Context: an optimization exercise on an open-source flow, tuned for small area, a short achievable clock period and few clock cycles per item. The choices shown serve that exercise and are no tape-out recipe.
RTL that was checked went through simulation tests only; none was proved equivalent to the original.
The series may have gaps, and a smaller design here may also do less where the tests do not look.
For runs 2, 5 and 6, only the layout was checked, not whether the RTL still works.

**Run 1: clock wires, drivers and flops**

Scale bar: 100 um.
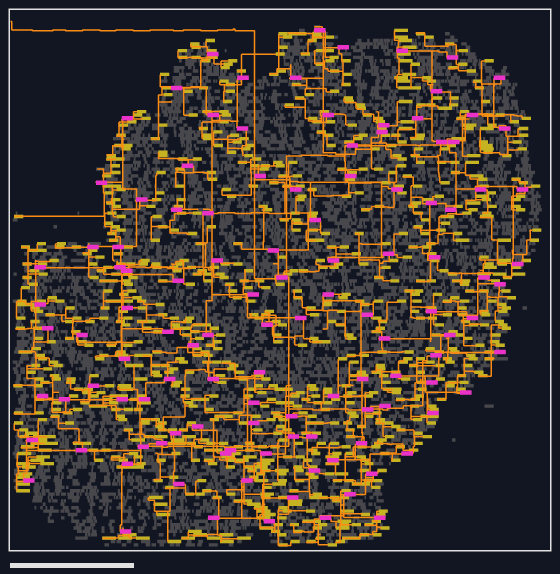
**Run 1: signal wires on met1**

Supply wires on this layer in grey.
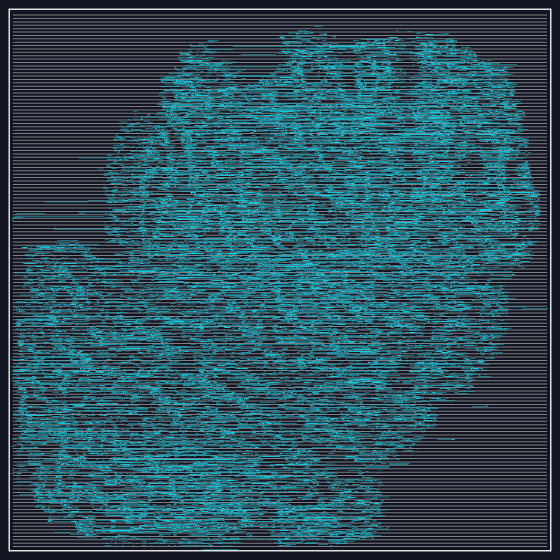
**Run 1: signal routing as the flow saved it**

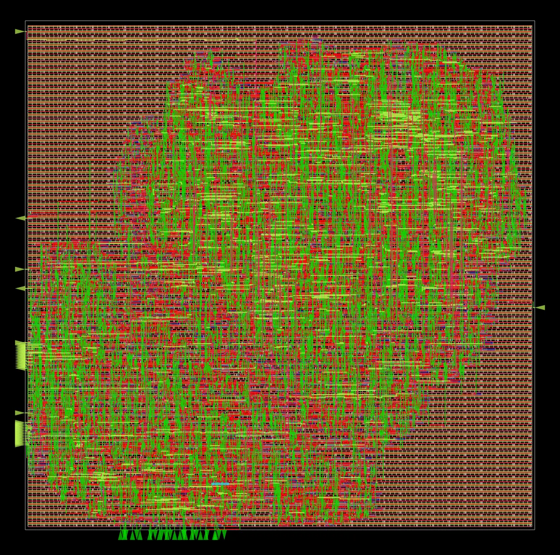
[flow/run.sh]
#!/bin/bash
# synth_recipe.tcl (not shown) runs the flow's synth.tcl, then flattens the netlist and writes it again
# the make line also repeats each setting of config.mk as NAME=value (left out here)
make -C /OpenROAD-flow-scripts/flow DESIGN_CONFIG=/design/flow/config.mk WORK_HOME=/design/flow/orfs CLKGATE_MAP_FILE= SYNTH_SCRIPT=/design/flow/synth_recipe.tcl finish
[flow/config.mk]
export PLATFORM = sky130hd
export DESIGN_NAME = kalman_filter_v3
export DESIGN_NICKNAME = kalman_filter_v3
export VERILOG_FILES = /design/flow/design.v
export SDC_FILE = /design/flow/constraint.sdc
export NUM_CORES = 4
export LEC_CHECK = 0
export CAP_MARGIN = 20
export CORE_MARGIN = 2
export CORE_UTILIZATION = 40
export PLACE_DENSITY = 0.6
export SLEW_MARGIN = 20
[flow/constraint.sdc]
create_clock -name core_clock -period 12.0 [get_ports {clk}]
set_input_delay 2.4000 -clock core_clock [delete_from_list [all_inputs] [get_ports {clk}]]
set_output_delay 2.4000 -clock core_clock [all_outputs]
set_load 0.01 [all_outputs]
[flow/design.v]
module divider_48cycle (
  input  [30:0] rem,
  input  [30:0] divisor,
  input         bin,
  output        q,
  output [30:0] rem_next
);
  wire [31:0] diff = {1'b0, rem} - {1'b0, divisor};
  assign q = ~diff[31];
  assign rem_next = q ? {diff[29:0], bin} : {rem[29:0], bin};
endmodule
module kalman_filter_v3 (
  input  wire               clk,
  input  wire               rstn,
  input  wire               valid,
  input  wire signed [31:0] I_data_x,
  output wire signed [31:0] O_filter_data_x,
  output reg                finish
);
  localparam [31:0] QV = 32'h0000_1999;
  localparam [3:0] S_IDLE  = 4'd0;
  localparam [3:0] S_R     = 4'd1;
  localparam [3:0] S_V     = 4'd2;
  localparam [3:0] S_FAST  = 4'd3;
  localparam [3:0] S_SLOW1 = 4'd4;
  localparam [3:0] S_SLOW2 = 4'd5;
  localparam [3:0] S_F     = 4'd6;
  localparam [3:0] S_FIN   = 4'd7;
  reg [3:0]  st;
  reg [5:0]  t;
  reg [31:0] x0, xe0, xe1, pe0, pe1, pe2, pe3;
  reg [31:0] z, e;
  reg [2:0]  rc;
  reg [30:0] vd, rem0, rem2;
  reg        sg0, sg2, fastok;
  reg        u31_0, unz_0, u31_2, unz_2;
  reg [47:0] s_x0, c_x0, s_x1, c_x1;
  reg [47:0] s_p0, c_p0, s_p1, c_p1, s_p2, c_p2, s_p3, c_p3;
  wire [31:0] d = x0 - z;
  wire gt40 = d[31] ? (d < (32'h0 - 32'h0028_0000)) : (d > 32'h0028_0000);
  wire gt20 = d[31] ? (d < (32'h0 - 32'h0014_0000)) : (d > 32'h0014_0000);
  wire gt10 = d[31] ? (d < (32'h0 - 32'h000a_0000)) : (d > 32'h000a_0000);
  wire gt5  = d[31] ? (d < (32'h0 - 32'h0005_0000)) : (d > 32'h0005_0000);
  wire gt0  = |d;
  wire [2:0] rc_n = gt40 ? 3'd1 : gt20 ? 3'd2 : gt10 ? 3'd3 :
                    gt5  ? 3'd4 : gt0  ? 3'd5 : 3'd0;
  reg [31:0] rv, rvn;    
  always @(*) begin
    case (rc)
      3'd1:    begin rv = 32'h03e8_0000; rvn = 32'hfc18_0001; end
      3'd2:    begin rv = 32'h07d0_0000; rvn = 32'hf830_0001; end
      3'd3:    begin rv = 32'h0bb8_0000; rvn = 32'hf448_0001; end
      3'd4:    begin rv = 32'h0fa0_0000; rvn = 32'hf060_0001; end
      3'd5:    begin rv = 32'h1388_0000; rvn = 32'hec78_0001; end
      default: begin rv = 32'h0000_0000; rvn = 32'h0000_0001; end
    endcase
  end
  wire [31:0] dsum  = pe0 + rv;
  wire [31:0] dnsum = ~pe0 + rvn;             
  wire [30:0] vd_n  = dsum[31] ? dnsum[30:0] : dsum[30:0];
  wire [30:0] dm0 = pe0[31] ? (~pe0[30:0] + 31'd1) : pe0[30:0];
  wire [30:0] dm2 = pe2[31] ? (~pe2[30:0] + 31'd1) : pe2[30:0];
  wire [31:0] nv0 = {pe0[30], dm0};
  wire [31:0] nv2 = {pe2[30], dm2};
  wire slow = (st == S_SLOW1) | (st == S_SLOW2);
  wire bin0 = slow & ~t[5] & nv0[~t[4:0]];
  wire bin2 = slow & ~t[5] & nv2[~t[4:0]];
  wire q0, q2;
  wire [30:0] rn0, rn2;
  divider_48cycle u_d0 (.rem(rem0), .divisor(vd), .bin(bin0), .q(q0), .rem_next(rn0));
  divider_48cycle u_d2 (.rem(rem2), .divisor(vd), .bin(bin2), .q(q2), .rem_next(rn2));
  wire early = (st == S_SLOW2) & (t < 6'd16);
  wire dg0 = early ? u31_0 : q0;
  wire dg2 = early ? u31_2 : q2;
  wire sp0 = sg0 & ~(u31_0 & ~unz_0);
  wire sp2 = sg2 & ~(u31_2 & ~unz_2);
  function [95:0] acc_step;
    input [47:0] s;
    input [47:0] c;
    input [31:0] m;
    input        ng;
    input        dg;
    reg   [32:0] ms;
    reg   [47:0] a, b, r;
    begin
      ms = {m[31], m} ^ {33{ng}};
      r  = {15'b0, ~(dg & ms[32]), dg ? ms[31:0] : 32'b0};
      a  = {s[46:0], dg & ng};
      b  = {c[46:0], 1'b0};
      acc_step = {a ^ b ^ r, (((a & b) | (a & r) | (b & r)) << 1)};
    end
  endfunction
  wire clr = (st == S_V) | ((st == S_SLOW1) & (t == 6'd47));
  always @(posedge clk) begin
    if (clr) begin
      {s_x0, c_x0} <= 96'b0; {s_x1, c_x1} <= 96'b0;
      {s_p0, c_p0} <= 96'b0; {s_p1, c_p1} <= 96'b0;
      {s_p2, c_p2} <= 96'b0; {s_p3, c_p3} <= 96'b0;
    end else begin
      {s_x0, c_x0} <= acc_step(s_x0, c_x0, e,   sp0, dg0);
      {s_x1, c_x1} <= acc_step(s_x1, c_x1, e,   sp2, dg2);
      {s_p0, c_p0} <= acc_step(s_p0, c_p0, pe0, sp0, dg0);
      {s_p1, c_p1} <= acc_step(s_p1, c_p1, pe1, sp0, dg0);
      {s_p2, c_p2} <= acc_step(s_p2, c_p2, pe0, sp2, dg2);
      {s_p3, c_p3} <= acc_step(s_p3, c_p3, pe1, sp2, dg2);
    end
  end
  wire [16:0] l_x0 = {1'b0, s_x0[15:0]} + {1'b0, c_x0[15:0]};
  wire [16:0] l_x1 = {1'b0, s_x1[15:0]} + {1'b0, c_x1[15:0]};
  wire [16:0] l_p0 = {1'b0, s_p0[15:0]} + {1'b0, c_p0[15:0]};
  wire [16:0] l_p1 = {1'b0, s_p1[15:0]} + {1'b0, c_p1[15:0]};
  wire [16:0] l_p2 = {1'b0, s_p2[15:0]} + {1'b0, c_p2[15:0]};
  wire [16:0] l_p3 = {1'b0, s_p3[15:0]} + {1'b0, c_p3[15:0]};
  always @(posedge clk) begin
    if (!rstn) begin
      st  <= S_IDLE;
      t   <= 6'd0;
      finish <= 1'b0;
      x0  <= 32'h0;
      xe0 <= 32'h0;
      xe1 <= 32'h0;
      pe0 <= 32'h000a_1999;
      pe1 <= 32'h0005_0000;
      pe2 <= 32'h0005_0000;
      pe3 <= 32'h0005_1999;
    end else begin
      finish <= 1'b0;
      case (st)
        S_IDLE: if (valid) st <= S_R;
        S_R:    st <= S_V;
        S_V: begin
          st <= S_FAST;
          t  <= 6'd32;
        end
        S_FAST: begin
          if (t == 6'd32 && (!fastok || q0 || q2)) begin
            st <= S_SLOW1;
            t  <= 6'd0;
          end else begin
            t <= t + 6'd1;
            if (t == 6'd47) st <= S_F;
          end
        end
        S_SLOW1: begin
          t <= (t == 6'd47) ? 6'd0 : t + 6'd1;
          if (t == 6'd47) st <= S_SLOW2;
        end
        S_SLOW2: begin
          t <= t + 6'd1;
          if (t == 6'd47) st <= S_F;
        end
        S_F: begin
          st <= S_FIN;
          finish <= 1'b1;
          x0  <= xe0 + s_x0[47:16] + c_x0[47:16] + 32'h0001_0000 + {31'b0, l_x0[16]};
          xe1 <= xe1 + s_x1[47:16] + c_x1[47:16] + 32'h0001_0000 + {31'b0, l_x1[16]};
          pe0 <= pe0 + ~s_p0[47:16] + ~c_p0[47:16] + 32'hffff_0001 + {31'b0, ~l_p0[16]};
          pe1 <= pe1 + ~s_p1[47:16] + ~c_p1[47:16] + 32'hffff_0001 + {31'b0, ~l_p1[16]};
          pe2 <= pe2 + ~s_p2[47:16] + ~c_p2[47:16] + 32'hffff_0001 + {31'b0, ~l_p2[16]};
          pe3 <= pe3 + ~s_p3[47:16] + ~c_p3[47:16] + 32'hffff_0001 + {31'b0, ~l_p3[16]};
        end
        S_FIN: begin
          st  <= S_IDLE;
          xe0 <= x0 + xe1;
          pe0 <= pe0 + pe1 + pe2 + pe3 + QV;
          pe1 <= pe1 + pe3;
          pe2 <= pe2 + pe3;
          pe3 <= pe3 + QV;
        end
        default: st <= S_IDLE;
      endcase
    end
  end
  always @(posedge clk) begin
    if (st == S_IDLE) z <= I_data_x;
    if (st == S_R) begin
      rc <= rc_n;
      e  <= z - xe0;
    end
    if (st == S_V) begin
      vd     <= vd_n;
      sg0    <= pe0[31] ^ dsum[31];
      sg2    <= pe2[31] ^ dsum[31];
      fastok <= ~pe0[30] & ~pe2[30] & ~vd_n[30];
      u31_0  <= 1'b0;
      u31_2  <= 1'b0;
      unz_0  <= 1'b0;
      unz_2  <= 1'b0;
      rem0   <= dm0;
      rem2   <= dm2;
    end
    if (st == S_FAST || st == S_SLOW1 || st == S_SLOW2) begin
      rem0 <= rn0;
      rem2 <= rn2;
    end
    if ((st == S_FAST && t == 6'd32 && (!fastok || q0 || q2)) ||
        (st == S_SLOW1 && t == 6'd47)) begin
      rem0 <= 31'b0;
      rem2 <= 31'b0;
    end
    if (st == S_SLOW1) begin
      if (t == 6'd16) begin
        u31_0 <= q0;
        u31_2 <= q2;
      end
      if (t > 6'd16) begin
        unz_0 <= unz_0 | q0;
        unz_2 <= unz_2 | q2;
      end
    end
  end
  assign O_filter_data_x = x0;
endmodule
==> summary.txt, run 1 <==
Setup path
  – Launch point of the worst reg-to-reg path: s_p0[2]
  – Crit path required time: 12.70 ns
  – Stage delay of the slowest cell on the critical path: 0.61 ns
  – Cell depth of the worst flop-to-flop path: 29
  – Type of origin of the critical path: flop
  – Data arrival time of the worst path: 7.38 ns
  – Worst setup EP type: flop
  – Most numerous cell on the critical path: sky130_fd_sc_hd__a21o_1
  – Slowest CP cell: sky130_fd_sc_hd__a311oi_1
  – FF-to-FF setup slack: 5.33 ns
  – Capture point of the worst reg-to-reg path: pe0[31]
  – Crit Path Category: flop to flop
  – Highest fanout seen on the critical path: 4

Logic synthesis
  – Cell area after synthesis: 0.0739 mm^2
  – Dominant combinational cell family by area after synthesis: adder cells
  – Number of flops mapped to enable cells by yosys: 101
  – Post-synthesis sequential element count: 972
  – Yosys top cell by area: sky130_fd_sc_hd__dfxtp_1
  – Fraction of the mapped netlist area in simple logic gates: 16.3%
  – Primary flip-flop cell chosen by synthesis mapping: sky130_fd_sc_hd__dfxtp_1
  – Mux share of post-synthesis cell area: 0.840%
  – Cell variety after synth: 99
  – Syn avg cell area: 9.00 um^2
  – Post-synth net total: 9553
  – Share of synthesized area occupied by flip-flops and latches: 27.7%
  – Count leader, synth: sky130_fd_sc_hd__dfxtp_1
  – Instance count of the mapped netlist: 8213
  – Fraction of the mapped netlist area in adder cells: 26.6%
  – Most frequent cells after synthesis: 871 x sky130_fd_sc_hd__dfxtp_1, 858 x sky130_fd_sc_hd__ha_1, 658 x sky130_fd_sc_hd__nor2_1
  – Post-synthesis share of cell area spent on xor and xnor gates: 7.56%
  – Fraction of synthesized cell area taken by the top area cell type: 23.6%
  – Top cells by area, synth: sky130_fd_sc_hd__dfxtp_1 24%, sky130_fd_sc_hd__ha_1 15%, sky130_fd_sc_hd__fa_1 12%
  – Yosys warning count: 1
  – Fraction of synthesis flops using an asynchronous set or reset pin: 0%
  – Complex-gate fraction of the synthesized area: 16.0%

Floorplanning
  – Die area: 0.188 mm^2
  – Overall die height: 434 um
  – Initial Utilization: 40.3%
  – Num ports: 68
  – Number of rows in the core area: 157
  – Die width: 434 um
  – Total core area: 0.183 mm^2

Layout
  – Fraction of layout cells with a size suffix above 1: 4.38%
  – Fillers: 17700
  – Post-route standard cell area excluding fillers: 0.0810 mm^2
  – Post-route non-filler standard cell count: 10700
  – Growth of design area from synthesis to finish: 9.52%
  – Total number of nets in the final design: 9425
  – Final Util: 44.2%

Timing
  – Setup slack of the critical path after layout: 5.33 ns
  – Measured slew at the worst slew-check pin: 1.17 ns
  – Number of max-slew violations in the final report: 0
  – Sum Neg Setup Slack: 0 ns
  – Worst hold-check slack: 0.491 ns
  – Final setup violation count: 0
  – Relative slew margins: 22.1%
  – RSZ-0062 raised after global routing: no
  – Minimum clock period after layout: 6.67 ns
  – Maximum clock rate: 150 MHz
  – Share of the clock period used by the worst path after layout: 55.6%
  – Final hold violations: 0

CTS
  – TritonCTS clock tree: yes
  – Clock root buffer: sky130_fd_sc_hd__clkbuf_16
  – Post CTS Setup Buffer Count: 0
  – Maximum buffer depth of the clock tree: 3
  – CTS Hold Bufs: 0
  – Clock input transition at the sequential cells of the worst setup and hold paths: 0.06 ns
  – Clock buffer count from CTS: 116
  – Number of sinks handled by clock tree synthesis: 972
  – H-tree Lvls: 3
  – Number of gates given a new drive strength after cts: 0

Drt
  – Number of vias per cell after detailed routing: 5.58
  – Final routed DRC violation total: 0
  – Initial detailed-routing violation count: 4191
  – Count of nets left with antenna violations after detail routing: 0
  – DR pass1 iterations: 6
  – Routed metal-1 wire length: 99.2 mm
  – Average wire length per cell after detail routing: 20.0 um

Place
  – Post-placement setup slack: 5.31 ns
  – HPWL Detailed: 156 mm
  – Post-DP Area: 0.0769 mm^2
  – GP Congestion: 0.882
  – DP Cell Count: 10400
  – Number of port buffers: 67

Hold path
  – Worst hold path type: flop to flop
  – Cell count of the worst hold path: 2
  – Min-Delay Startpoint: xe1[16]
  – Worst Hold End: xe1[16]

Global route
  – Pin count of the biggest net entering global routing: 272
  – First-pass GRT wire length: 339 mm
  – Busiest metal layer after global routing: met2
  – Initial antenna violation count: 4
  – Global route total overflow: 0
  – Met2 usage in global routing: 36.2%
  – Vias in the first global route: 59100
  – GR Util met3: 2.68%

Status
  – Outcome: no timing/DRC/antenna violations

Flow run
  – Count of maximum capacitance violations: 0
Testbench counts for the RTL of run 1, summed over its fixed seeds: cycles 50,400, items 2,400.
About 'clock wires, drivers and flops':
[clock-net drivers] magenta | count: 116
[flip-flops] yellow | count: 972
[clock wires] orange | length: 15200 um
flops lie: spread over the die
largest clock skew in the final design: 0.0567 ns
clock network latency to the later pin of the worst-skew pair: 0.79 ns

About 'signal wires on met1':
main direction: horizontal
wire length on this layer: 99.2 mm
share of all routed wire: 47%
longest straight run: 102 um
nets with wire on the layer: 9088
wire length after detailed routing: 213 mm
Via Count: 59400
GR met1 Demand/Resource: 31.8%

About 'signal routing as the flow saved it':
detailed route wirelength on metal2: 95.5 mm
top sig layer: met5
global-route usage over all layers: 22.7%
Routed met3 length: 11.0 mm

## run 1: layout make-up
cell class | count | area, um^2 | area share (%)
multi-input cells | 6266 | 49900 | 61.7
flip-flops and latches | 972 | 20500 | 25.3
clock buffers | 158 | 3300 | 4.08
well taps | 2464 | 3080 | 3.81
inverters | 604 | 2270 | 2.81
repair buffers | 125 | 1150 | 1.43
clock inverters | 63 | 751 | 0.927
diodes | 1 | 2.50 | 0.00309
## run 1: worst max-delay path by stage
stage	slack, ns	end	cells after the start	startpoint
finish	5.33	pe0[31]	29	s_p0[2]
global route	4.80	pe0[25]	30	s_p0[2]
CTS	5.29	pe0[31]	29	s_p0[2]
detailed placement	5.31	pe0[31]	29	s_p0[2]
global placement	5.12	pe0[25]	30	s_p0[2]
floorplan	6.35	pe1[29]	30	s_p1[2]
## run 1: flip-flops by register name, indices dropped and copies added, names as in the netlist, 48 cells and up
register / flops
s_p0: 48
s_p1: 48
s_p2: 48
s_p3: 48
s_x0: 48
s_x1: 48
## run 1: worst max-delay path, delay by kind of cell (launching register included)
family,cells,cell delay [ns]
XOR/XNOR,1,0.15
AND/OR/NAND/NOR,3,0.31
adder cells (fa/ha/maj),4,1.33
AO/OA/AOI/OAI,19,4.36
flip-flops,1,0.33
buffers and inverters,2,0.14
## run 1: cells in the final DEF (no fill, tap or decap), drive strengths merged, types with 57 or more instances in the layout
master         count
dfxtp            871
ha               858
nor2             658
inv              594
and3             593
a21oi            586
nand2            506
fa               447
xnor2            407
o21ai            387
xor2             231
a21o             195
clkbuf           158
nand3            135
nor3             107
edfxtp           101
a211oi           101
nand2b            90
nor2b             80
clkdlybuf4s50     66
o21a              60
o211ai            60
buf               59
or3               58
a31oi             57
## run 1: cell families (layout without fill, tap and decap cells)
group | count (synthesis) | in the layout
other | 1 | 2
buffers and inverters | 975 | 950
xor gates and xnor gates | 638 | 638
DFF | 972 | 972
muxes | 50 | 50
adders and majority gates | 1305 | 1305
AOI/OAI and AO/OA | 1857 | 1857
and+or+nand+nor | 2415 | 2415
--- run 2 (changed files replaced; the others as in run 1) ---
==> flow/design.v <==
module divider_48cycle (
  input  [30:0] rem,
  input  [30:0] divisor,
  input         b1,
  input         b2,
  output        q1,
  output        q2,
  output [30:0] rem_next
);
  wire [31:0] a  = {1'b0, rem} - {1'b0, divisor};
  wire [30:0] c0 = {rem[29:0], b1};
  wire [31:0] b0 = {1'b0, c0} - {1'b0, divisor};
  wire [33:0] e1 = {2'b0, rem, b1} - {2'b0, divisor, 1'b0} - {3'b0, divisor};
  assign q1 = ~a[31];
  wire q2_0 = ~b0[31];
  wire q2_1 = a[30] ? (~e1[33] & (e1[32] | e1[31])) : ~e1[33];
  assign q2 = q1 ? q2_1 : q2_0;
  reg [29:0] hi;
  always @(*) begin
    case ({q1, q2})
      2'b00:   hi = c0[29:0];
      2'b01:   hi = b0[29:0];
      2'b10:   hi = {a[28:0], b1};
      default: hi = e1[29:0];
    endcase
  end
  assign rem_next = {hi, b2};
endmodule
module kalman_filter_v3 (
  input  wire               clk,
  input  wire               rstn,
  input  wire               valid,
  input  wire signed [31:0] I_data_x,
  output wire signed [31:0] O_filter_data_x,
  output reg                finish
);
  localparam [31:0] QV = 32'h0000_1999;
  localparam [2:0] S_IDLE  = 3'd0;
  localparam [2:0] S_RV    = 3'd1;
  localparam [2:0] S_FAST  = 3'd2;
  localparam [2:0] S_VN    = 3'd3;
  localparam [2:0] S_SLOW1 = 3'd4;
  localparam [2:0] S_SLOW2 = 3'd5;
  localparam [2:0] S_F     = 3'd6;
  localparam [2:0] S_FIN   = 3'd7;
  reg [2:0]  st;
  reg [5:0]  t;
  reg [31:0] x0, xe0, xe1, pe0, pe1, pe2, pe3;
  reg        cx0, cx1, cp0, cp1, cp2, cp3;
  reg [31:0] d, e;
  reg [2:0]  rc;
  reg [30:0] vd, rem0, rem2;
  reg        sg0, sg2, fastok, neg;
  reg        u31_0, unz_0, u31_2, unz_2;
  reg [47:0] s_x0, c_x0, s_x1, c_x1;
  reg [47:0] s_p0, c_p0, s_p1, c_p1, s_p2, c_p2, s_p3, c_p3;
  wire gt40 = d[31] ? (d < (32'h0 - 32'h0028_0000)) : (d > 32'h0028_0000);
  wire gt20 = d[31] ? (d < (32'h0 - 32'h0014_0000)) : (d > 32'h0014_0000);
  wire gt10 = d[31] ? (d < (32'h0 - 32'h000a_0000)) : (d > 32'h000a_0000);
  wire gt5  = d[31] ? (d < (32'h0 - 32'h0005_0000)) : (d > 32'h0005_0000);
  wire gt0  = |d;
  wire [2:0] rc_n = gt40 ? 3'd1 : gt20 ? 3'd2 : gt10 ? 3'd3 :
                    gt5  ? 3'd4 : gt0  ? 3'd5 : 3'd0;
  wire       vn   = (st == S_VN);
  wire [2:0] code = vn ? rc : rc_n;
  reg  [31:0] rv;
  always @(*) begin
    case ({vn, code})
      4'h1:    rv = 32'h03e8_0000;
      4'h2:    rv = 32'h07d0_0000;
      4'h3:    rv = 32'h0bb8_0000;
      4'h4:    rv = 32'h0fa0_0000;
      4'h5:    rv = 32'h1388_0000;
      4'h9:    rv = 32'hfc18_0001;
      4'ha:    rv = 32'hf830_0001;
      4'hb:    rv = 32'hf448_0001;
      4'hc:    rv = 32'hf060_0001;
      4'hd:    rv = 32'hec78_0001;
      4'h8, 4'he, 4'hf: rv = 32'h0000_0001;
      default: rv = 32'h0000_0000;
    endcase
  end
  wire [31:0] dsum = (pe0 ^ {32{vn}}) + rv;
  wire [30:0] dm0 = pe0[31] ? (~pe0[30:0] + 31'd1) : pe0[30:0];
  wire [30:0] dm2 = pe2[31] ? (~pe2[30:0] + 31'd1) : pe2[30:0];
  wire [31:0] nv0 = {pe0[30], dm0};
  wire [31:0] nv2 = {pe2[30], dm2};
  wire slow = (st == S_SLOW1) | (st == S_SLOW2);
  wire b1_0 = slow & ~t[5] & nv0[{~t[4:1], 1'b1}];
  wire b2_0 = slow & ~t[5] & nv0[{~t[4:1], 1'b0}];
  wire b1_2 = slow & ~t[5] & nv2[{~t[4:1], 1'b1}];
  wire b2_2 = slow & ~t[5] & nv2[{~t[4:1], 1'b0}];
  wire q1_0, q2_0, q1_2, q2_2;
  wire [30:0] rn0, rn2;
  divider_48cycle u_d0 (.rem(rem0), .divisor(vd), .b1(b1_0), .b2(b2_0),
                        .q1(q1_0), .q2(q2_0), .rem_next(rn0));
  divider_48cycle u_d2 (.rem(rem2), .divisor(vd), .b1(b1_2), .b2(b2_2),
                        .q1(q1_2), .q2(q2_2), .rem_next(rn2));
  wire early = (st == S_SLOW2) & (t < 6'd16);
  wire da0 = early ? u31_0 : q1_0;
  wire db0 = early ? u31_0 : q2_0;
  wire da2 = early ? u31_2 : q1_2;
  wire db2 = early ? u31_2 : q2_2;
  wire sp0 = sg0 & ~(u31_0 & ~unz_0);
  wire sp2 = sg2 & ~(u31_2 & ~unz_2);
  function [95:0] acc_step;
    input [47:0] s;
    input [47:0] c;
    input [31:0] m;
    input        ng;
    input        da;
    input        db;
    reg   [32:0] ms;
    reg   [47:0] a, b, r, s1, c1, r2;
    begin
      ms = {m[31], m} ^ {33{ng}};
      r  = {14'b0, ~(da & ms[32]), da ? ms[31:0] : 32'b0, 1'b0};
      a  = {s[45:0], da & ng, db & ng};
      b  = {c[45:0], 2'b0};
      s1 = a ^ b ^ r;
      c1 = ((a & b) | (a & r) | (b & r)) << 1;
      r2 = {15'b0, ~(db & ms[32]), db ? ms[31:0] : 32'b0};
      acc_step = {s1 ^ c1 ^ r2, (((s1 & c1) | (s1 & r2) | (c1 & r2)) << 1)};
    end
  endfunction
  wire clr = (st == S_RV) | ((st == S_SLOW1) & (t == 6'd46));
  always @(posedge clk) begin
    if (clr) begin
      {s_x0, c_x0} <= 96'b0; {s_x1, c_x1} <= 96'b0;
      {s_p0, c_p0} <= 96'b0; {s_p1, c_p1} <= 96'b0;
      {s_p2, c_p2} <= 96'b0; {s_p3, c_p3} <= 96'b0;
    end else begin
      {s_x0, c_x0} <= acc_step(s_x0, c_x0, e,   sp0, da0, db0);
      {s_x1, c_x1} <= acc_step(s_x1, c_x1, e,   sp2, da2, db2);
      {s_p0, c_p0} <= acc_step(s_p0, c_p0, pe0, sp0, da0, db0);
      {s_p1, c_p1} <= acc_step(s_p1, c_p1, pe1, sp0, da0, db0);
      {s_p2, c_p2} <= acc_step(s_p2, c_p2, pe0, sp2, da2, db2);
      {s_p3, c_p3} <= acc_step(s_p3, c_p3, pe1, sp2, da2, db2);
    end
  end
  wire [16:0] l_x0 = {1'b0, s_x0[15:0]} + {1'b0, c_x0[15:0]};
  wire [16:0] l_x1 = {1'b0, s_x1[15:0]} + {1'b0, c_x1[15:0]};
  wire [16:0] l_p0 = {1'b0, s_p0[15:0]} + {1'b0, c_p0[15:0]};
  wire [16:0] l_p1 = {1'b0, s_p1[15:0]} + {1'b0, c_p1[15:0]};
  wire [16:0] l_p2 = {1'b0, s_p2[15:0]} + {1'b0, c_p2[15:0]};
  wire [16:0] l_p3 = {1'b0, s_p3[15:0]} + {1'b0, c_p3[15:0]};
  wire abort = (t == 6'd32) & (~fastok | q1_0 | q1_2);
  always @(posedge clk) begin
    if (!rstn) begin
      st  <= S_IDLE;
      t   <= 6'd0;
      finish <= 1'b0;
      x0  <= 32'h0;
      xe0 <= 32'h0;
      xe1 <= 32'h0;
      pe0 <= 32'h000a_1999;
      pe1 <= 32'h0005_0000;
      pe2 <= 32'h0005_0000;
      pe3 <= 32'h0005_1999;
      cx0 <= 1'b0;
    end else begin
      finish <= 1'b0;
      case (st)
        S_IDLE: if (valid) st <= S_RV;
        S_RV: begin
          st <= S_FAST;
          t  <= 6'd32;
        end
        S_FAST: begin
          if (abort) begin
            st <= neg ? S_VN : S_SLOW1;
            t  <= 6'd0;
          end else begin
            t <= t + 6'd2;
            if (t == 6'd46) st <= S_F;
          end
        end
        S_VN: st <= S_SLOW1;
        S_SLOW1: begin
          t <= (t == 6'd46) ? 6'd0 : t + 6'd2;
          if (t == 6'd46) st <= S_SLOW2;
        end
        S_SLOW2: begin
          t <= t + 6'd2;
          if (t == 6'd46) st <= S_F;
        end
        S_F: begin
          st <= S_FIN;
          finish <= 1'b1;
          x0  <= xe0 + s_x0[47:16] + c_x0[47:16] + 32'h0001_0000;
          xe1 <= xe1 + s_x1[47:16] + c_x1[47:16] + 32'h0001_0000;
          pe0 <= pe0 + ~s_p0[47:16] + ~c_p0[47:16] + 32'hffff_0001;
          pe1 <= pe1 + ~s_p1[47:16] + ~c_p1[47:16] + 32'hffff_0001;
          pe2 <= pe2 + ~s_p2[47:16] + ~c_p2[47:16] + 32'hffff_0001;
          pe3 <= pe3 + ~s_p3[47:16] + ~c_p3[47:16] + 32'hffff_0001;
          cx0 <= l_x0[16];
        end
        S_FIN: begin
          st  <= S_IDLE;
          x0  <= x0 + {31'b0, cx0};
          xe1 <= xe1 + {31'b0, cx1};
          xe0 <= x0 + xe1 + {31'b0, cx0} + {31'b0, cx1};
          pe0 <= pe0 + pe1 + pe2 + pe3 + QV + {31'b0, cp0} + {31'b0, cp1}
                 + {31'b0, cp2} + {31'b0, cp3};
          pe1 <= pe1 + pe3 + {31'b0, cp1} + {31'b0, cp3};
          pe2 <= pe2 + pe3 + {31'b0, cp2} + {31'b0, cp3};
          pe3 <= pe3 + QV + {31'b0, cp3};
          cx0 <= 1'b0;
        end
        default: st <= S_IDLE;
      endcase
    end
  end
  always @(posedge clk) begin
    if (st == S_IDLE) begin
      d <= x0 - I_data_x;
      e <= I_data_x - xe0;
    end
    if (st == S_RV) begin
      rc     <= rc_n;
      sg0    <= pe0[31] ^ dsum[31];
      sg2    <= pe2[31] ^ dsum[31];
      neg    <= dsum[31];
      fastok <= ~pe0[30] & ~pe2[30] & ~dsum[31] & ~dsum[30];
      u31_0  <= 1'b0;
      u31_2  <= 1'b0;
      unz_0  <= 1'b0;
      unz_2  <= 1'b0;
    end
    if (st == S_RV || st == S_VN) vd <= dsum[30:0];
    if (st == S_RV) begin
      rem0 <= dm0;
      rem2 <= dm2;
    end
    if (st == S_FAST || slow) begin
      rem0 <= rn0;
      rem2 <= rn2;
    end
    if ((st == S_FAST && abort) || (st == S_SLOW1 && t == 6'd46)) begin
      rem0 <= 31'b0;
      rem2 <= 31'b0;
    end
    if (st == S_SLOW1) begin
      if (t == 6'd16) begin
        u31_0 <= q1_0;
        u31_2 <= q1_2;
        unz_0 <= q2_0;
        unz_2 <= q2_2;
      end
      if (t > 6'd16) begin
        unz_0 <= unz_0 | q1_0 | q2_0;
        unz_2 <= unz_2 | q1_2 | q2_2;
      end
    end
    if (st == S_F) begin
      cx1 <= l_x1[16];
      cp0 <= ~l_p0[16];
      cp1 <= ~l_p1[16];
      cp2 <= ~l_p2[16];
      cp3 <= ~l_p3[16];
    end
  end
  assign O_filter_data_x = x0 + {31'b0, cx0};
endmodule
**Run 2: signal wires on met1**

Supply wires on this layer in grey.
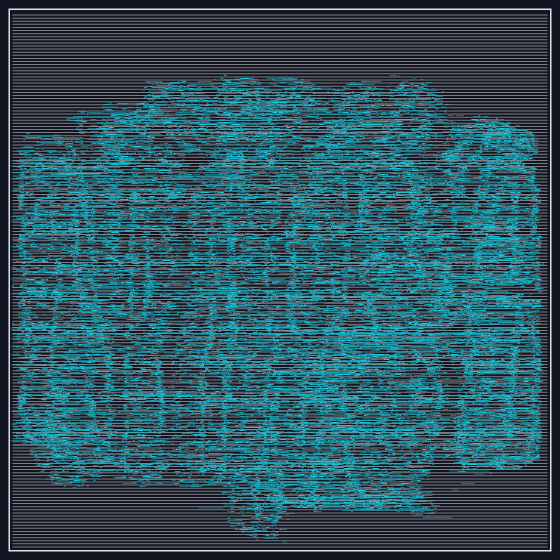
nets with wire on the layer: 11340
wire length on this layer: 116 mm
longest straight run: 116 um
main direction: horizontal
share of all routed wire: 42%
wire length after detailed routing: 273 mm
GR met1 Demand/Resource: 30.1%
Via Count: 72300

**Run 2: worst path highlighted**

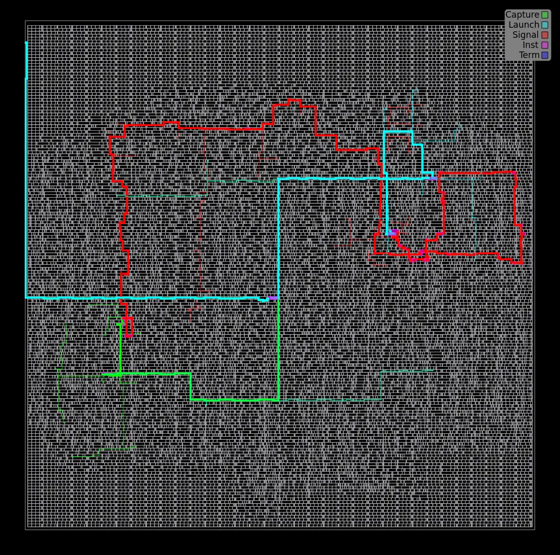
Final Util: 43.9%
minimum clock period after layout: 8.14 ns

==> run 2 against run 1 <==
  * Final cell count is 22% higher
  * Sequential share of layout area decreased by 3.9 points
  * Register-to-register slack worse by 1.5 ns
  * Synthesized cell count up 22%
  * Die area grew 20%
  * Utilization down 0.26 points
  * Via count up 22%
==> summary.txt, run 2 <==
Status
  – Outcome: no timing/DRC/antenna violations (unchanged)

Global route
  – Global route total overflow: 0 (unchanged)
  – Vias in the first global route: 73200 (was 59100)
  – First-pass GRT wire length: 421 mm (was 339 mm)
  – Global-route usage over all layers: 23.8% (was 22.7%)
  – Initial antenna violation count: 3 (was 4)
  – Pin count of the biggest net entering global routing: 201 (was 272)

Logic synthesis
  – Yosys warning count: 2 (was 1)
  – Post-synth net total: 11900 (was 9553)
  – Mux share of post-synthesis cell area: 1.06% (was 0.840%)
  – Fraction of synthesized cell area taken by the top area cell type: 19.6% (was 23.6%)
  – Syn avg cell area: 8.85 um^2 (was 9.00 um^2)
  – Most frequent cells after synthesis: 1153 x sky130_fd_sc_hd__ha_1, 957 x sky130_fd_sc_hd__nor2_1, 872 x sky130_fd_sc_hd__inv_1 (was 871 x sky130_fd_sc_hd__dfxtp_1, 858 x sky130_fd_sc_hd__ha_1, 658 x sky130_fd_sc_hd__nor2_1)
  – Post-synthesis sequential element count: 977 (was 972)
  – Instance count of the mapped netlist: 10000 (was 8213)
  – Primary flip-flop cell chosen by synthesis mapping: sky130_fd_sc_hd__dfxtp_1 (unchanged)
  – Count leader, synth: sky130_fd_sc_hd__ha_1 (was sky130_fd_sc_hd__dfxtp_1)
  – Complex-gate fraction of the synthesized area: 16.9% (was 16.0%)
  – Yosys top cell by area: sky130_fd_sc_hd__dfxtp_1 (unchanged)
  – Cell area after synthesis: 0.0888 mm^2 (was 0.0739 mm^2)
  – Share of synthesized area occupied by flip-flops and latches: 23.2% (was 27.7%)
  – Post-synthesis share of cell area spent on xor and xnor gates: 8.17% (was 7.56%)
  – Fraction of the mapped netlist area in adder cells: 30.6% (was 26.6%)
  – Fraction of the mapped netlist area in simple logic gates: 14.5% (was 16.3%)
  – Number of flops mapped to enable cells by yosys: 107 (was 101)
  – Fraction of synthesis flops using an asynchronous set or reset pin: 0% (unchanged)
  – Top cells by area, synth: sky130_fd_sc_hd__dfxtp_1 20%, sky130_fd_sc_hd__ha_1 16%, sky130_fd_sc_hd__fa_1 14% (was sky130_fd_sc_hd__dfxtp_1 24%, sky130_fd_sc_hd__ha_1 15%, sky130_fd_sc_hd__fa_1 12%)
  – Dominant combinational cell family by area after synthesis: adder cells (unchanged)
  – Cell variety after synth: 98 (was 99)

Layout
  – Growth of design area from synthesis to finish: 8.92% (was 9.52%)
  – Leading cell type in the layout, fill and taps excluded: sky130_fd_sc_hd__ha_1 (was sky130_fd_sc_hd__dfxtp_1)
  – Fraction of layout cells with a size suffix above 1: 4.34% (was 4.38%)
  – Top library cells by usage in the layout, fill and taps aside: 1153 x sky130_fd_sc_hd__ha_1, 954 x sky130_fd_sc_hd__nor2_1, 868 x sky130_fd_sc_hd__inv_1 (was 870 x sky130_fd_sc_hd__dfxtp_1, 858 x sky130_fd_sc_hd__ha_1, 655 x sky130_fd_sc_hd__nor2_1)
  – Fillers: 21400 (was 17700)
  – Total number of nets in the final design: 11800 (was 9425)

Setup path
  – Crit Path Category: flop to flop (unchanged)
  – Crit path required time: 12.62 ns (was 12.70 ns)
  – Stage delay of the slowest cell on the critical path: 0.60 ns (was 0.61 ns)
  – Worst Path Buf+Inv: 3 (was 2)
  – Cell family contributing the most delay on the critical path: compound AO/OA/AOI/OAI gates (unchanged)
  – Type of origin of the critical path: flop (unchanged)
  – Cell depth of the worst flop-to-flop path: 27 (was 29)
  – Data arrival time of the worst path: 8.76 ns (was 7.38 ns)
  – Worst setup EP type: flop (unchanged)
  – Highest fanout seen on the critical path: 46 (was 4)
  – Number of cells on the critical path: 27 (was 29)
  – Slowest CP cell: sky130_fd_sc_hd__a211oi_1 (was sky130_fd_sc_hd__a311oi_1)

Floorplanning
  – Die area: 0.226 mm^2 (was 0.188 mm^2)
  – Num ports: 68 (unchanged)
  – Die width: 475 um (was 434 um)
  – Number of rows in the core area: 172 (was 157)
  – Overall die height: 475 um (was 434 um)
  – Total core area: 0.220 mm^2 (was 0.183 mm^2)
  – Initial Utilization: 40.3% (about the same)

Timing
  – Final hold violations: 0 (unchanged)
  – Number of max-slew violations in the final report: 0 (unchanged)
  – Largest clock skew in the final design: 0.0363 ns (was 0.0567 ns)
  – Final setup violation count: 0 (unchanged)
  – Setup slack of the critical path after layout: 3.86 ns (was 5.33 ns)
  – Measured slew at the worst slew-check pin: 1.27 ns (was 1.17 ns)
  – Sum Neg Setup Slack: 0 ns (unchanged)
  – RSZ-0062 raised after global routing: no (unchanged)
  – Maximum clock rate: 123 MHz (was 150 MHz)
  – Share of the clock period used by the worst path after layout: 67.8% (was 55.6%)
  – Relative slew margins: 14.9% (was 22.1%)

CTS
  – TritonCTS clock tree: yes (unchanged)
  – Post CTS Setup Buffer Count: 0 (unchanged)
  – Number of gates given a new drive strength after cts: 0 (unchanged)
  – Number of sinks handled by clock tree synthesis: 977 (was 972)
  – Clock buffer count from CTS: 119 (was 116)
  – Maximum buffer depth of the clock tree: 3 (unchanged)
  – Clock root buffer: sky130_fd_sc_hd__clkbuf_16 (unchanged)
  – Clock input transition at the sequential cells of the worst setup and hold paths: 0.06 ns (about the same)
  – CTS Hold Bufs: 0 (unchanged)
  – H-tree Lvls: 3 (unchanged)

Flow run
  – Count of maximum capacitance violations: 0 (unchanged)

Drt
  – Final routed DRC violation total: 0 (unchanged)
  – DR pass1 iterations: 7 (was 6)
  – Count of nets left with antenna violations after detail routing: 0 (unchanged)
  – Number of vias per cell after detailed routing: 5.56 (was 5.58)
  – Average wire length per cell after detail routing: 21.0 um (was 20.0 um)
  – Initial detailed-routing violation count: 4934 (was 4191)

Place
  – Number of port buffers: 67 (unchanged)
  – HPWL Detailed: 206 mm (was 156 mm)
  – Post-placement setup slack: 3.96 ns (was 5.31 ns)
  – GP Congestion: 0.945 (was 0.882)

Hold path
  – Worst hold path type: flop to flop (unchanged)
  – Cell count of the worst hold path: 2 (unchanged)
**Run 2: clock wires, drivers and flops**

Scale bar: 100 um.
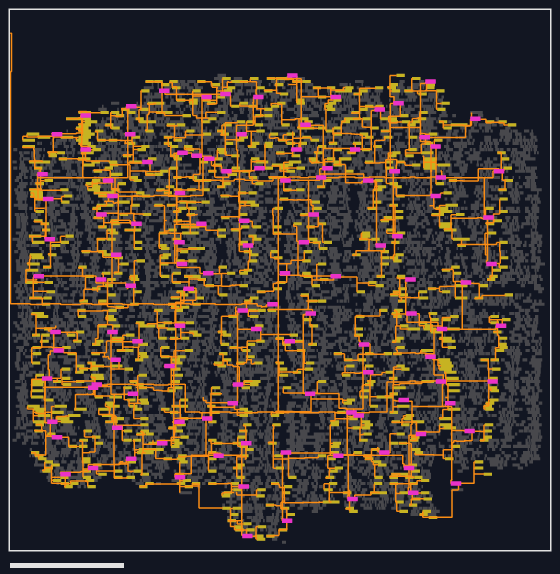
clock network latency to the later pin of the worst-skew pair: 0.80 ns

[run 2: cell types whose count changed in the layout (fill, tap and decap cells not counted), sizes merged, moves of 78 or more]
| cell | delta |
|---|---|
| o21ai | +78 |
| fa | +191 |
| ha | +295 |
| a21oi | +86 |
| and3 | -520 |
| nor2 | +299 |
| xnor2 | +183 |
| nand2 | +244 |
| a21o | +78 |
| inv | +282 |
| nor2b | +205 |
[run 2: per-stage QoR]
step	cell area (um^2)	std cells	util, %	hold slack [ns]
2_1_floorplan	88800	10000	-	0.432
4_1_cts	96700	13000	43.9	0.461
3_5_place_dp	92600	12800	42.0	0.446
5_1_grt	96700	13000	43.9	0.503
6_report	96700	13000	43.9	0.456
3_3_place_gp	92600	12800	42.0	0.444
[run 2: worst paths after layout]
| kind | from | end | slack (ns) |
|---|---|---|---|
| min reg2reg | xe0[16] | xe0[16] | 0.46 |
| max | pe0[9] | s_x0[32] | 3.86 |
| max reg2reg | pe0[9] | s_x0[32] | 3.86 |
| min | xe0[16] | xe0[16] | 0.46 |
[run 2: cell type report]
type | count | area, um^2 | area share (%)
multi-input cells | 7796 | 63400 | 65.6
inverters | 879 | 3300 | 3.42
clock inverters | 48 | 649 | 0.672
flip-flops and latches | 977 | 20600 | 21.3
repair buffers | 169 | 1470 | 1.52
diodes | 3 | 7.51 | 0.00777
clock buffers | 175 | 3450 | 3.57
well taps | 2958 | 3700 | 3.83
[run 2: worst min-delay path, cell delays in order (launching register included)]
cell and delay, ns:
sky130_fd_sc_hd__dfxtp_1 0.31, sky130_fd_sc_hd__nand2_1 0.05, sky130_fd_sc_hd__a21oi_1 0.05
[run 2: layer usage]
metal	track usage, %	wire length [um]	up-vias
li1	-	-	34500
met1	30.1	116000	35200
met2	40.4	129000	2072
met3	2.97	14700	550
met4	11.0	13800	4
met5	0	33	-
==> inputs of run 3 (changes only) <==
--- a/flow/design.v
+++ b/flow/design.v
@@ -48,7 +48,6 @@
   reg [31:0] x0, xe0, xe1, pe0, pe1, pe2, pe3;
   reg        cx0, cx1, cp0, cp1, cp2, cp3;
   reg [31:0] d, e;
-  reg [2:0]  rc;
   reg [30:0] vd, rem0, rem2;
   reg        sg0, sg2, fastok, neg;
   reg        u31_0, unz_0, u31_2, unz_2;
@@ -59,37 +58,27 @@
   wire gt10 = d[31] ? (d < (32'h0 - 32'h000a_0000)) : (d > 32'h000a_0000);
   wire gt5  = d[31] ? (d < (32'h0 - 32'h0005_0000)) : (d > 32'h0005_0000);
   wire gt0  = |d;
-  wire [2:0] rc_n = gt40 ? 3'd1 : gt20 ? 3'd2 : gt10 ? 3'd3 :
-                    gt5  ? 3'd4 : gt0  ? 3'd5 : 3'd0;
-  wire       vn   = (st == S_VN);
-  wire [2:0] code = vn ? rc : rc_n;
-  reg  [31:0] rv;
-  always @(*) begin
-    case ({vn, code})
-      4'h1:    rv = 32'h03e8_0000;
-      4'h2:    rv = 32'h07d0_0000;
-      4'h3:    rv = 32'h0bb8_0000;
-      4'h4:    rv = 32'h0fa0_0000;
-      4'h5:    rv = 32'h1388_0000;
-      4'h9:    rv = 32'hfc18_0001;
-      4'ha:    rv = 32'hf830_0001;
-      4'hb:    rv = 32'hf448_0001;
-      4'hc:    rv = 32'hf060_0001;
-      4'hd:    rv = 32'hec78_0001;
-      4'h8, 4'he, 4'hf: rv = 32'h0000_0001;
-      default: rv = 32'h0000_0000;
-    endcase
-  end
-  wire [31:0] dsum = (pe0 ^ {32{vn}}) + rv;
+  wire [15:0] rv_hi = gt40 ? 16'h03e8 : gt20 ? 16'h07d0 : gt10 ? 16'h0bb8 :
+                      gt5  ? 16'h0fa0 : gt0  ? 16'h1388 : 16'h0000;
+  wire [31:0] dsum = {pe0[31:16] + rv_hi, pe0[15:0]};
+  wire [30:0] vneg = ~vd + 31'd1;
   wire [30:0] dm0 = pe0[31] ? (~pe0[30:0] + 31'd1) : pe0[30:0];
   wire [30:0] dm2 = pe2[31] ? (~pe2[30:0] + 31'd1) : pe2[30:0];
   wire [31:0] nv0 = {pe0[30], dm0};
   wire [31:0] nv2 = {pe2[30], dm2};
   wire slow = (st == S_SLOW1) | (st == S_SLOW2);
-  wire b1_0 = slow & ~t[5] & nv0[{~t[4:1], 1'b1}];
-  wire b2_0 = slow & ~t[5] & nv0[{~t[4:1], 1'b0}];
-  wire b1_2 = slow & ~t[5] & nv2[{~t[4:1], 1'b1}];
-  wire b2_2 = slow & ~t[5] & nv2[{~t[4:1], 1'b0}];
+  reg  bq1_0, bq2_0, bq1_2, bq2_2;
+  wire [5:0] tn = (slow && t != 6'd46) ? t + 6'd2 : 6'd0;
+  always @(posedge clk) begin
+    bq1_0 <= ~tn[5] & nv0[{~tn[4:1], 1'b1}];
+    bq2_0 <= ~tn[5] & nv0[{~tn[4:1], 1'b0}];
+    bq1_2 <= ~tn[5] & nv2[{~tn[4:1], 1'b1}];
+    bq2_2 <= ~tn[5] & nv2[{~tn[4:1], 1'b0}];
+  end
+  wire b1_0 = slow & bq1_0;
+  wire b2_0 = slow & bq2_0;
+  wire b1_2 = slow & bq1_2;
+  wire b2_2 = slow & bq2_2;
   wire q1_0, q2_0, q1_2, q2_2;
   wire [30:0] rn0, rn2;
   divider_48cycle u_d0 (.rem(rem0), .divisor(vd), .b1(b1_0), .b2(b2_0),
@@ -217,7 +206,6 @@
       e <= I_data_x - xe0;
     end
     if (st == S_RV) begin
-      rc     <= rc_n;
       sg0    <= pe0[31] ^ dsum[31];
       sg2    <= pe2[31] ^ dsum[31];
       neg    <= dsum[31];
@@ -227,7 +215,8 @@
       unz_0  <= 1'b0;
       unz_2  <= 1'b0;
     end
-    if (st == S_RV || st == S_VN) vd <= dsum[30:0];
+    if (st == S_RV) vd <= dsum[30:0];
+    if (st == S_VN) vd <= vneg;
     if (st == S_RV) begin
       rem0 <= dm0;
       rem2 <= dm2;
**Run 3: signal wires on met1**

Supply wires on this layer in grey.
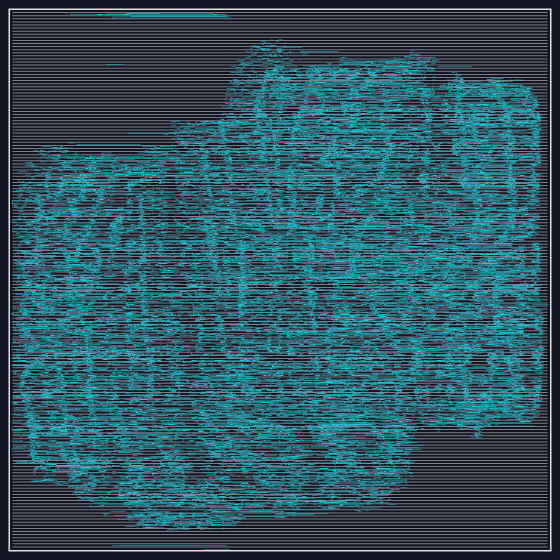
main direction: horizontal
nets with wire on the layer: 11354
longest straight run: 105 um
wire length on this layer: 118 mm
share of all routed wire: 43%
Via Count: 72700
GR met1 Demand/Resource: 30.7%
wire length after detailed routing: 278 mm

**Run 3: signal routing as the flow saved it**

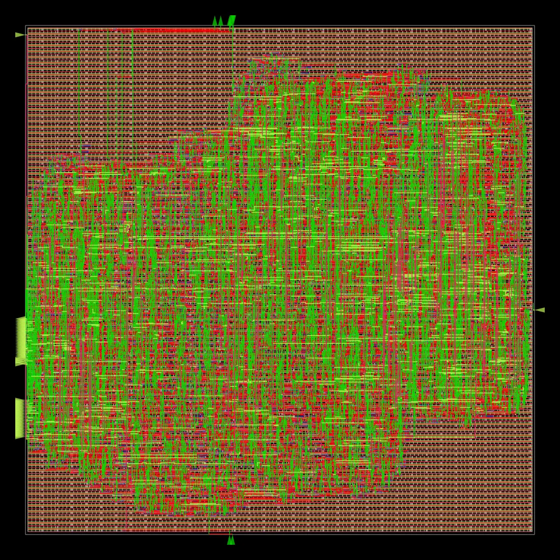
top sig layer: met4
routed metal-1 wire length: 118 mm
detailed route wirelength on metal2: 131 mm
average wire length per cell after detail routing: 21.3 um

==> run 3 against run 2 <==
  * Still clean
  * Die area up 0.23%
  * Worst setup slack gained 0.33 ns
  * Register-to-register slack improved by 0.33 ns
  * Synthesized area grew 0.23%
  * Highest routed layer is now met4
==> summary.txt, run 3 <==
Place
  – Post-DP Area: 0.0929 mm^2 (was 0.0926 mm^2)
  – Number of port buffers: 67 (unchanged)
  – GP Congestion: 0.938 (was 0.945)
  – Post-placement setup slack: 4.32 ns (was 3.96 ns)
  – HPWL Detailed: 211 mm (was 206 mm)

Logic synthesis
  – Top cells by area, synth: sky130_fd_sc_hd__dfxtp_1 20%, sky130_fd_sc_hd__ha_1 16%, sky130_fd_sc_hd__fa_1 14% (unchanged)
  – Yosys warning count: 2 (unchanged)
  – Syn avg cell area: 8.86 um^2 (was 8.85 um^2)
  – Post-synth net total: 11900 (about the same)
  – Share of synthesized area occupied by flip-flops and latches: 23.2% (about the same)
  – Yosys top cell by area: sky130_fd_sc_hd__dfxtp_1 (unchanged)
  – Number of flops mapped to enable cells by yosys: 104 (was 107)
  – Instance count of the mapped netlist: 10000 (about the same)
  – Primary flip-flop cell chosen by synthesis mapping: sky130_fd_sc_hd__dfxtp_1 (unchanged)
  – Cell area after synthesis: 0.0890 mm^2 (was 0.0888 mm^2)
  – Most frequent cells after synthesis: 1146 x sky130_fd_sc_hd__ha_1, 980 x sky130_fd_sc_hd__nor2_1, 882 x sky130_fd_sc_hd__inv_1 (was 1153 x sky130_fd_sc_hd__ha_1, 957 x sky130_fd_sc_hd__nor2_1, 872 x sky130_fd_sc_hd__inv_1)
  – Fraction of synthesized cell area taken by the top area cell type: 19.7% (was 19.6%)
  – Cell variety after synth: 98 (unchanged)
  – Fraction of synthesis flops using an asynchronous set or reset pin: 0% (unchanged)
  – Count leader, synth: sky130_fd_sc_hd__ha_1 (unchanged)
  – Post-synthesis sequential element count: 978 (was 977)

Layout
  – Final Util: 44.0% (was 43.9%)
  – Fraction of layout cells with a size suffix above 1: 4.93% (was 4.34%)
  – Growth of design area from synthesis to finish: 9.57% (was 8.92%)
  – Total number of nets in the final design: 11800 (about the same)
  – Top library cells by usage in the layout, fill and taps aside: 1146 x sky130_fd_sc_hd__ha_1, 975 x sky130_fd_sc_hd__nor2_1, 881 x sky130_fd_sc_hd__inv_1 (was 1153 x sky130_fd_sc_hd__ha_1, 954 x sky130_fd_sc_hd__nor2_1, 868 x sky130_fd_sc_hd__inv_1)
  – Fillers: 21600 (was 21400)
  – Leading cell type in the layout, fill and taps excluded: sky130_fd_sc_hd__ha_1 (unchanged)
  – Post-route standard cell area excluding fillers: 0.0975 mm^2 (was 0.0967 mm^2)

Timing
  – RSZ-0062 raised after global routing: no (unchanged)
  – Number of max-slew violations in the final report: 0 (unchanged)
  – Minimum clock period after layout: 7.81 ns (was 8.14 ns)
  – Measured slew at the worst slew-check pin: 1.12 ns (was 1.27 ns)
  – Largest clock skew in the final design: 0.0264 ns (was 0.0363 ns)
  – Worst hold-check slack: 0.496 ns (was 0.456 ns)
  – Maximum clock rate: 128 MHz (was 123 MHz)
  – Sum Neg Setup Slack: 0 ns (unchanged)
  – Relative slew margins: 24.4% (was 14.9%)
  – Share of the clock period used by the worst path after layout: 65.1% (was 67.8%)
  – Setup slack of the critical path after layout: 4.19 ns (was 3.86 ns)
  – Final hold violations: 0 (unchanged)
  – Final setup violation count: 0 (unchanged)

CTS
  – Maximum buffer depth of the clock tree: 3 (unchanged)
  – Number of sinks handled by clock tree synthesis: 978 (was 977)
  – Post CTS Setup Buffer Count: 0 (unchanged)
  – Clock root buffer: sky130_fd_sc_hd__clkbuf_16 (unchanged)
  – CTS Hold Bufs: 0 (unchanged)
  – TritonCTS clock tree: yes (unchanged)
  – Number of gates given a new drive strength after cts: 0 (unchanged)
  – H-tree Lvls: 4 (was 3)
  – Clock input transition at the sequential cells of the worst setup and hold paths: 0.06 ns (about the same)
  – Clock buffer count from CTS: 130 (was 119)

Setup path
  – Crit Path Category: flop to flop (unchanged)
  – Number of cells on the critical path: 24 (was 27)
  – Stage delay of the slowest cell on the critical path: 0.70 ns (was 0.60 ns)
  – Worst Path Buf+Inv: 3 (unchanged)
  – Highest fanout seen on the critical path: 60 (was 46)
  – Crit path required time: 12.66 ns (was 12.62 ns)
  – Cell family contributing the most delay on the critical path: compound AO/OA/AOI/OAI gates (unchanged)
  – Worst setup EP type: flop (unchanged)
  – Cell depth of the worst flop-to-flop path: 24 (was 27)
  – Data arrival time of the worst path: 8.47 ns (was 8.76 ns)
  – List of cells traversed by the critical path: inv_1, ha_1, nor2b_1, o21a_1, o21ai_0, a21oi_1, a41oi_1, a21boi_0, o21a_1, nor2_1, xnor2_1, ha_1, nand4_1, a221oi_1, a31oi_1, o31a_1, o21ai_2, nand2_2, a31oi_4, buf_4, buf_4, nand2_1, fa_1, nor2_1
  – Type of origin of the critical path: flop (unchanged)
  – Slowest CP cell: sky130_fd_sc_hd__buf_4 (was sky130_fd_sc_hd__a211oi_1)

Hold path
  – Cell count of the worst hold path: 2 (unchanged)
  – Worst hold path type: flop to flop (unchanged)

Drt
  – Number of vias per cell after detailed routing: 5.57 (was 5.56)
  – DR pass1 iterations: 6 (was 7)
  – Final routed DRC violation total: 0 (unchanged)
  – Initial detailed-routing violation count: 4756 (was 4934)
  – Count of nets left with antenna violations after detail routing: 0 (unchanged)

Global route
  – Initial antenna violation count: 7 (was 3)
  – Pin count of the biggest net entering global routing: 155 (was 201)
  – Vias in the first global route: 74600 (was 73200)
  – Global-route usage over all layers: 24.6% (was 23.8%)
  – First-pass GRT wire length: 432 mm (was 421 mm)
  – Global route total overflow: 0 (unchanged)

Floorplanning
  – Overall die height: 476 um (was 475 um)
  – Die width: 476 um (was 475 um)
  – Die area: 0.226 mm^2 (about the same)
  – Initial Utilization: 40.1% (was 40.3%)
  – Num ports: 68 (unchanged)
  – Total core area: 0.222 mm^2 (was 0.220 mm^2)
  – Number of rows in the core area: 173 (was 172)

Flow run
  – Count of maximum capacitance violations: 0 (unchanged)

Status
  – Outcome: no timing/DRC/antenna violations (unchanged)
Testbench counts for the RTL of run 3, summed over its fixed seeds: cycles 28,800, items 2,400.
**Run 3: clock wires, drivers and flops**

Scale bar: 100 um.
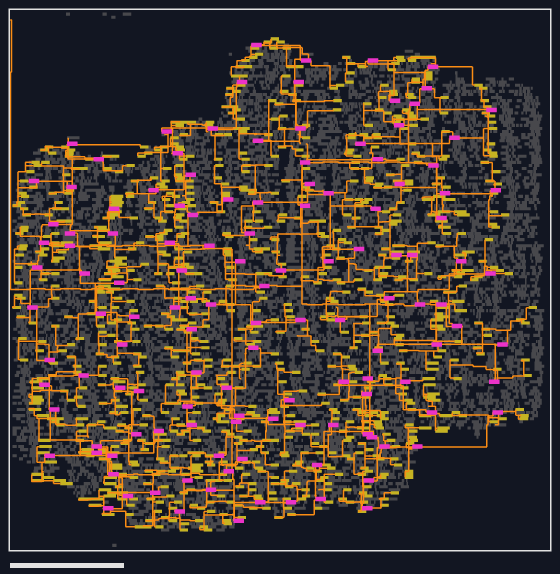
clock network latency to the later pin of the worst-skew pair: 0.81 ns

## run 3: changes by cell type in the layout (fill, tap and decap cells not counted), sizes merged, moves of 19 or more
cell    change
mux2       +25
nand3      -20
o221ai     -30
a31oi      +27
a21boi     +19
a21oi      -28
nor2       +25
xor2       -23
o21ai      -49
a211oi     -20
## run 3: logic make-up after synthesis
| family | Yosys count | share of synthesized area (%) |
|---|---|---|
| AND/OR/NAND/NOR | 2839 | 14.8 |
| buffers and inverters | 1251 | 5.36 |
| adder cells (fa/ha/maj) | 1785 | 30.5 |
| flip-flops | 978 | 23.2 |
| XOR/XNOR | 797 | 7.85 |
| multiplexers | 131 | 1.67 |
| AO/OA/AOI/OAI | 2256 | 16.6 |
## run 3: stage by stage
| step | cells |
|---|---|
| finish | 13100 |
| detailed placement | 12800 |
| global route | 13100 |
| global placement | 12800 |
| CTS | 13100 |
| floorplan | 10000 |
## run 3: per-layer routing
metal,GRT usage (%),vias up,part of all wire [%]
li1,-,34600,-
met2,41.8,2007,47
met1,30.7,35600,43
met3,3.04,530,5.0
met4,12.0,0,5.2
met5,0,-,0
## run 3: area by class of cell
type	instances	area, um^2	share of cell area, %
Multi-Input combinational cell	7808	63700	65.4
Sequential cell	978	20600	21.2
Clock buffer	184	3780	3.88
Tap cell	2975	3720	3.82
Inverter	886	3330	3.42
Timing Repair Buffer	167	1470	1.51
Clock inverter	53	785	0.805
Antenna cell	2	5.00	0.00513
## run 3: worst paths after layout
kind                  from  endpoint  slack (ns)
setup / recovery     vd[1]  s_x0[31]        4.19
hold / removal    rem2[30]  rem2[30]        0.50
setup reg to reg     vd[1]  s_x0[31]        4.19
hold reg to reg   rem2[30]  rem2[30]        0.50
## run 3: worst register-to-register path: cells and delay by family, from the launching register on
| kind | cells | cell delay [ns] |
|---|---|---|
| adder cells (fa/ha/maj) | 3 | 1.26 |
| AO/OA/AOI/OAI | 11 | 3.26 |
| flip-flops | 1 | 0.47 |
| AND/OR/NAND/NOR | 6 | 1.00 |
| XOR/XNOR | 1 | 0.10 |
| buffers and inverters | 3 | 1.58 |
==> inputs of run 4 (changes only) <==
--- a/flow/config.mk
+++ b/flow/config.mk
@@ -9,4 +9,6 @@
 export CORE_MARGIN = 2
 export CORE_UTILIZATION = 40
 export PLACE_DENSITY = 0.6
+export SETUP_SLACK_MARGIN = 5
 export SLEW_MARGIN = 20
+export TNS_END_PERCENT = 100
**Run 4: signal wires on met1**

Supply wires on this layer in grey.
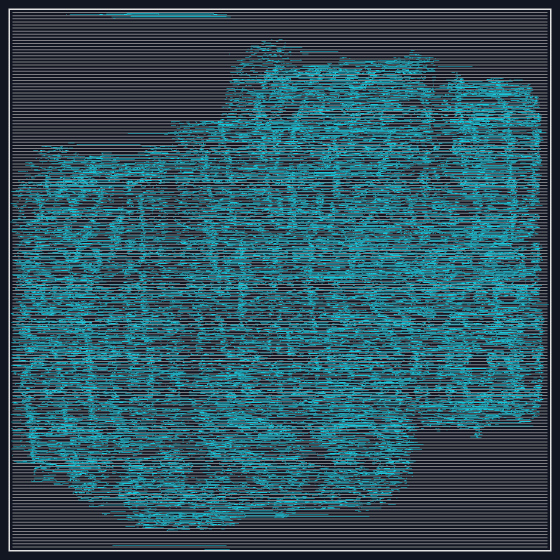
share of all routed wire: 43%
nets with wire on the layer: 11357
main direction: horizontal
Via Count: 72900
wire length after detailed routing: 279 mm
GR met1 Demand/Resource: 30.7%

**Run 4: clock wires, drivers and flops**

Scale bar: 100 um.
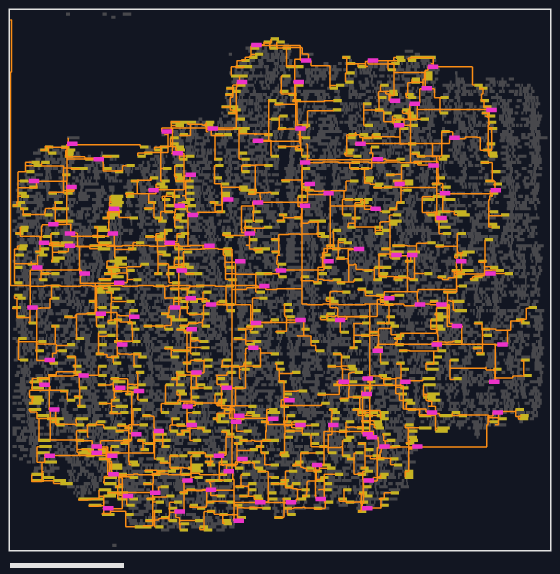
largest clock skew in the final design: 0.0281 ns

==> run 4 against run 3 <==
  * Critical path depth grew 2
  * Count of clock-buffer cells in the layout stayed put
  * Sequential share of layout area is 0.054 points lower
  * Design area up 0.26%
  * Synthesized cell count is the same
  * Routed wire length increased by 0.26%
  * Non-clock buffer count is 11 higher
  * Clock skew is 0.0017 ns higher
  * Synthesized area unchanged
  * Worst hold slack lost 0.00084 ns
  * Die area stayed put
  * Critical endpoint is now s_x1[15]
==> summary.txt, run 4 <==
Global route
  – Vias in the first global route: 74700 (was 74600)
  – Global route total overflow: 0 (unchanged)
  – Initial antenna violation count: 7 (unchanged)
  – Pin count of the biggest net entering global routing: 155 (unchanged)
  – Global-route usage over all layers: 24.6% (about the same)
  – First-pass GRT wire length: 432 mm (about the same)

Timing
  – Relative slew margins: 24.0% (was 24.4%)
  – Measured slew at the worst slew-check pin: 1.13 ns (was 1.12 ns)
  – RSZ-0062 raised after global routing: no (unchanged)
  – Share of the clock period used by the worst path after layout: 55.7% (was 65.1%)
  – Final setup violation count: 0 (unchanged)
  – Final hold violations: 0 (unchanged)
  – Maximum clock rate: 150 MHz (was 128 MHz)
  – Number of max-slew violations in the final report: 0 (unchanged)

CTS
  – Clock root buffer: sky130_fd_sc_hd__clkbuf_16 (unchanged)
  – TritonCTS clock tree: yes (unchanged)
  – Clock input transition at the sequential cells of the worst setup and hold paths: 0.06 ns (about the same)
  – Clock buffer count from CTS: 130 (unchanged)
  – Maximum buffer depth of the clock tree: 3 (unchanged)
  – CTS Hold Bufs: 0 (unchanged)
  – H-tree Lvls: 4 (unchanged)
  – Clock network latency to the later pin of the worst-skew pair: 0.81 ns (about the same)
  – Number of sinks handled by clock tree synthesis: 978 (unchanged)

Setup path
  – Type of origin of the critical path: flop (unchanged)
  – Highest fanout seen on the critical path: 38 (was 60)
  – Worst setup EP type: flop (unchanged)
  – Slowest CP cell: sky130_fd_sc_hd__fa_1 (was sky130_fd_sc_hd__buf_4)
  – Data arrival time of the worst path: 7.33 ns (was 8.47 ns)
  – Crit path required time: 12.64 ns (was 12.66 ns)
  – Timing startpoint of the critical path: vd[1] (unchanged)
  – Stage delay of the slowest cell on the critical path: 0.54 ns (was 0.70 ns)
  – Crit Path Category: flop to flop (unchanged)
  – Launch point of the worst reg-to-reg path: vd[1] (unchanged)

Logic synthesis
  – Most frequent cells after synthesis: 1146 x sky130_fd_sc_hd__ha_1, 980 x sky130_fd_sc_hd__nor2_1, 882 x sky130_fd_sc_hd__inv_1 (unchanged)
  – Post-synthesis sequential element count: 978 (unchanged)
  – Fraction of synthesis flops using an asynchronous set or reset pin: 0% (unchanged)
  – Cell variety after synth: 98 (unchanged)
  – Fraction of synthesized cell area taken by the top area cell type: 19.7% (unchanged)
  – Syn avg cell area: 8.86 um^2 (unchanged)
  – Top cells by area, synth: sky130_fd_sc_hd__dfxtp_1 20%, sky130_fd_sc_hd__ha_1 16%, sky130_fd_sc_hd__fa_1 14% (unchanged)
  – Instance count of the mapped netlist: 10000 (unchanged)
  – Share of synthesized area occupied by flip-flops and latches: 23.2% (unchanged)
  – Cell area after synthesis: 0.0890 mm^2 (unchanged)
  – Number of flops mapped to enable cells by yosys: 104 (unchanged)
  – Post-synth net total: 11900 (unchanged)
  – Count leader, synth: sky130_fd_sc_hd__ha_1 (unchanged)
  – Primary flip-flop cell chosen by synthesis mapping: sky130_fd_sc_hd__dfxtp_1 (unchanged)
  – Yosys top cell by area: sky130_fd_sc_hd__dfxtp_1 (unchanged)
  – Yosys warning count: 2 (unchanged)

Drt
  – Initial detailed-routing violation count: 4964 (was 4756)
  – Count of nets left with antenna violations after detail routing: 0 (unchanged)
  – DR pass1 iterations: 6 (unchanged)
  – Average wire length per cell after detail routing: 21.3 um (about the same)
  – Number of vias per cell after detailed routing: 5.58 (was 5.57)
  – Final routed DRC violation total: 0 (unchanged)

Layout
  – Top library cells by usage in the layout, fill and taps aside: 1146 x sky130_fd_sc_hd__ha_1, 975 x sky130_fd_sc_hd__nor2_1, 880 x sky130_fd_sc_hd__inv_1 (was 1146 x sky130_fd_sc_hd__ha_1, 975 x sky130_fd_sc_hd__nor2_1, 881 x sky130_fd_sc_hd__inv_1)
  – Total number of nets in the final design: 11800 (about the same)
  – Growth of design area from synthesis to finish: 9.85% (was 9.57%)
  – Post-route standard cell area excluding fillers: 0.0977 mm^2 (was 0.0975 mm^2)
  – Fraction of layout cells with a size suffix above 1: 5.15% (was 4.93%)
  – Leading cell type in the layout, fill and taps excluded: sky130_fd_sc_hd__ha_1 (unchanged)

Floorplanning
  – Total core area: 0.222 mm^2 (unchanged)
  – Die area: 0.226 mm^2 (unchanged)
  – Number of rows in the core area: 173 (unchanged)
  – Die width: 476 um (unchanged)
  – Overall die height: 476 um (unchanged)
  – Num ports: 68 (unchanged)
  – Initial Utilization: 40.1% (unchanged)

Hold path
  – Worst hold path type: flop to flop (unchanged)
  – Min-Delay Startpoint: rem2[30] (unchanged)

Place
  – Post-DP Area: 0.0929 mm^2 (unchanged)
  – Number of port buffers: 67 (unchanged)
  – GP Congestion: 0.938 (unchanged)
  – HPWL Detailed: 211 mm (unchanged)

Status
  – Outcome: no timing/DRC/antenna violations (unchanged)

Flow run
  – Count of maximum capacitance violations: 0 (unchanged)
**Run 4: worst path highlighted**

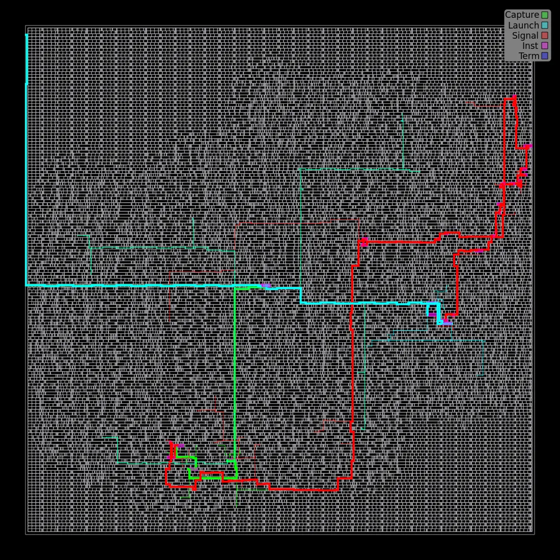
Final Util: 44.1%
post-route non-filler standard cell count: 13100
setup slack of the critical path after layout: 5.31 ns
Sum Neg Setup Slack: 0 ns
minimum clock period after layout: 6.69 ns

run 4: final cells by class:
| cell class | instances | area, um^2 |
|---|---|---|
| inverter | 886 | 3340 |
| multi-input combinational | 7808 | 63800 |
| sequential | 978 | 20600 |
| clock inverter | 53 | 785 |
| antenna | 3 | 7.51 |
| tap | 2975 | 3720 |
| timing repair buffer | 178 | 1640 |
| clock buffer | 184 | 3780 |
| fill | 21600 | 124000 |
run 4: stage by stage:
step | cells | hold WS, ns | setup WS (ns)
after floorplan | 10000 | 0.439 | 6.21
after global placement | 12800 | 0.475 | 4.39
after detailed placement | 12800 | 0.476 | 4.32
after CTS | 13100 | 0.498 | 5.02
after global routing | 13100 | 0.521 | 4.98
final | 13100 | 0.495 | 5.31
run 4: cells by family after synthesis:
kind of cell / after synthesis / synth area share [%]
AOI/OAI and AO/OA: 2256 / 16.6
xor gates and xnor gates: 797 / 7.85
adders and majority gates: 1785 / 30.5
buffers and inverters: 1251 / 5.36
DFF: 978 / 23.2
muxes: 131 / 1.67
and+or+nand+nor: 2839 / 14.8
run 4: worst paths after layout:
check	to	slack [ns]	cells past startpoint
min reg2reg	rem2[30]	0.50	2
max reg2reg	s_x1[15]	5.31	26
min	rem2[30]	0.50	2
max	s_x1[15]	5.31	26
run 4: critical path, delay by kind of cell, from the launching register on:
family,cells,cell delay (ns)
flip-flops,1,0.48
adder cells (fa/ha/maj),3,1.38
AO/OA/AOI/OAI,11,2.32
AND/OR/NAND/NOR,5,0.84
multiplexers,1,0.18
XOR/XNOR,1,0.18
buffers and inverters,5,1.03
run 4: per-layer routing:
layer / global-route usage, % / vias to the layer above / part of all wire (%)
met3: 3.02 / 528 / 5.2
met4: 12.0 / 0 / 5.2
met2: 41.8 / 2098 / 47
met1: 30.7 / 35600 / 43
met5: 0 / - / 0
li1: - / 34600 / -
run 4: timing repair:
| action | 4_1_cts | 5_1_grt |
|---|---|---|
| resized for setup | 11 | 17 |
| setup buffers | 4 | 6 |
| gates cloned | 0 | 1 |
| setup endpoints to repair | 322 | 325 |
| pin swaps | 0 | 2 |
==> inputs of run 5 (changes only) <==
--- a/flow/design.v
+++ b/flow/design.v
@@ -42,11 +42,10 @@
   localparam [2:0] S_SLOW1 = 3'd4;
   localparam [2:0] S_SLOW2 = 3'd5;
   localparam [2:0] S_F     = 3'd6;
-  localparam [2:0] S_FIN   = 3'd7;
   reg [2:0]  st;
   reg [5:0]  t;
   reg [31:0] x0, xe0, xe1, pe0, pe1, pe2, pe3;
-  reg        cx0, cx1, cp0, cp1, cp2, cp3;
+  reg        cp0, cp1, cp2, cp3, pend;
   reg [31:0] d, e;
   reg [30:0] vd, rem0, rem2;
   reg        sg0, sg2, fastok, neg;
@@ -134,11 +133,14 @@
   wire [16:0] l_p2 = {1'b0, s_p2[15:0]} + {1'b0, c_p2[15:0]};
   wire [16:0] l_p3 = {1'b0, s_p3[15:0]} + {1'b0, c_p3[15:0]};
   wire abort = (t == 6'd32) & (~fastok | q1_0 | q1_2);
+  wire [31:0] x0_n = xe0 + s_x0[47:16] + c_x0[47:16] + 32'h0001_0000 + {31'b0, l_x0[16]};
+  wire last = (t == 6'd46) & ((st == S_FAST) | (st == S_SLOW2));
   always @(posedge clk) begin
     if (!rstn) begin
       st  <= S_IDLE;
       t   <= 6'd0;
       finish <= 1'b0;
+      pend <= 1'b0;
       x0  <= 32'h0;
       xe0 <= 32'h0;
       xe1 <= 32'h0;
@@ -146,11 +148,21 @@
       pe1 <= 32'h0005_0000;
       pe2 <= 32'h0005_0000;
       pe3 <= 32'h0005_1999;
-      cx0 <= 1'b0;
     end else begin
-      finish <= 1'b0;
+      finish <= last;
       case (st)
-        S_IDLE: if (valid) st <= S_RV;
+        S_IDLE: begin
+          if (valid) st <= S_RV;
+          if (pend) begin
+            pend <= 1'b0;
+            xe0 <= x0 + xe1;
+            pe0 <= pe0 + pe1 + pe2 + pe3 + QV + {31'b0, cp0} + {31'b0, cp1}
+                   + {31'b0, cp2} + {31'b0, cp3};
+            pe1 <= pe1 + pe3 + {31'b0, cp1} + {31'b0, cp3};
+            pe2 <= pe2 + pe3 + {31'b0, cp2} + {31'b0, cp3};
+            pe3 <= pe3 + QV + {31'b0, cp3};
+          end
+        end
         S_RV: begin
           st <= S_FAST;
           t  <= 6'd32;
@@ -174,27 +186,14 @@
           if (t == 6'd46) st <= S_F;
         end
         S_F: begin
-          st <= S_FIN;
-          finish <= 1'b1;
-          x0  <= xe0 + s_x0[47:16] + c_x0[47:16] + 32'h0001_0000;
-          xe1 <= xe1 + s_x1[47:16] + c_x1[47:16] + 32'h0001_0000;
+          st   <= S_IDLE;
+          pend <= 1'b1;
+          x0  <= x0_n;
+          xe1 <= xe1 + s_x1[47:16] + c_x1[47:16] + 32'h0001_0000 + {31'b0, l_x1[16]};
           pe0 <= pe0 + ~s_p0[47:16] + ~c_p0[47:16] + 32'hffff_0001;
           pe1 <= pe1 + ~s_p1[47:16] + ~c_p1[47:16] + 32'hffff_0001;
           pe2 <= pe2 + ~s_p2[47:16] + ~c_p2[47:16] + 32'hffff_0001;
           pe3 <= pe3 + ~s_p3[47:16] + ~c_p3[47:16] + 32'hffff_0001;
-          cx0 <= l_x0[16];
-        end
-        S_FIN: begin
-          st  <= S_IDLE;
-          x0  <= x0 + {31'b0, cx0};
-          xe1 <= xe1 + {31'b0, cx1};
-          xe0 <= x0 + xe1 + {31'b0, cx0} + {31'b0, cx1};
-          pe0 <= pe0 + pe1 + pe2 + pe3 + QV + {31'b0, cp0} + {31'b0, cp1}
-                 + {31'b0, cp2} + {31'b0, cp3};
-          pe1 <= pe1 + pe3 + {31'b0, cp1} + {31'b0, cp3};
-          pe2 <= pe2 + pe3 + {31'b0, cp2} + {31'b0, cp3};
-          pe3 <= pe3 + QV + {31'b0, cp3};
-          cx0 <= 1'b0;
         end
         default: st <= S_IDLE;
       endcase
@@ -203,7 +202,7 @@
   always @(posedge clk) begin
     if (st == S_IDLE) begin
       d <= x0 - I_data_x;
-      e <= I_data_x - xe0;
+      e <= I_data_x - x0 - xe1;
     end
     if (st == S_RV) begin
       sg0    <= pe0[31] ^ dsum[31];
@@ -242,12 +241,11 @@
       end
     end
     if (st == S_F) begin
-      cx1 <= l_x1[16];
       cp0 <= ~l_p0[16];
       cp1 <= ~l_p1[16];
       cp2 <= ~l_p2[16];
       cp3 <= ~l_p3[16];
     end
   end
-  assign O_filter_data_x = x0 + {31'b0, cx0};
+  assign O_filter_data_x = x0_n;
 endmodule
**Run 5: worst path highlighted**

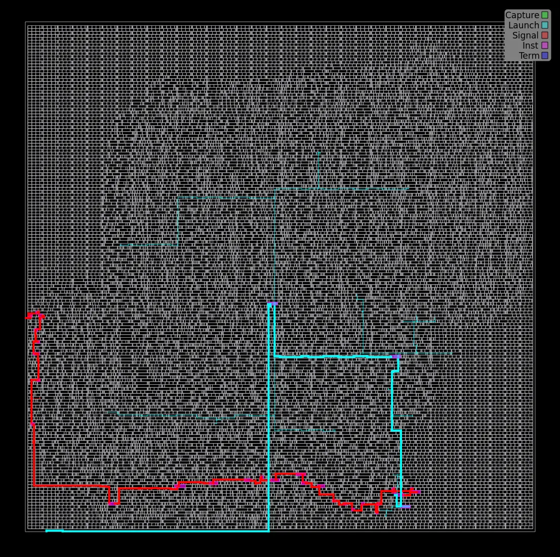
Final Util: 44.4%
setup slack of the critical path after layout: 3.77 ns
post-route non-filler standard cell count: 12800
minimum clock period after layout: 8.23 ns

**Run 5: signal wires on met1**

Supply wires on this layer in grey.
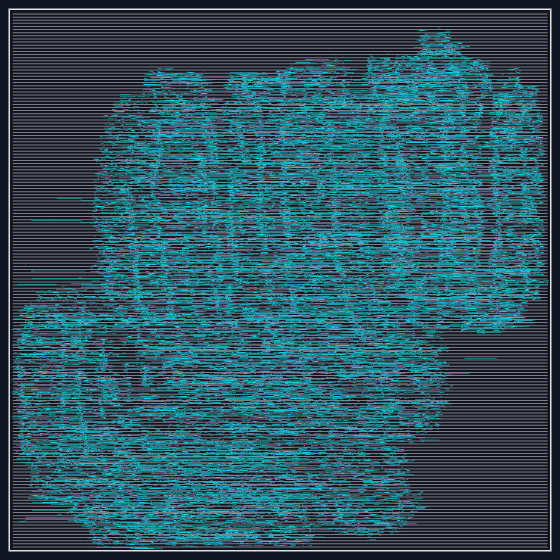
nets with wire on the layer: 11193
main direction: horizontal
longest straight run: 112 um
share of all routed wire: 46%
GR met1 Demand/Resource: 31.8%
wire length after detailed routing: 259 mm

==> run 5 against run 4 <==
  * Worst hold slack got worse by 0.040 ns
  * Count of clock-buffer cells in the layout decreased by 29
  * Final cell count shrank 1.9%
  * Synthesized area fell by 1.8%
  * Fmax is 19% lower
  * Die area is 1.8% lower
  * Synthesized cell count down 2.0%
  * Routed wire length fell by 6.9%
  * Highest routed layer unchanged
==> summary.txt, run 5 <==
Logic synthesis
  – Post-synthesis sequential element count: 977 (was 978)
  – Instance count of the mapped netlist: 9840 (was 10000)
  – Post-synth net total: 11700 (was 11900)
  – Complex-gate fraction of the synthesized area: 16.2% (was 16.6%)
  – Fraction of synthesized cell area taken by the top area cell type: 20.0% (was 19.7%)
  – Yosys top cell by area: sky130_fd_sc_hd__dfxtp_1 (unchanged)
  – Post-synthesis share of cell area spent on xor and xnor gates: 7.96% (was 7.85%)
  – Most frequent cells after synthesis: 1148 x sky130_fd_sc_hd__ha_1, 921 x sky130_fd_sc_hd__nor2_1, 897 x sky130_fd_sc_hd__inv_1 (was 1146 x sky130_fd_sc_hd__ha_1, 980 x sky130_fd_sc_hd__nor2_1, 882 x sky130_fd_sc_hd__inv_1)
  – Top cells by area, synth: sky130_fd_sc_hd__dfxtp_1 20%, sky130_fd_sc_hd__ha_1 16%, sky130_fd_sc_hd__fa_1 15% (was sky130_fd_sc_hd__dfxtp_1 20%, sky130_fd_sc_hd__ha_1 16%, sky130_fd_sc_hd__fa_1 14%)
  – Count leader, synth: sky130_fd_sc_hd__ha_1 (unchanged)
  – Cell variety after synth: 101 (was 98)
  – Number of flops mapped to enable cells by yosys: 103 (was 104)
  – Fraction of synthesis flops using an asynchronous set or reset pin: 0% (unchanged)
  – Mux share of post-synthesis cell area: 0.464% (was 1.67%)
  – Syn avg cell area: 8.88 um^2 (was 8.86 um^2)
  – Yosys warning count: 2 (unchanged)
  – Fraction of the mapped netlist area in simple logic gates: 14.6% (was 14.8%)
  – Primary flip-flop cell chosen by synthesis mapping: sky130_fd_sc_hd__dfxtp_1 (unchanged)
  – Share of synthesized area occupied by flip-flops and latches: 23.6% (was 23.2%)
  – Fraction of the mapped netlist area in adder cells: 31.7% (was 30.5%)
  – Dominant combinational cell family by area after synthesis: adder cells (unchanged)
  – Cell area after synthesis: 0.0874 mm^2 (was 0.0890 mm^2)

Setup path
  – Cell depth of the worst flop-to-flop path: 30 (was 26)
  – Type of origin of the critical path: flop (unchanged)
  – Stage delay of the slowest cell on the critical path: 0.35 ns (was 0.54 ns)
  – Crit path required time: 9.60 ns (was 12.64 ns)
  – Worst Setup EP: O_filter_data_x[31] (was s_x1[15])
  – Data arrival time of the worst path: 5.83 ns (was 7.33 ns)
  – FF-to-FF setup slack: 5.20 ns (was 5.31 ns)
  – Launch point of the worst reg-to-reg path: vd[0] (was vd[1])
  – Slowest CP cell: sky130_fd_sc_hd__dfxtp_4 (was sky130_fd_sc_hd__fa_1)
  – Timing startpoint of the critical path: s_x0[2] (was vd[1])
  – Highest fanout seen on the critical path: 3 (was 38)
  – Capture point of the worst reg-to-reg path: s_x1[24] (was s_x1[15])
  – Worst setup EP type: primary output (was flop)
  – Crit Path Category: flop to primary output (was flop to flop)

CTS
  – H-tree Lvls: 3 (was 4)
  – Maximum buffer depth of the clock tree: 3 (unchanged)
  – Clock network latency to the later pin of the worst-skew pair: 0.79 ns (was 0.81 ns)
  – Clock root buffer: sky130_fd_sc_hd__clkbuf_16 (unchanged)
  – TritonCTS clock tree: yes (unchanged)
  – Number of sinks handled by clock tree synthesis: 977 (was 978)
  – Clock input transition at the sequential cells of the worst setup and hold paths: 0.06 ns (about the same)
  – Clock buffer count from CTS: 119 (was 130)
  – CTS Hold Bufs: 0 (unchanged)

Global route
  – First-pass GRT wire length: 408 mm (was 432 mm)
  – Pin count of the biggest net entering global routing: 202 (was 155)
  – Vias in the first global route: 71900 (was 74700)
  – Initial antenna violation count: 11 (was 7)
  – Global route total overflow: 0 (unchanged)
  – Global-route usage over all layers: 23.2% (was 24.6%)

Place
  – Number of port buffers: 67 (unchanged)
  – GP Congestion: 0.923 (was 0.938)
  – DP Cell Count: 12500 (was 12800)
  – HPWL Detailed: 195 mm (was 211 mm)
  – Post-DP Area: 0.0912 mm^2 (was 0.0929 mm^2)
  – Post-placement setup slack: 3.03 ns (was 4.32 ns)

Floorplanning
  – Die area: 0.222 mm^2 (was 0.226 mm^2)
  – Total core area: 0.217 mm^2 (was 0.222 mm^2)
  – Num ports: 68 (unchanged)
  – Die width: 471 um (was 476 um)
  – Initial Utilization: 40.2% (was 40.1%)
  – Overall die height: 471 um (was 476 um)
  – Number of rows in the core area: 171 (was 173)

Layout
  – Fillers: 21100 (was 21600)
  – Fraction of layout cells with a size suffix above 1: 6.23% (was 5.15%)
  – Growth of design area from synthesis to finish: 10.3% (was 9.85%)
  – Sequential standard cell area: 0.0206 mm^2 (about the same)
  – Top library cells by usage in the layout, fill and taps aside: 1144 x sky130_fd_sc_hd__ha_1, 917 x sky130_fd_sc_hd__nor2_1, 894 x sky130_fd_sc_hd__inv_1 (was 1146 x sky130_fd_sc_hd__ha_1, 975 x sky130_fd_sc_hd__nor2_1, 880 x sky130_fd_sc_hd__inv_1)
  – Leading cell type in the layout, fill and taps excluded: sky130_fd_sc_hd__ha_1 (unchanged)
  – Post-route standard cell area excluding fillers: 0.0964 mm^2 (was 0.0977 mm^2)
  – Total number of nets in the final design: 11700 (was 11800)
  – Total area of multi-input combinational cells: 0.0628 mm^2 (was 0.0638 mm^2)

Drt
  – Average wire length per cell after detail routing: 20.2 um (was 21.3 um)
  – Count of nets left with antenna violations after detail routing: 0 (unchanged)
  – Via Count: 70400 (was 72900)
  – Number of vias per cell after detailed routing: 5.50 (was 5.58)
  – DR pass1 iterations: 13 (was 6)
  – Initial detailed-routing violation count: 5183 (was 4964)
  – Final routed DRC violation total: 0 (unchanged)

Timing
  – RSZ-0062 raised after global routing: yes (was no)
  – Maximum clock rate: 121 MHz (was 150 MHz)
  – Measured slew at the worst slew-check pin: 1.20 ns (was 1.13 ns)
  – Relative slew margins: 20.1% (was 24.0%)
  – Sum Neg Setup Slack: 0 ns (unchanged)
  – Final setup violation count: 0 (unchanged)
  – Worst hold-check slack: 0.456 ns (was 0.495 ns)
  – Final hold violations: 0 (unchanged)
  – Share of the clock period used by the worst path after layout: 68.6% (was 55.7%)
  – Number of max-slew violations in the final report: 0 (unchanged)

Hold path
  – Worst hold path type: flop to flop (unchanged)

Flow run
  – Count of maximum capacitance violations: 0 (unchanged)

Status
  – Outcome: no timing/DRC/antenna violations (unchanged)
**Run 5: clock wires, drivers and flops**

Scale bar: 100 um.
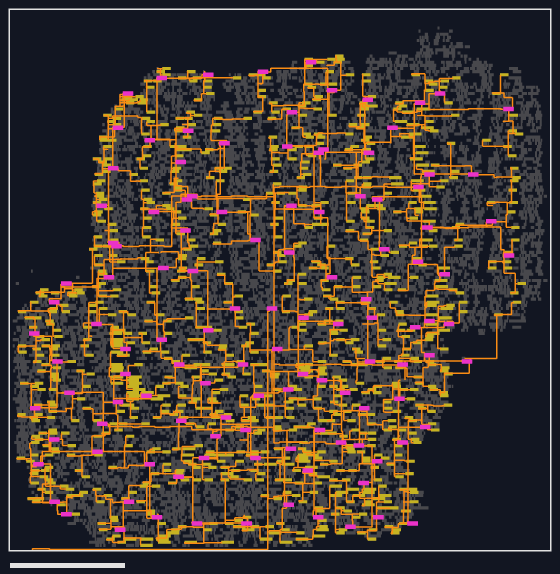
largest clock skew in the final design: 0.0402 ns

run 5: changes by cell type in the layout (fill, tap and decap cells not counted), sizes merged, moves of 28 or more:
| cell | before | now |
|---|---|---|
| a221oi | 61 | 11 |
| buf | 110 | 194 |
| clkdlybuf4s50 | 66 | 38 |
| fa | 639 | 668 |
| mux2 | 42 | 4 |
| mux2i | 79 | 18 |
| nand2 | 767 | 839 |
| nand3 | 147 | 114 |
| nor2 | 982 | 923 |
| o22ai | 26 | 57 |
| or2 | 59 | 87 |
| xnor2 | 583 | 528 |
| xor2 | 214 | 266 |
run 5: per-layer routing:
layer / vias up / routed length, um / track usage (%)
met5: - / 0 / 0
met4: 0 / 9090 / 7.70
met3: 446 / 14300 / 2.69
met2: 1887 / 118000 / 37.7
met1: 34500 / 118000 / 31.8
li1: 33600 / - / -
run 5: worst min-delay path by stage:
stage                   end  slack [ns]     from  cells after the start
global route        xe0[16]        0.49  xe0[16]                      2
global placement    xe0[16]        0.44  xe0[16]                      2
finish              xe0[16]        0.46  xe0[16]                      2
detailed placement  xe0[16]        0.45  xe0[16]                      2
floorplan           xe0[16]        0.43  xe0[16]                      2
CTS                 xe0[16]        0.46  xe0[16]                      2
run 5: layout make-up:
cell class / instances / area share, %
Multi-Input combinational cell: 7616 / 65.1
Sequential cell: 977 / 21.4
Tap cell: 2854 / 3.70
Inverter: 902 / 3.53
Clock buffer: 155 / 3.44
Timing Repair Buffer: 240 / 2.18
Clock inverter: 69 / 0.645
Antenna cell: 4 / 0.0104
run 5: critical path, delay by kind of cell (launching register included):
family	cells	cell delay, ns
and+or+nand+nor	4	0.30
AOI/OAI and AO/OA	20	3.22
buffers and inverters	2	0.26
DFF	1	0.35
adders and majority gates	4	0.93
run 5: kinds of logic (layout without fill, tap and decap cells):
kind of cell,count (synthesis),count (layout)
buffers and inverters,1248,1366
adder cells (fa/ha/maj),1816,1816
AND/OR/NAND/NOR,2767,2767
other,0,4
AO/OA/AOI/OAI,2208,2209
flip-flops,977,977
multiplexers,30,30
XOR/XNOR,794,794
run 5: what timing repair did:
item | CTS | global route
gates resized for setup | 168 | 79
endpoints found under the hold margin | 0 | 0
setup endpoints to repair | 413 | 369
pin swaps | 52 | 54
setup buffers | 27 | 40
gates cloned | 1 | 2
==> inputs of run 6 (changes only) <==
--- a/flow/config.mk
+++ b/flow/config.mk
@@ -7,8 +7,8 @@
 export LEC_CHECK = 0
 export CAP_MARGIN = 20
 export CORE_MARGIN = 2
-export CORE_UTILIZATION = 40
-export PLACE_DENSITY = 0.6
+export CORE_UTILIZATION = 55
+export PLACE_DENSITY = 0.7
 export SETUP_SLACK_MARGIN = 5
 export SLEW_MARGIN = 20
 export TNS_END_PERCENT = 100
**Run 6: worst path highlighted**

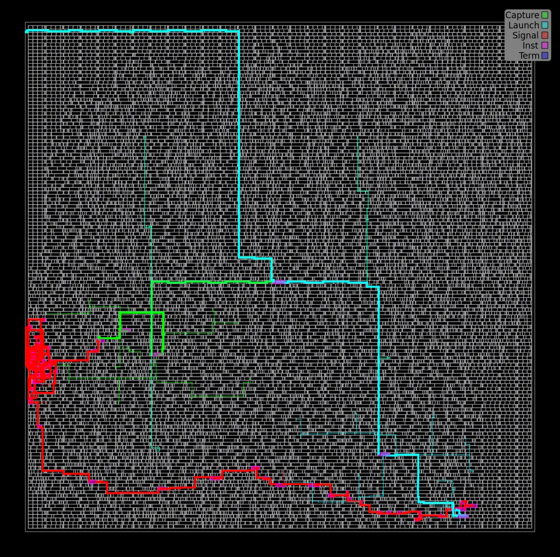
post-route non-filler standard cell count: 12100
setup slack of the critical path after layout: 3.54 ns
minimum clock period after layout: 8.46 ns

**Run 6: signal routing as the flow saved it**

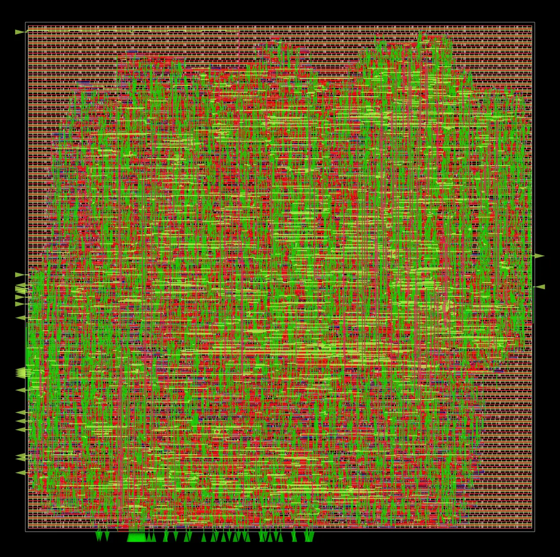
wire length after detailed routing: 253 mm
routed metal-1 wire length: 111 mm
detailed route wirelength on metal2: 114 mm

==> run 6 against run 5 <==
  * Sequential share of layout area grew 0.12 points
  * Global-route usage grew 7.9 points
  * Fmax shrank 2.7%
  * Critical path type is now flop to flop
  * Register-to-register slack lost 1.7 ns
  * Count of clock-buffer cells in the layout is the same
  * Sequential cell count is the same
  * Non-clock buffer count grew 20
  * Synthesized area is the same
  * Clock skew grew 0.0067 ns
  * Highest routed layer unchanged
==> summary.txt, run 6 <==
Setup path
  – Data arrival time of the worst path: 9.09 ns (was 5.83 ns)
  – Type of origin of the critical path: flop (unchanged)
  – FF-to-FF setup slack: 3.54 ns (was 5.20 ns)
  – Crit Path Category: flop to flop (was flop to primary output)
  – Cell family contributing the most delay on the critical path: buffers and inverters (was compound AO/OA/AOI/OAI gates)
  – Stage delay of the slowest cell on the critical path: 0.35 ns (about the same)
  – Cell depth of the worst flop-to-flop path: 55 (was 30)
  – Crit path required time: 12.63 ns (was 9.60 ns)
  – Timing startpoint of the critical path: s_x0[2] (unchanged)
  – Slowest CP cell: sky130_fd_sc_hd__a211o_1 (was sky130_fd_sc_hd__dfxtp_4)
  – Worst Path Buf+Inv: 27 (was 2)
  – Worst Setup EP: x0[27] (was O_filter_data_x[31])
  – Number of cells on the critical path: 55 (was 30)
  – Worst setup EP type: flop (was primary output)
  – Capture point of the worst reg-to-reg path: x0[27] (was s_x1[24])
  – Most numerous cell on the critical path: sky130_fd_sc_hd__buf_4
  – Highest fanout seen on the critical path: 2 (was 3)
  – Launch point of the worst reg-to-reg path: s_x0[2] (was vd[0])

Floorplanning
  – Number of rows in the core area: 146 (was 171)
  – Die area: 0.162 mm^2 (was 0.222 mm^2)
  – Initial Utilization: 55.3% (was 40.2%)
  – Total core area: 0.158 mm^2 (was 0.217 mm^2)
  – Die width: 403 um (was 471 um)
  – Overall die height: 403 um (was 471 um)
  – Num ports: 68 (unchanged)

Drt
  – Final routed DRC violation total: 0 (unchanged)
  – DR pass1 iterations: 8 (was 13)
  – Initial detailed-routing violation count: 5552 (was 5183)
  – Via Count: 71100 (was 70400)
  – Average wire length per cell after detail routing: 21.0 um (was 20.2 um)
  – Number of vias per cell after detailed routing: 5.90 (was 5.50)
  – Count of nets left with antenna violations after detail routing: 0 (unchanged)

Logic synthesis
  – Share of synthesized area occupied by flip-flops and latches: 23.6% (unchanged)
  – Primary flip-flop cell chosen by synthesis mapping: sky130_fd_sc_hd__dfxtp_1 (unchanged)
  – Yosys top cell by area: sky130_fd_sc_hd__dfxtp_1 (unchanged)
  – Syn avg cell area: 8.88 um^2 (unchanged)
  – Cell area after synthesis: 0.0874 mm^2 (unchanged)
  – Instance count of the mapped netlist: 9840 (unchanged)
  – Yosys warning count: 2 (unchanged)
  – Most frequent cells after synthesis: 1148 x sky130_fd_sc_hd__ha_1, 921 x sky130_fd_sc_hd__nor2_1, 897 x sky130_fd_sc_hd__inv_1 (unchanged)
  – Fraction of synthesized cell area taken by the top area cell type: 20.0% (unchanged)
  – Top cells by area, synth: sky130_fd_sc_hd__dfxtp_1 20%, sky130_fd_sc_hd__ha_1 16%, sky130_fd_sc_hd__fa_1 15% (unchanged)
  – Post-synthesis sequential element count: 977 (unchanged)
  – Number of flops mapped to enable cells by yosys: 103 (unchanged)
  – Cell variety after synth: 101 (unchanged)
  – Post-synth net total: 11700 (unchanged)
  – Count leader, synth: sky130_fd_sc_hd__ha_1 (unchanged)
  – Fraction of synthesis flops using an asynchronous set or reset pin: 0% (unchanged)

CTS
  – TritonCTS clock tree: yes (unchanged)
  – Clock buffer count from CTS: 118 (was 119)
  – H-tree Lvls: 3 (unchanged)
  – Clock input transition at the sequential cells of the worst setup and hold paths: 0.06 ns (about the same)
  – CTS Hold Bufs: 0 (unchanged)
  – Number of sinks handled by clock tree synthesis: 977 (unchanged)
  – Maximum buffer depth of the clock tree: 3 (unchanged)
  – Clock root buffer: sky130_fd_sc_hd__clkbuf_16 (unchanged)

Global route
  – Initial antenna violation count: 5 (was 11)
  – Global route total overflow: 0 (unchanged)
  – Global-route usage over all layers: 31.1% (was 23.2%)
  – Pin count of the biggest net entering global routing: 225 (was 202)
  – Vias in the first global route: 72500 (was 71900)
  – First-pass GRT wire length: 400 mm (was 408 mm)

Status
  – Outcome: no timing/DRC/antenna violations (unchanged)

Timing
  – Maximum clock rate: 118 MHz (was 121 MHz)
  – Final hold violations: 0 (unchanged)
  – Sum Neg Setup Slack: 0 ns (unchanged)
  – RSZ-0062 raised after global routing: yes (unchanged)
  – Measured slew at the worst slew-check pin: 1.18 ns (was 1.20 ns)
  – Number of max-slew violations in the final report: 0 (unchanged)
  – Share of the clock period used by the worst path after layout: 70.5% (was 68.6%)
  – Worst hold-check slack: 0.478 ns (was 0.456 ns)
  – Final setup violation count: 0 (unchanged)
  – Relative slew margins: 21.6% (was 20.1%)

Layout
  – Leading cell type in the layout, fill and taps excluded: sky130_fd_sc_hd__ha_1 (unchanged)
  – Post-route standard cell area excluding fillers: 0.0958 mm^2 (was 0.0964 mm^2)
  – Fillers: 13400 (was 21100)
  – Fraction of layout cells with a size suffix above 1: 6.42% (was 6.23%)
  – Growth of design area from synthesis to finish: 9.68% (was 10.3%)
  – Total number of nets in the final design: 11700 (about the same)
  – Top library cells by usage in the layout, fill and taps aside: 1142 x sky130_fd_sc_hd__ha_1, 916 x sky130_fd_sc_hd__nor2_1, 892 x sky130_fd_sc_hd__inv_1 (was 1144 x sky130_fd_sc_hd__ha_1, 917 x sky130_fd_sc_hd__nor2_1, 894 x sky130_fd_sc_hd__inv_1)

Flow run
  – Count of maximum capacitance violations: 0 (unchanged)

Place
  – Number of port buffers: 67 (unchanged)
  – Post-DP Area: 0.0902 mm^2 (was 0.0912 mm^2)
  – HPWL Detailed: 189 mm (was 195 mm)
  – GP Congestion: 0.929 (was 0.923)

Hold path
  – Cell count of the worst hold path: 2 (unchanged)
  – Worst hold path type: flop to flop (unchanged)
**Run 6: clock wires, drivers and flops**

Scale bar: 100 um.
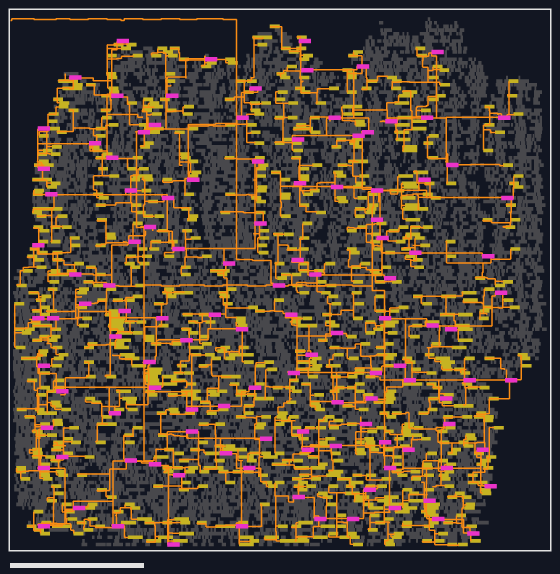
[clock-net drivers] magenta | count: 118
[flip-flops] yellow | count: 977
[clock wires] orange | length: 15100 um
routed clock nets: 119
flops lie: spread over the die
clock network latency to the later pin of the worst-skew pair: 0.78 ns
largest clock skew in the final design: 0.0469 ns

==> run 6: stage by stage <==
step                cells  setup slack (ns)  utilization (%)
global route        12100              3.31             60.6
finish              12100              3.54             60.6
floorplan            9840              5.01                -
CTS                 12000              3.61             60.2
detailed placement  11700              3.24             57.1
global placement    11700              3.17             57.1
==> run 6: how the worst min path moves through the flow <==
stage               startpoint      end  slack [ns]
floorplan              xe0[16]  xe0[16]        0.43
global placement       xe0[16]  xe0[16]        0.45
detailed placement     xe0[16]  xe0[16]        0.46
CTS                    xe0[16]  xe0[16]        0.48
global route           xe1[16]  xe1[16]        0.49
finish                 xe0[16]  xe0[16]        0.48
==> run 6: worst min-delay path: cells and delay by family, from the launching register on <==
kind	cells	cell delay, ns
AO/OA/AOI/OAI	1	0.06
flip-flops	1	0.31
AND/OR/NAND/NOR	1	0.06
==> run 6: cell families after synthesis <==
kind of cell | share of synthesized area [%]
simple gates | 14.6
compound gates | 16.2
fa+ha+maj | 31.7
buf+inv | 5.43
flops | 23.6
xor+xnor | 7.96
mux | 0.464
==> run 6: timing repair <==
item | 4_1_cts | 5_1_grt
pin swaps | 58 | 58
endpoints found under the setup margin | 401 | 407
gates resized for setup | 169 | 74
cloned | 1 | 4
buffers inserted | 63 | 32
==> run 6: layout make-up <==
cell class	instances	area, um^2	area share, %
Multi-Input combinational cell	7615	62700	65.5
Sequential cell	977	20600	21.5
Inverter	902	3410	3.56
Clock buffer	155	3340	3.48
Tap cell	2072	2590	2.71
Timing Repair Buffer	260	2290	2.39
Clock inverter	70	881	0.919
Antenna cell	1	2.50	0.00261
==> run 6: layer usage <==
metal	GRT usage [%]	part of all wire, %
met3	3.79	6.7
met5	0	0
met1	42.4	44
met4	12.7	4.3
met2	50.1	45
==> inputs of run 7 (changes only) <==
--- a/flow/design.v
+++ b/flow/design.v
@@ -134,6 +134,19 @@
   wire [16:0] l_p3 = {1'b0, s_p3[15:0]} + {1'b0, c_p3[15:0]};
   wire abort = (t == 6'd32) & (~fastok | q1_0 | q1_2);
   wire [31:0] x0_n = xe0 + s_x0[47:16] + c_x0[47:16] + 32'h0001_0000 + {31'b0, l_x0[16]};
+  wire        fs = (st == S_F);
+  wire [31:0] sh_x  = (fs ? xe1 : x0) + (fs ? s_x1[47:16] : xe1)
+                    + (fs ? c_x1[47:16] : 32'h0)
+                    + (fs ? 32'h0001_0000 : 32'h0) + {31'b0, fs & l_x1[16]};
+  wire [31:0] sh_p0 = pe0 + (fs ? ~s_p0[47:16] : pe1) + (fs ? ~c_p0[47:16] : pe2)
+                    + (fs ? 32'h0 : pe3) + (fs ? 32'hffff_0001 : QV)
+                    + {29'b0, fs ? 3'd0 : ({2'b0, cp0} + {2'b0, cp1} + {2'b0, cp2} + {2'b0, cp3})};
+  wire [31:0] sh_p1 = pe1 + (fs ? ~s_p1[47:16] : pe3) + (fs ? ~c_p1[47:16] : 32'h0)
+                    + (fs ? 32'hffff_0001 : 32'h0) + {30'b0, fs ? 2'd0 : ({1'b0, cp1} + {1'b0, cp3})};
+  wire [31:0] sh_p2 = pe2 + (fs ? ~s_p2[47:16] : pe3) + (fs ? ~c_p2[47:16] : 32'h0)
+                    + (fs ? 32'hffff_0001 : 32'h0) + {30'b0, fs ? 2'd0 : ({1'b0, cp2} + {1'b0, cp3})};
+  wire [31:0] sh_p3 = pe3 + (fs ? ~s_p3[47:16] : QV) + (fs ? ~c_p3[47:16] : 32'h0)
+                    + (fs ? 32'hffff_0001 : 32'h0) + {31'b0, ~fs & cp3};
   wire last = (t == 6'd46) & ((st == S_FAST) | (st == S_SLOW2));
   always @(posedge clk) begin
     if (!rstn) begin
@@ -149,18 +162,17 @@
       pe2 <= 32'h0005_0000;
       pe3 <= 32'h0005_1999;
     end else begin
-      finish <= last;
+      finish <= (st == S_F);
       case (st)
         S_IDLE: begin
           if (valid) st <= S_RV;
           if (pend) begin
             pend <= 1'b0;
-            xe0 <= x0 + xe1;
-            pe0 <= pe0 + pe1 + pe2 + pe3 + QV + {31'b0, cp0} + {31'b0, cp1}
-                   + {31'b0, cp2} + {31'b0, cp3};
-            pe1 <= pe1 + pe3 + {31'b0, cp1} + {31'b0, cp3};
-            pe2 <= pe2 + pe3 + {31'b0, cp2} + {31'b0, cp3};
-            pe3 <= pe3 + QV + {31'b0, cp3};
+            xe0 <= sh_x;
+            pe0 <= sh_p0;
+            pe1 <= sh_p1;
+            pe2 <= sh_p2;
+            pe3 <= sh_p3;
           end
         end
         S_RV: begin
@@ -189,11 +201,11 @@
           st   <= S_IDLE;
           pend <= 1'b1;
           x0  <= x0_n;
-          xe1 <= xe1 + s_x1[47:16] + c_x1[47:16] + 32'h0001_0000 + {31'b0, l_x1[16]};
-          pe0 <= pe0 + ~s_p0[47:16] + ~c_p0[47:16] + 32'hffff_0001;
-          pe1 <= pe1 + ~s_p1[47:16] + ~c_p1[47:16] + 32'hffff_0001;
-          pe2 <= pe2 + ~s_p2[47:16] + ~c_p2[47:16] + 32'hffff_0001;
-          pe3 <= pe3 + ~s_p3[47:16] + ~c_p3[47:16] + 32'hffff_0001;
+          xe1 <= sh_x;
+          pe0 <= sh_p0;
+          pe1 <= sh_p1;
+          pe2 <= sh_p2;
+          pe3 <= sh_p3;
         end
         default: st <= S_IDLE;
       endcase
@@ -247,5 +259,5 @@
       cp3 <= ~l_p3[16];
     end
   end
-  assign O_filter_data_x = x0_n;
+  assign O_filter_data_x = x0;
 endmodule
--- a/flow/config.mk
+++ b/flow/config.mk
@@ -7,8 +7,8 @@
 export LEC_CHECK = 0
 export CAP_MARGIN = 20
 export CORE_MARGIN = 2
-export CORE_UTILIZATION = 55
-export PLACE_DENSITY = 0.7
+export CORE_UTILIZATION = 40
+export PLACE_DENSITY = 0.6
 export SETUP_SLACK_MARGIN = 5
 export SLEW_MARGIN = 20
 export TNS_END_PERCENT = 100
**Run 7: clock wires, drivers and flops**

Scale bar: 100 um.
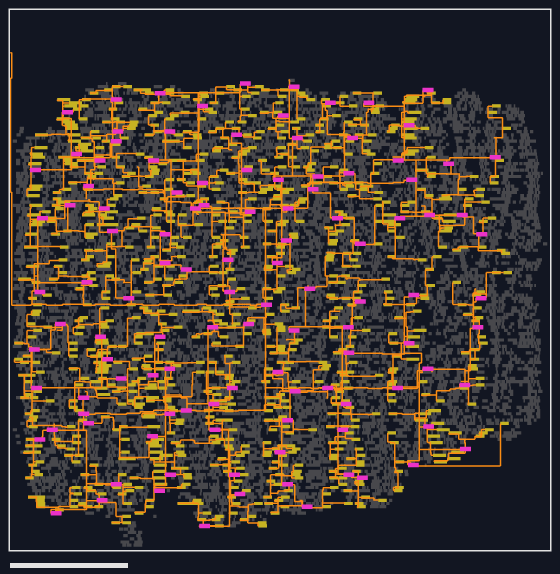
[clock wires] orange | length: 15300 um
[clock-net drivers] magenta | count: 114
[flip-flops] yellow | count: 977
routed clock nets: 115
flops lie: spread over the die
clock network latency to the later pin of the worst-skew pair: 0.77 ns

**Run 7: signal wires on met1**

Supply wires on this layer in grey.
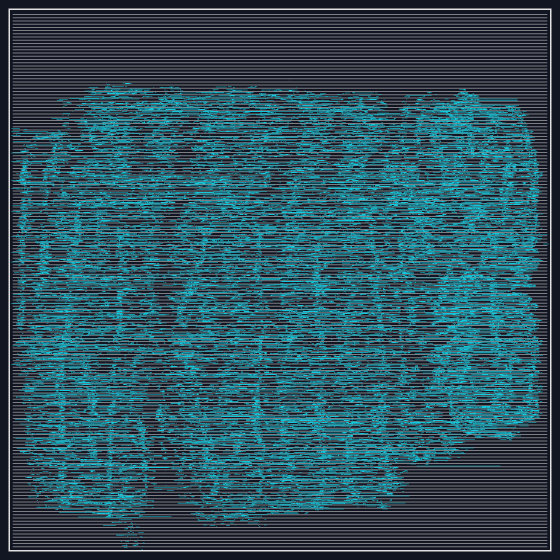
wire length after detailed routing: 243 mm
Via Count: 65700

==> run 7 against run 6 <==
  * Still clean on timing, DRC and antenna
  * Critical path depth decreased by 31
  * Fmax grew 28%
  * Count of clock-buffer cells in the layout is 17 higher
  * Register-to-register slack improved by 1.9 ns
  * Die area increased by 30%
  * Synthesized area down 5.6%
==> summary.txt, run 7 <==
CTS
  – Number of sinks handled by clock tree synthesis: 977 (unchanged)
  – Clock input transition at the sequential cells of the worst setup and hold paths: 0.06 ns (about the same)
  – Clock root buffer: sky130_fd_sc_hd__clkbuf_16 (unchanged)
  – Clock buffer count from CTS: 114 (was 118)
  – TritonCTS clock tree: yes (unchanged)
  – CTS Hold Bufs: 0 (unchanged)
  – H-tree Lvls: 3 (unchanged)
  – Maximum buffer depth of the clock tree: 3 (unchanged)

Place
  – HPWL Detailed: 184 mm (was 189 mm)
  – GP Congestion: 0.959 (was 0.929)
  – Post-placement setup slack: 4.44 ns (was 3.24 ns)
  – DP Cell Count: 11900 (was 11700)
  – Post-DP Area: 0.0859 mm^2 (was 0.0902 mm^2)
  – Number of port buffers: 67 (unchanged)

Layout
  – Leading cell type in the layout, fill and taps excluded: sky130_fd_sc_hd__nand2_1 (was sky130_fd_sc_hd__ha_1)
  – Total number of nets in the final design: 10900 (was 11700)
  – Top library cells by usage in the layout, fill and taps aside: 981 x sky130_fd_sc_hd__nand2_1, 931 x sky130_fd_sc_hd__nor2_1, 903 x sky130_fd_sc_hd__inv_1 (was 1142 x sky130_fd_sc_hd__ha_1, 916 x sky130_fd_sc_hd__nor2_1, 892 x sky130_fd_sc_hd__inv_1)
  – Fraction of layout cells with a size suffix above 1: 4.94% (was 6.42%)
  – Post-route non-filler standard cell count: 12100 (about the same)
  – Post-route standard cell area excluding fillers: 0.0902 mm^2 (was 0.0958 mm^2)
  – Final Util: 44.1% (was 60.6%)
  – Growth of design area from synthesis to finish: 9.36% (was 9.68%)

Global route
  – First-pass GRT wire length: 377 mm (was 400 mm)
  – Vias in the first global route: 66400 (was 72500)
  – Pin count of the biggest net entering global routing: 205 (was 225)
  – Initial antenna violation count: 5 (unchanged)
  – Global route total overflow: 0 (unchanged)

Setup path
  – List of cells traversed by the critical path: clkinvlp_4, ha_1, a211oi_1, o21ai_0, a21oi_1, o31a_1, o31ai_1, a21bo_2, a21oi_1, o21ai_0, xor2_1, ha_1, nor2b_1, nor4b_1, a211oi_1, buf_4, nor3_1, buf_4, a21oi_4, a21o_2, buf_12, nand2_1, fa_1, nor2_1
  – Data arrival time of the worst path: 7.21 ns (was 9.09 ns)
  – Highest fanout seen on the critical path: 59 (was 2)
  – Type of origin of the critical path: flop (unchanged)
  – Stage delay of the slowest cell on the critical path: 0.57 ns (was 0.35 ns)
  – Crit Path Category: flop to flop (unchanged)
  – Slowest CP cell: sky130_fd_sc_hd__fa_1 (was sky130_fd_sc_hd__a211o_1)
  – Crit path required time: 12.61 ns (was 12.63 ns)
  – Worst setup EP type: flop (unchanged)

Logic synthesis
  – Yosys top cell by area: sky130_fd_sc_hd__dfxtp_1 (unchanged)
  – Instance count of the mapped netlist: 9426 (was 9840)
  – Primary flip-flop cell chosen by synthesis mapping: sky130_fd_sc_hd__dfxtp_1 (unchanged)
  – Fraction of synthesized cell area taken by the top area cell type: 21.2% (was 20.0%)
  – Post-synthesis sequential element count: 977 (unchanged)
  – Post-synth net total: 11000 (was 11700)
  – Syn avg cell area: 8.75 um^2 (was 8.88 um^2)
  – Most frequent cells after synthesis: 983 x sky130_fd_sc_hd__nand2_1, 936 x sky130_fd_sc_hd__nor2_1, 908 x sky130_fd_sc_hd__inv_1 (was 1148 x sky130_fd_sc_hd__ha_1, 921 x sky130_fd_sc_hd__nor2_1, 897 x sky130_fd_sc_hd__inv_1)
  – Fraction of synthesis flops using an asynchronous set or reset pin: 0% (unchanged)
  – Top cells by area, synth: sky130_fd_sc_hd__dfxtp_1 21%, sky130_fd_sc_hd__fa_1 17%, sky130_fd_sc_hd__ha_1 13% (was sky130_fd_sc_hd__dfxtp_1 20%, sky130_fd_sc_hd__ha_1 16%, sky130_fd_sc_hd__fa_1 15%)
  – Cell variety after synth: 96 (was 101)
  – Yosys warning count: 2 (unchanged)
  – Number of flops mapped to enable cells by yosys: 103 (unchanged)
  – Count leader, synth: sky130_fd_sc_hd__nand2_1 (was sky130_fd_sc_hd__ha_1)
  – Cell area after synthesis: 0.0825 mm^2 (was 0.0874 mm^2)
  – Share of synthesized area occupied by flip-flops and latches: 25.0% (was 23.6%)

Timing
  – RSZ-0062 raised after global routing: no (was yes)
  – Maximum clock rate: 151 MHz (was 118 MHz)
  – Number of max-slew violations in the final report: 0 (unchanged)
  – Worst hold-check slack: 0.474 ns (was 0.478 ns)
  – Relative slew margins: 20.9% (was 21.6%)
  – Largest clock skew in the final design: 0.0525 ns (was 0.0469 ns)
  – Setup slack of the critical path after layout: 5.40 ns (was 3.54 ns)
  – Final hold violations: 0 (unchanged)
  – Minimum clock period after layout: 6.60 ns (was 8.46 ns)
  – Share of the clock period used by the worst path after layout: 55.0% (was 70.5%)
  – Final setup violation count: 0 (unchanged)
  – Measured slew at the worst slew-check pin: 1.19 ns (was 1.18 ns)
  – Sum Neg Setup Slack: 0 ns (unchanged)

Drt
  – Initial detailed-routing violation count: 4415 (was 5552)
  – Final routed DRC violation total: 0 (unchanged)
  – Count of nets left with antenna violations after detail routing: 0 (unchanged)
  – Number of vias per cell after detailed routing: 5.42 (was 5.90)
  – DR pass1 iterations: 6 (was 8)

Status
  – Outcome: no timing/DRC/antenna violations (unchanged)

Floorplanning
  – Die area: 0.210 mm^2 (was 0.162 mm^2)
  – Num ports: 68 (unchanged)
  – Total core area: 0.205 mm^2 (was 0.158 mm^2)
  – Initial Utilization: 40.3% (was 55.3%)
  – Number of rows in the core area: 166 (was 146)
  – Die width: 458 um (was 403 um)
  – Overall die height: 458 um (was 403 um)

Hold path
  – Worst hold path type: flop to flop (unchanged)

Flow run
  – Count of maximum capacitance violations: 0 (unchanged)
Testbench counts for the RTL of run 7, summed over its fixed seeds: cycles 28,800, items 2,400.
**Run 7: signal routing as the flow saved it**

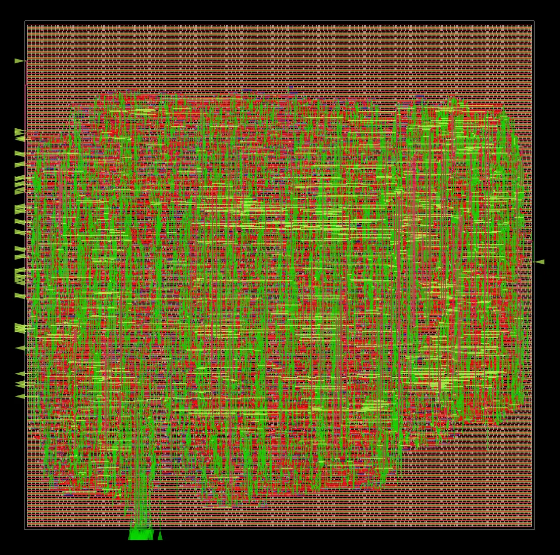
detailed route wirelength on metal2: 112 mm
routed metal-1 wire length: 106 mm
global-route usage over all layers: 22.8%
average wire length per cell after detail routing: 20.0 um

-- run 7: repair_timing --
action                     in CTS  in global routing
setup endpoints to repair     324                392
gates cloned                    1                  1
setup buffers                   2                  8
pin swaps                       0                  1
resized for setup              13                 35
-- run 7: final timing paths --
path / endpoint / depth (start not counted) / slack [ns] / start
setup / recovery: s_x1[31] / 24 / 5.40 / vd[2]
hold / removal: pe3[12] / 2 / 0.47 / pe3[12]
setup reg to reg: s_x1[31] / 24 / 5.40 / vd[2]
hold reg to reg: pe3[12] / 2 / 0.47 / pe3[12]
-- run 7: cell type report --
class / instances / area [um^2]
inverter: 910 / 3440
multi-input combinational: 7146 / 57200
tap: 2688 / 3360
clock inverter: 35 / 444
sequential: 977 / 20600
timing repair buffer: 181 / 1700
fill: 20000 / 115000
clock buffer: 172 / 3460
antenna: 4 / 10.0
-- run 7: metal layers --
| layer | wire length (um) | track usage (%) | vias up |
|---|---|---|---|
| met3 | 14100 | 2.89 | 417 |
| met4 | 11200 | 9.41 | 0 |
| met5 | 0 | 0 | - |
| met1 | 106000 | 30.1 | 32000 |
| li1 | - | - | 31500 |
| met2 | 112000 | 37.5 | 1783 |
-- run 7: cell families after synthesis --
family	Yosys count	synth area share, %
AOI/OAI and AO/OA	2037	15.7
xor gates and xnor gates	662	7.03
adders and majority gates	1554	30.0
buffers and inverters	1303	5.98
DFF	977	25.0
muxes	56	0.699
and+or+nand+nor	2837	15.6
-- run 7: critical path: cells and delay by family (launching register included) --
kind | cells | cell delay, ns
AO/OA/AOI/OAI | 11 | 2.84
adder cells (fa/ha/maj) | 3 | 1.43
buffers and inverters | 4 | 1.00
AND/OR/NAND/NOR | 5 | 0.55
flip-flops | 1 | 0.44
XOR/XNOR | 1 | 0.12

==> gallery <==
Worst path highlighted.
Plate I
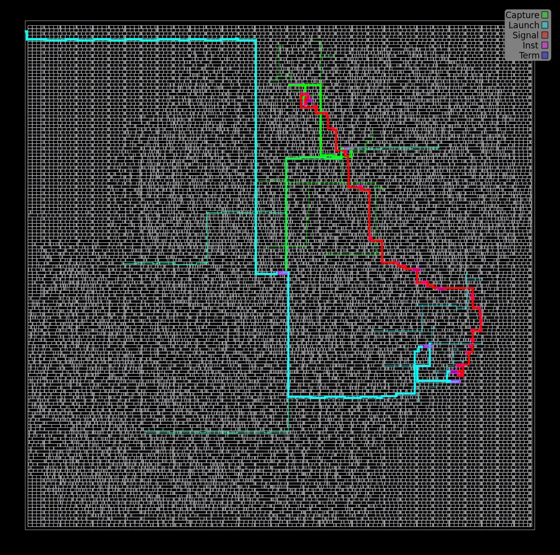
Plate II
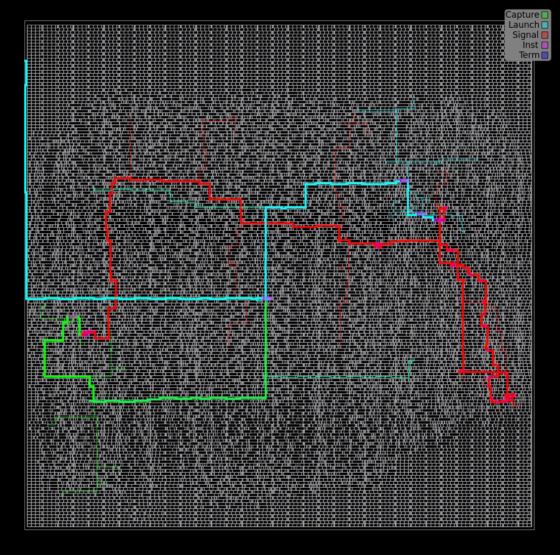
run 1 -> Plate I
run 7 -> Plate II

[afterwards: timing with drivers on the ports]
No port has a modelled driver above. Below, the same layouts with a new extraction and two added sets of constraints.
Step 1: set_driving_cell puts a clkbuf_16 on clk and a buf_2 on each other input, an assumption about the parent block.
Step 2 adds t to the input delays and takes it off the output delays; t is the mean of the earliest and latest rising clock arrival at the registers after step 1. Input paths then give back, and output paths get back, about the clock's delay inside the block.
Three values: ideal, step 1, step 2; two values: the first two.
run | t (ns) | setup WS [ns] | worst hold slack (ns) | slew at the worst register clock pin (ns) | pins driven straight from the clock port
run 1 | 0.849 | 5.325 / 5.325 / 5.325 | 0.491 / 0.491 / 0.491 | 0.07 / 0.07 | 1
run 2 | 0.869 | 3.859 / 3.859 / 3.859 | 0.456 / 0.456 / 0.456 | 0.07 / 0.07 | 1
run 3 | 0.888 | 4.186 / 4.186 / 4.186 | 0.496 / 0.496 / 0.496 | 0.06 / 0.06 | 1
run 4 | 0.889 | 5.312 / 5.277 / 5.178 | 0.495 / 0.495 / 0.495 | 0.06 / 0.06 | 1
run 5 | 0.854 | 3.767 / 3.685 / 4.539 | 0.456 / 0.456 / 0.456 | 0.07 / 0.07 | 1
run 6 | 0.837 | 3.539 / 3.539 / 3.539 | 0.478 / 0.478 / 0.478 | 0.07 / 0.07 | 1
run 7 | 0.832 | 5.399 / 5.399 / 5.203 | 0.474 / 0.474 / 0.474 | 0.07 / 0.07 | 1
After both steps every run listed still meets setup and hold. The setup slack of run 7, which loses most, moves by 0.000 ns with the drivers and by -0.196 ns with both steps.
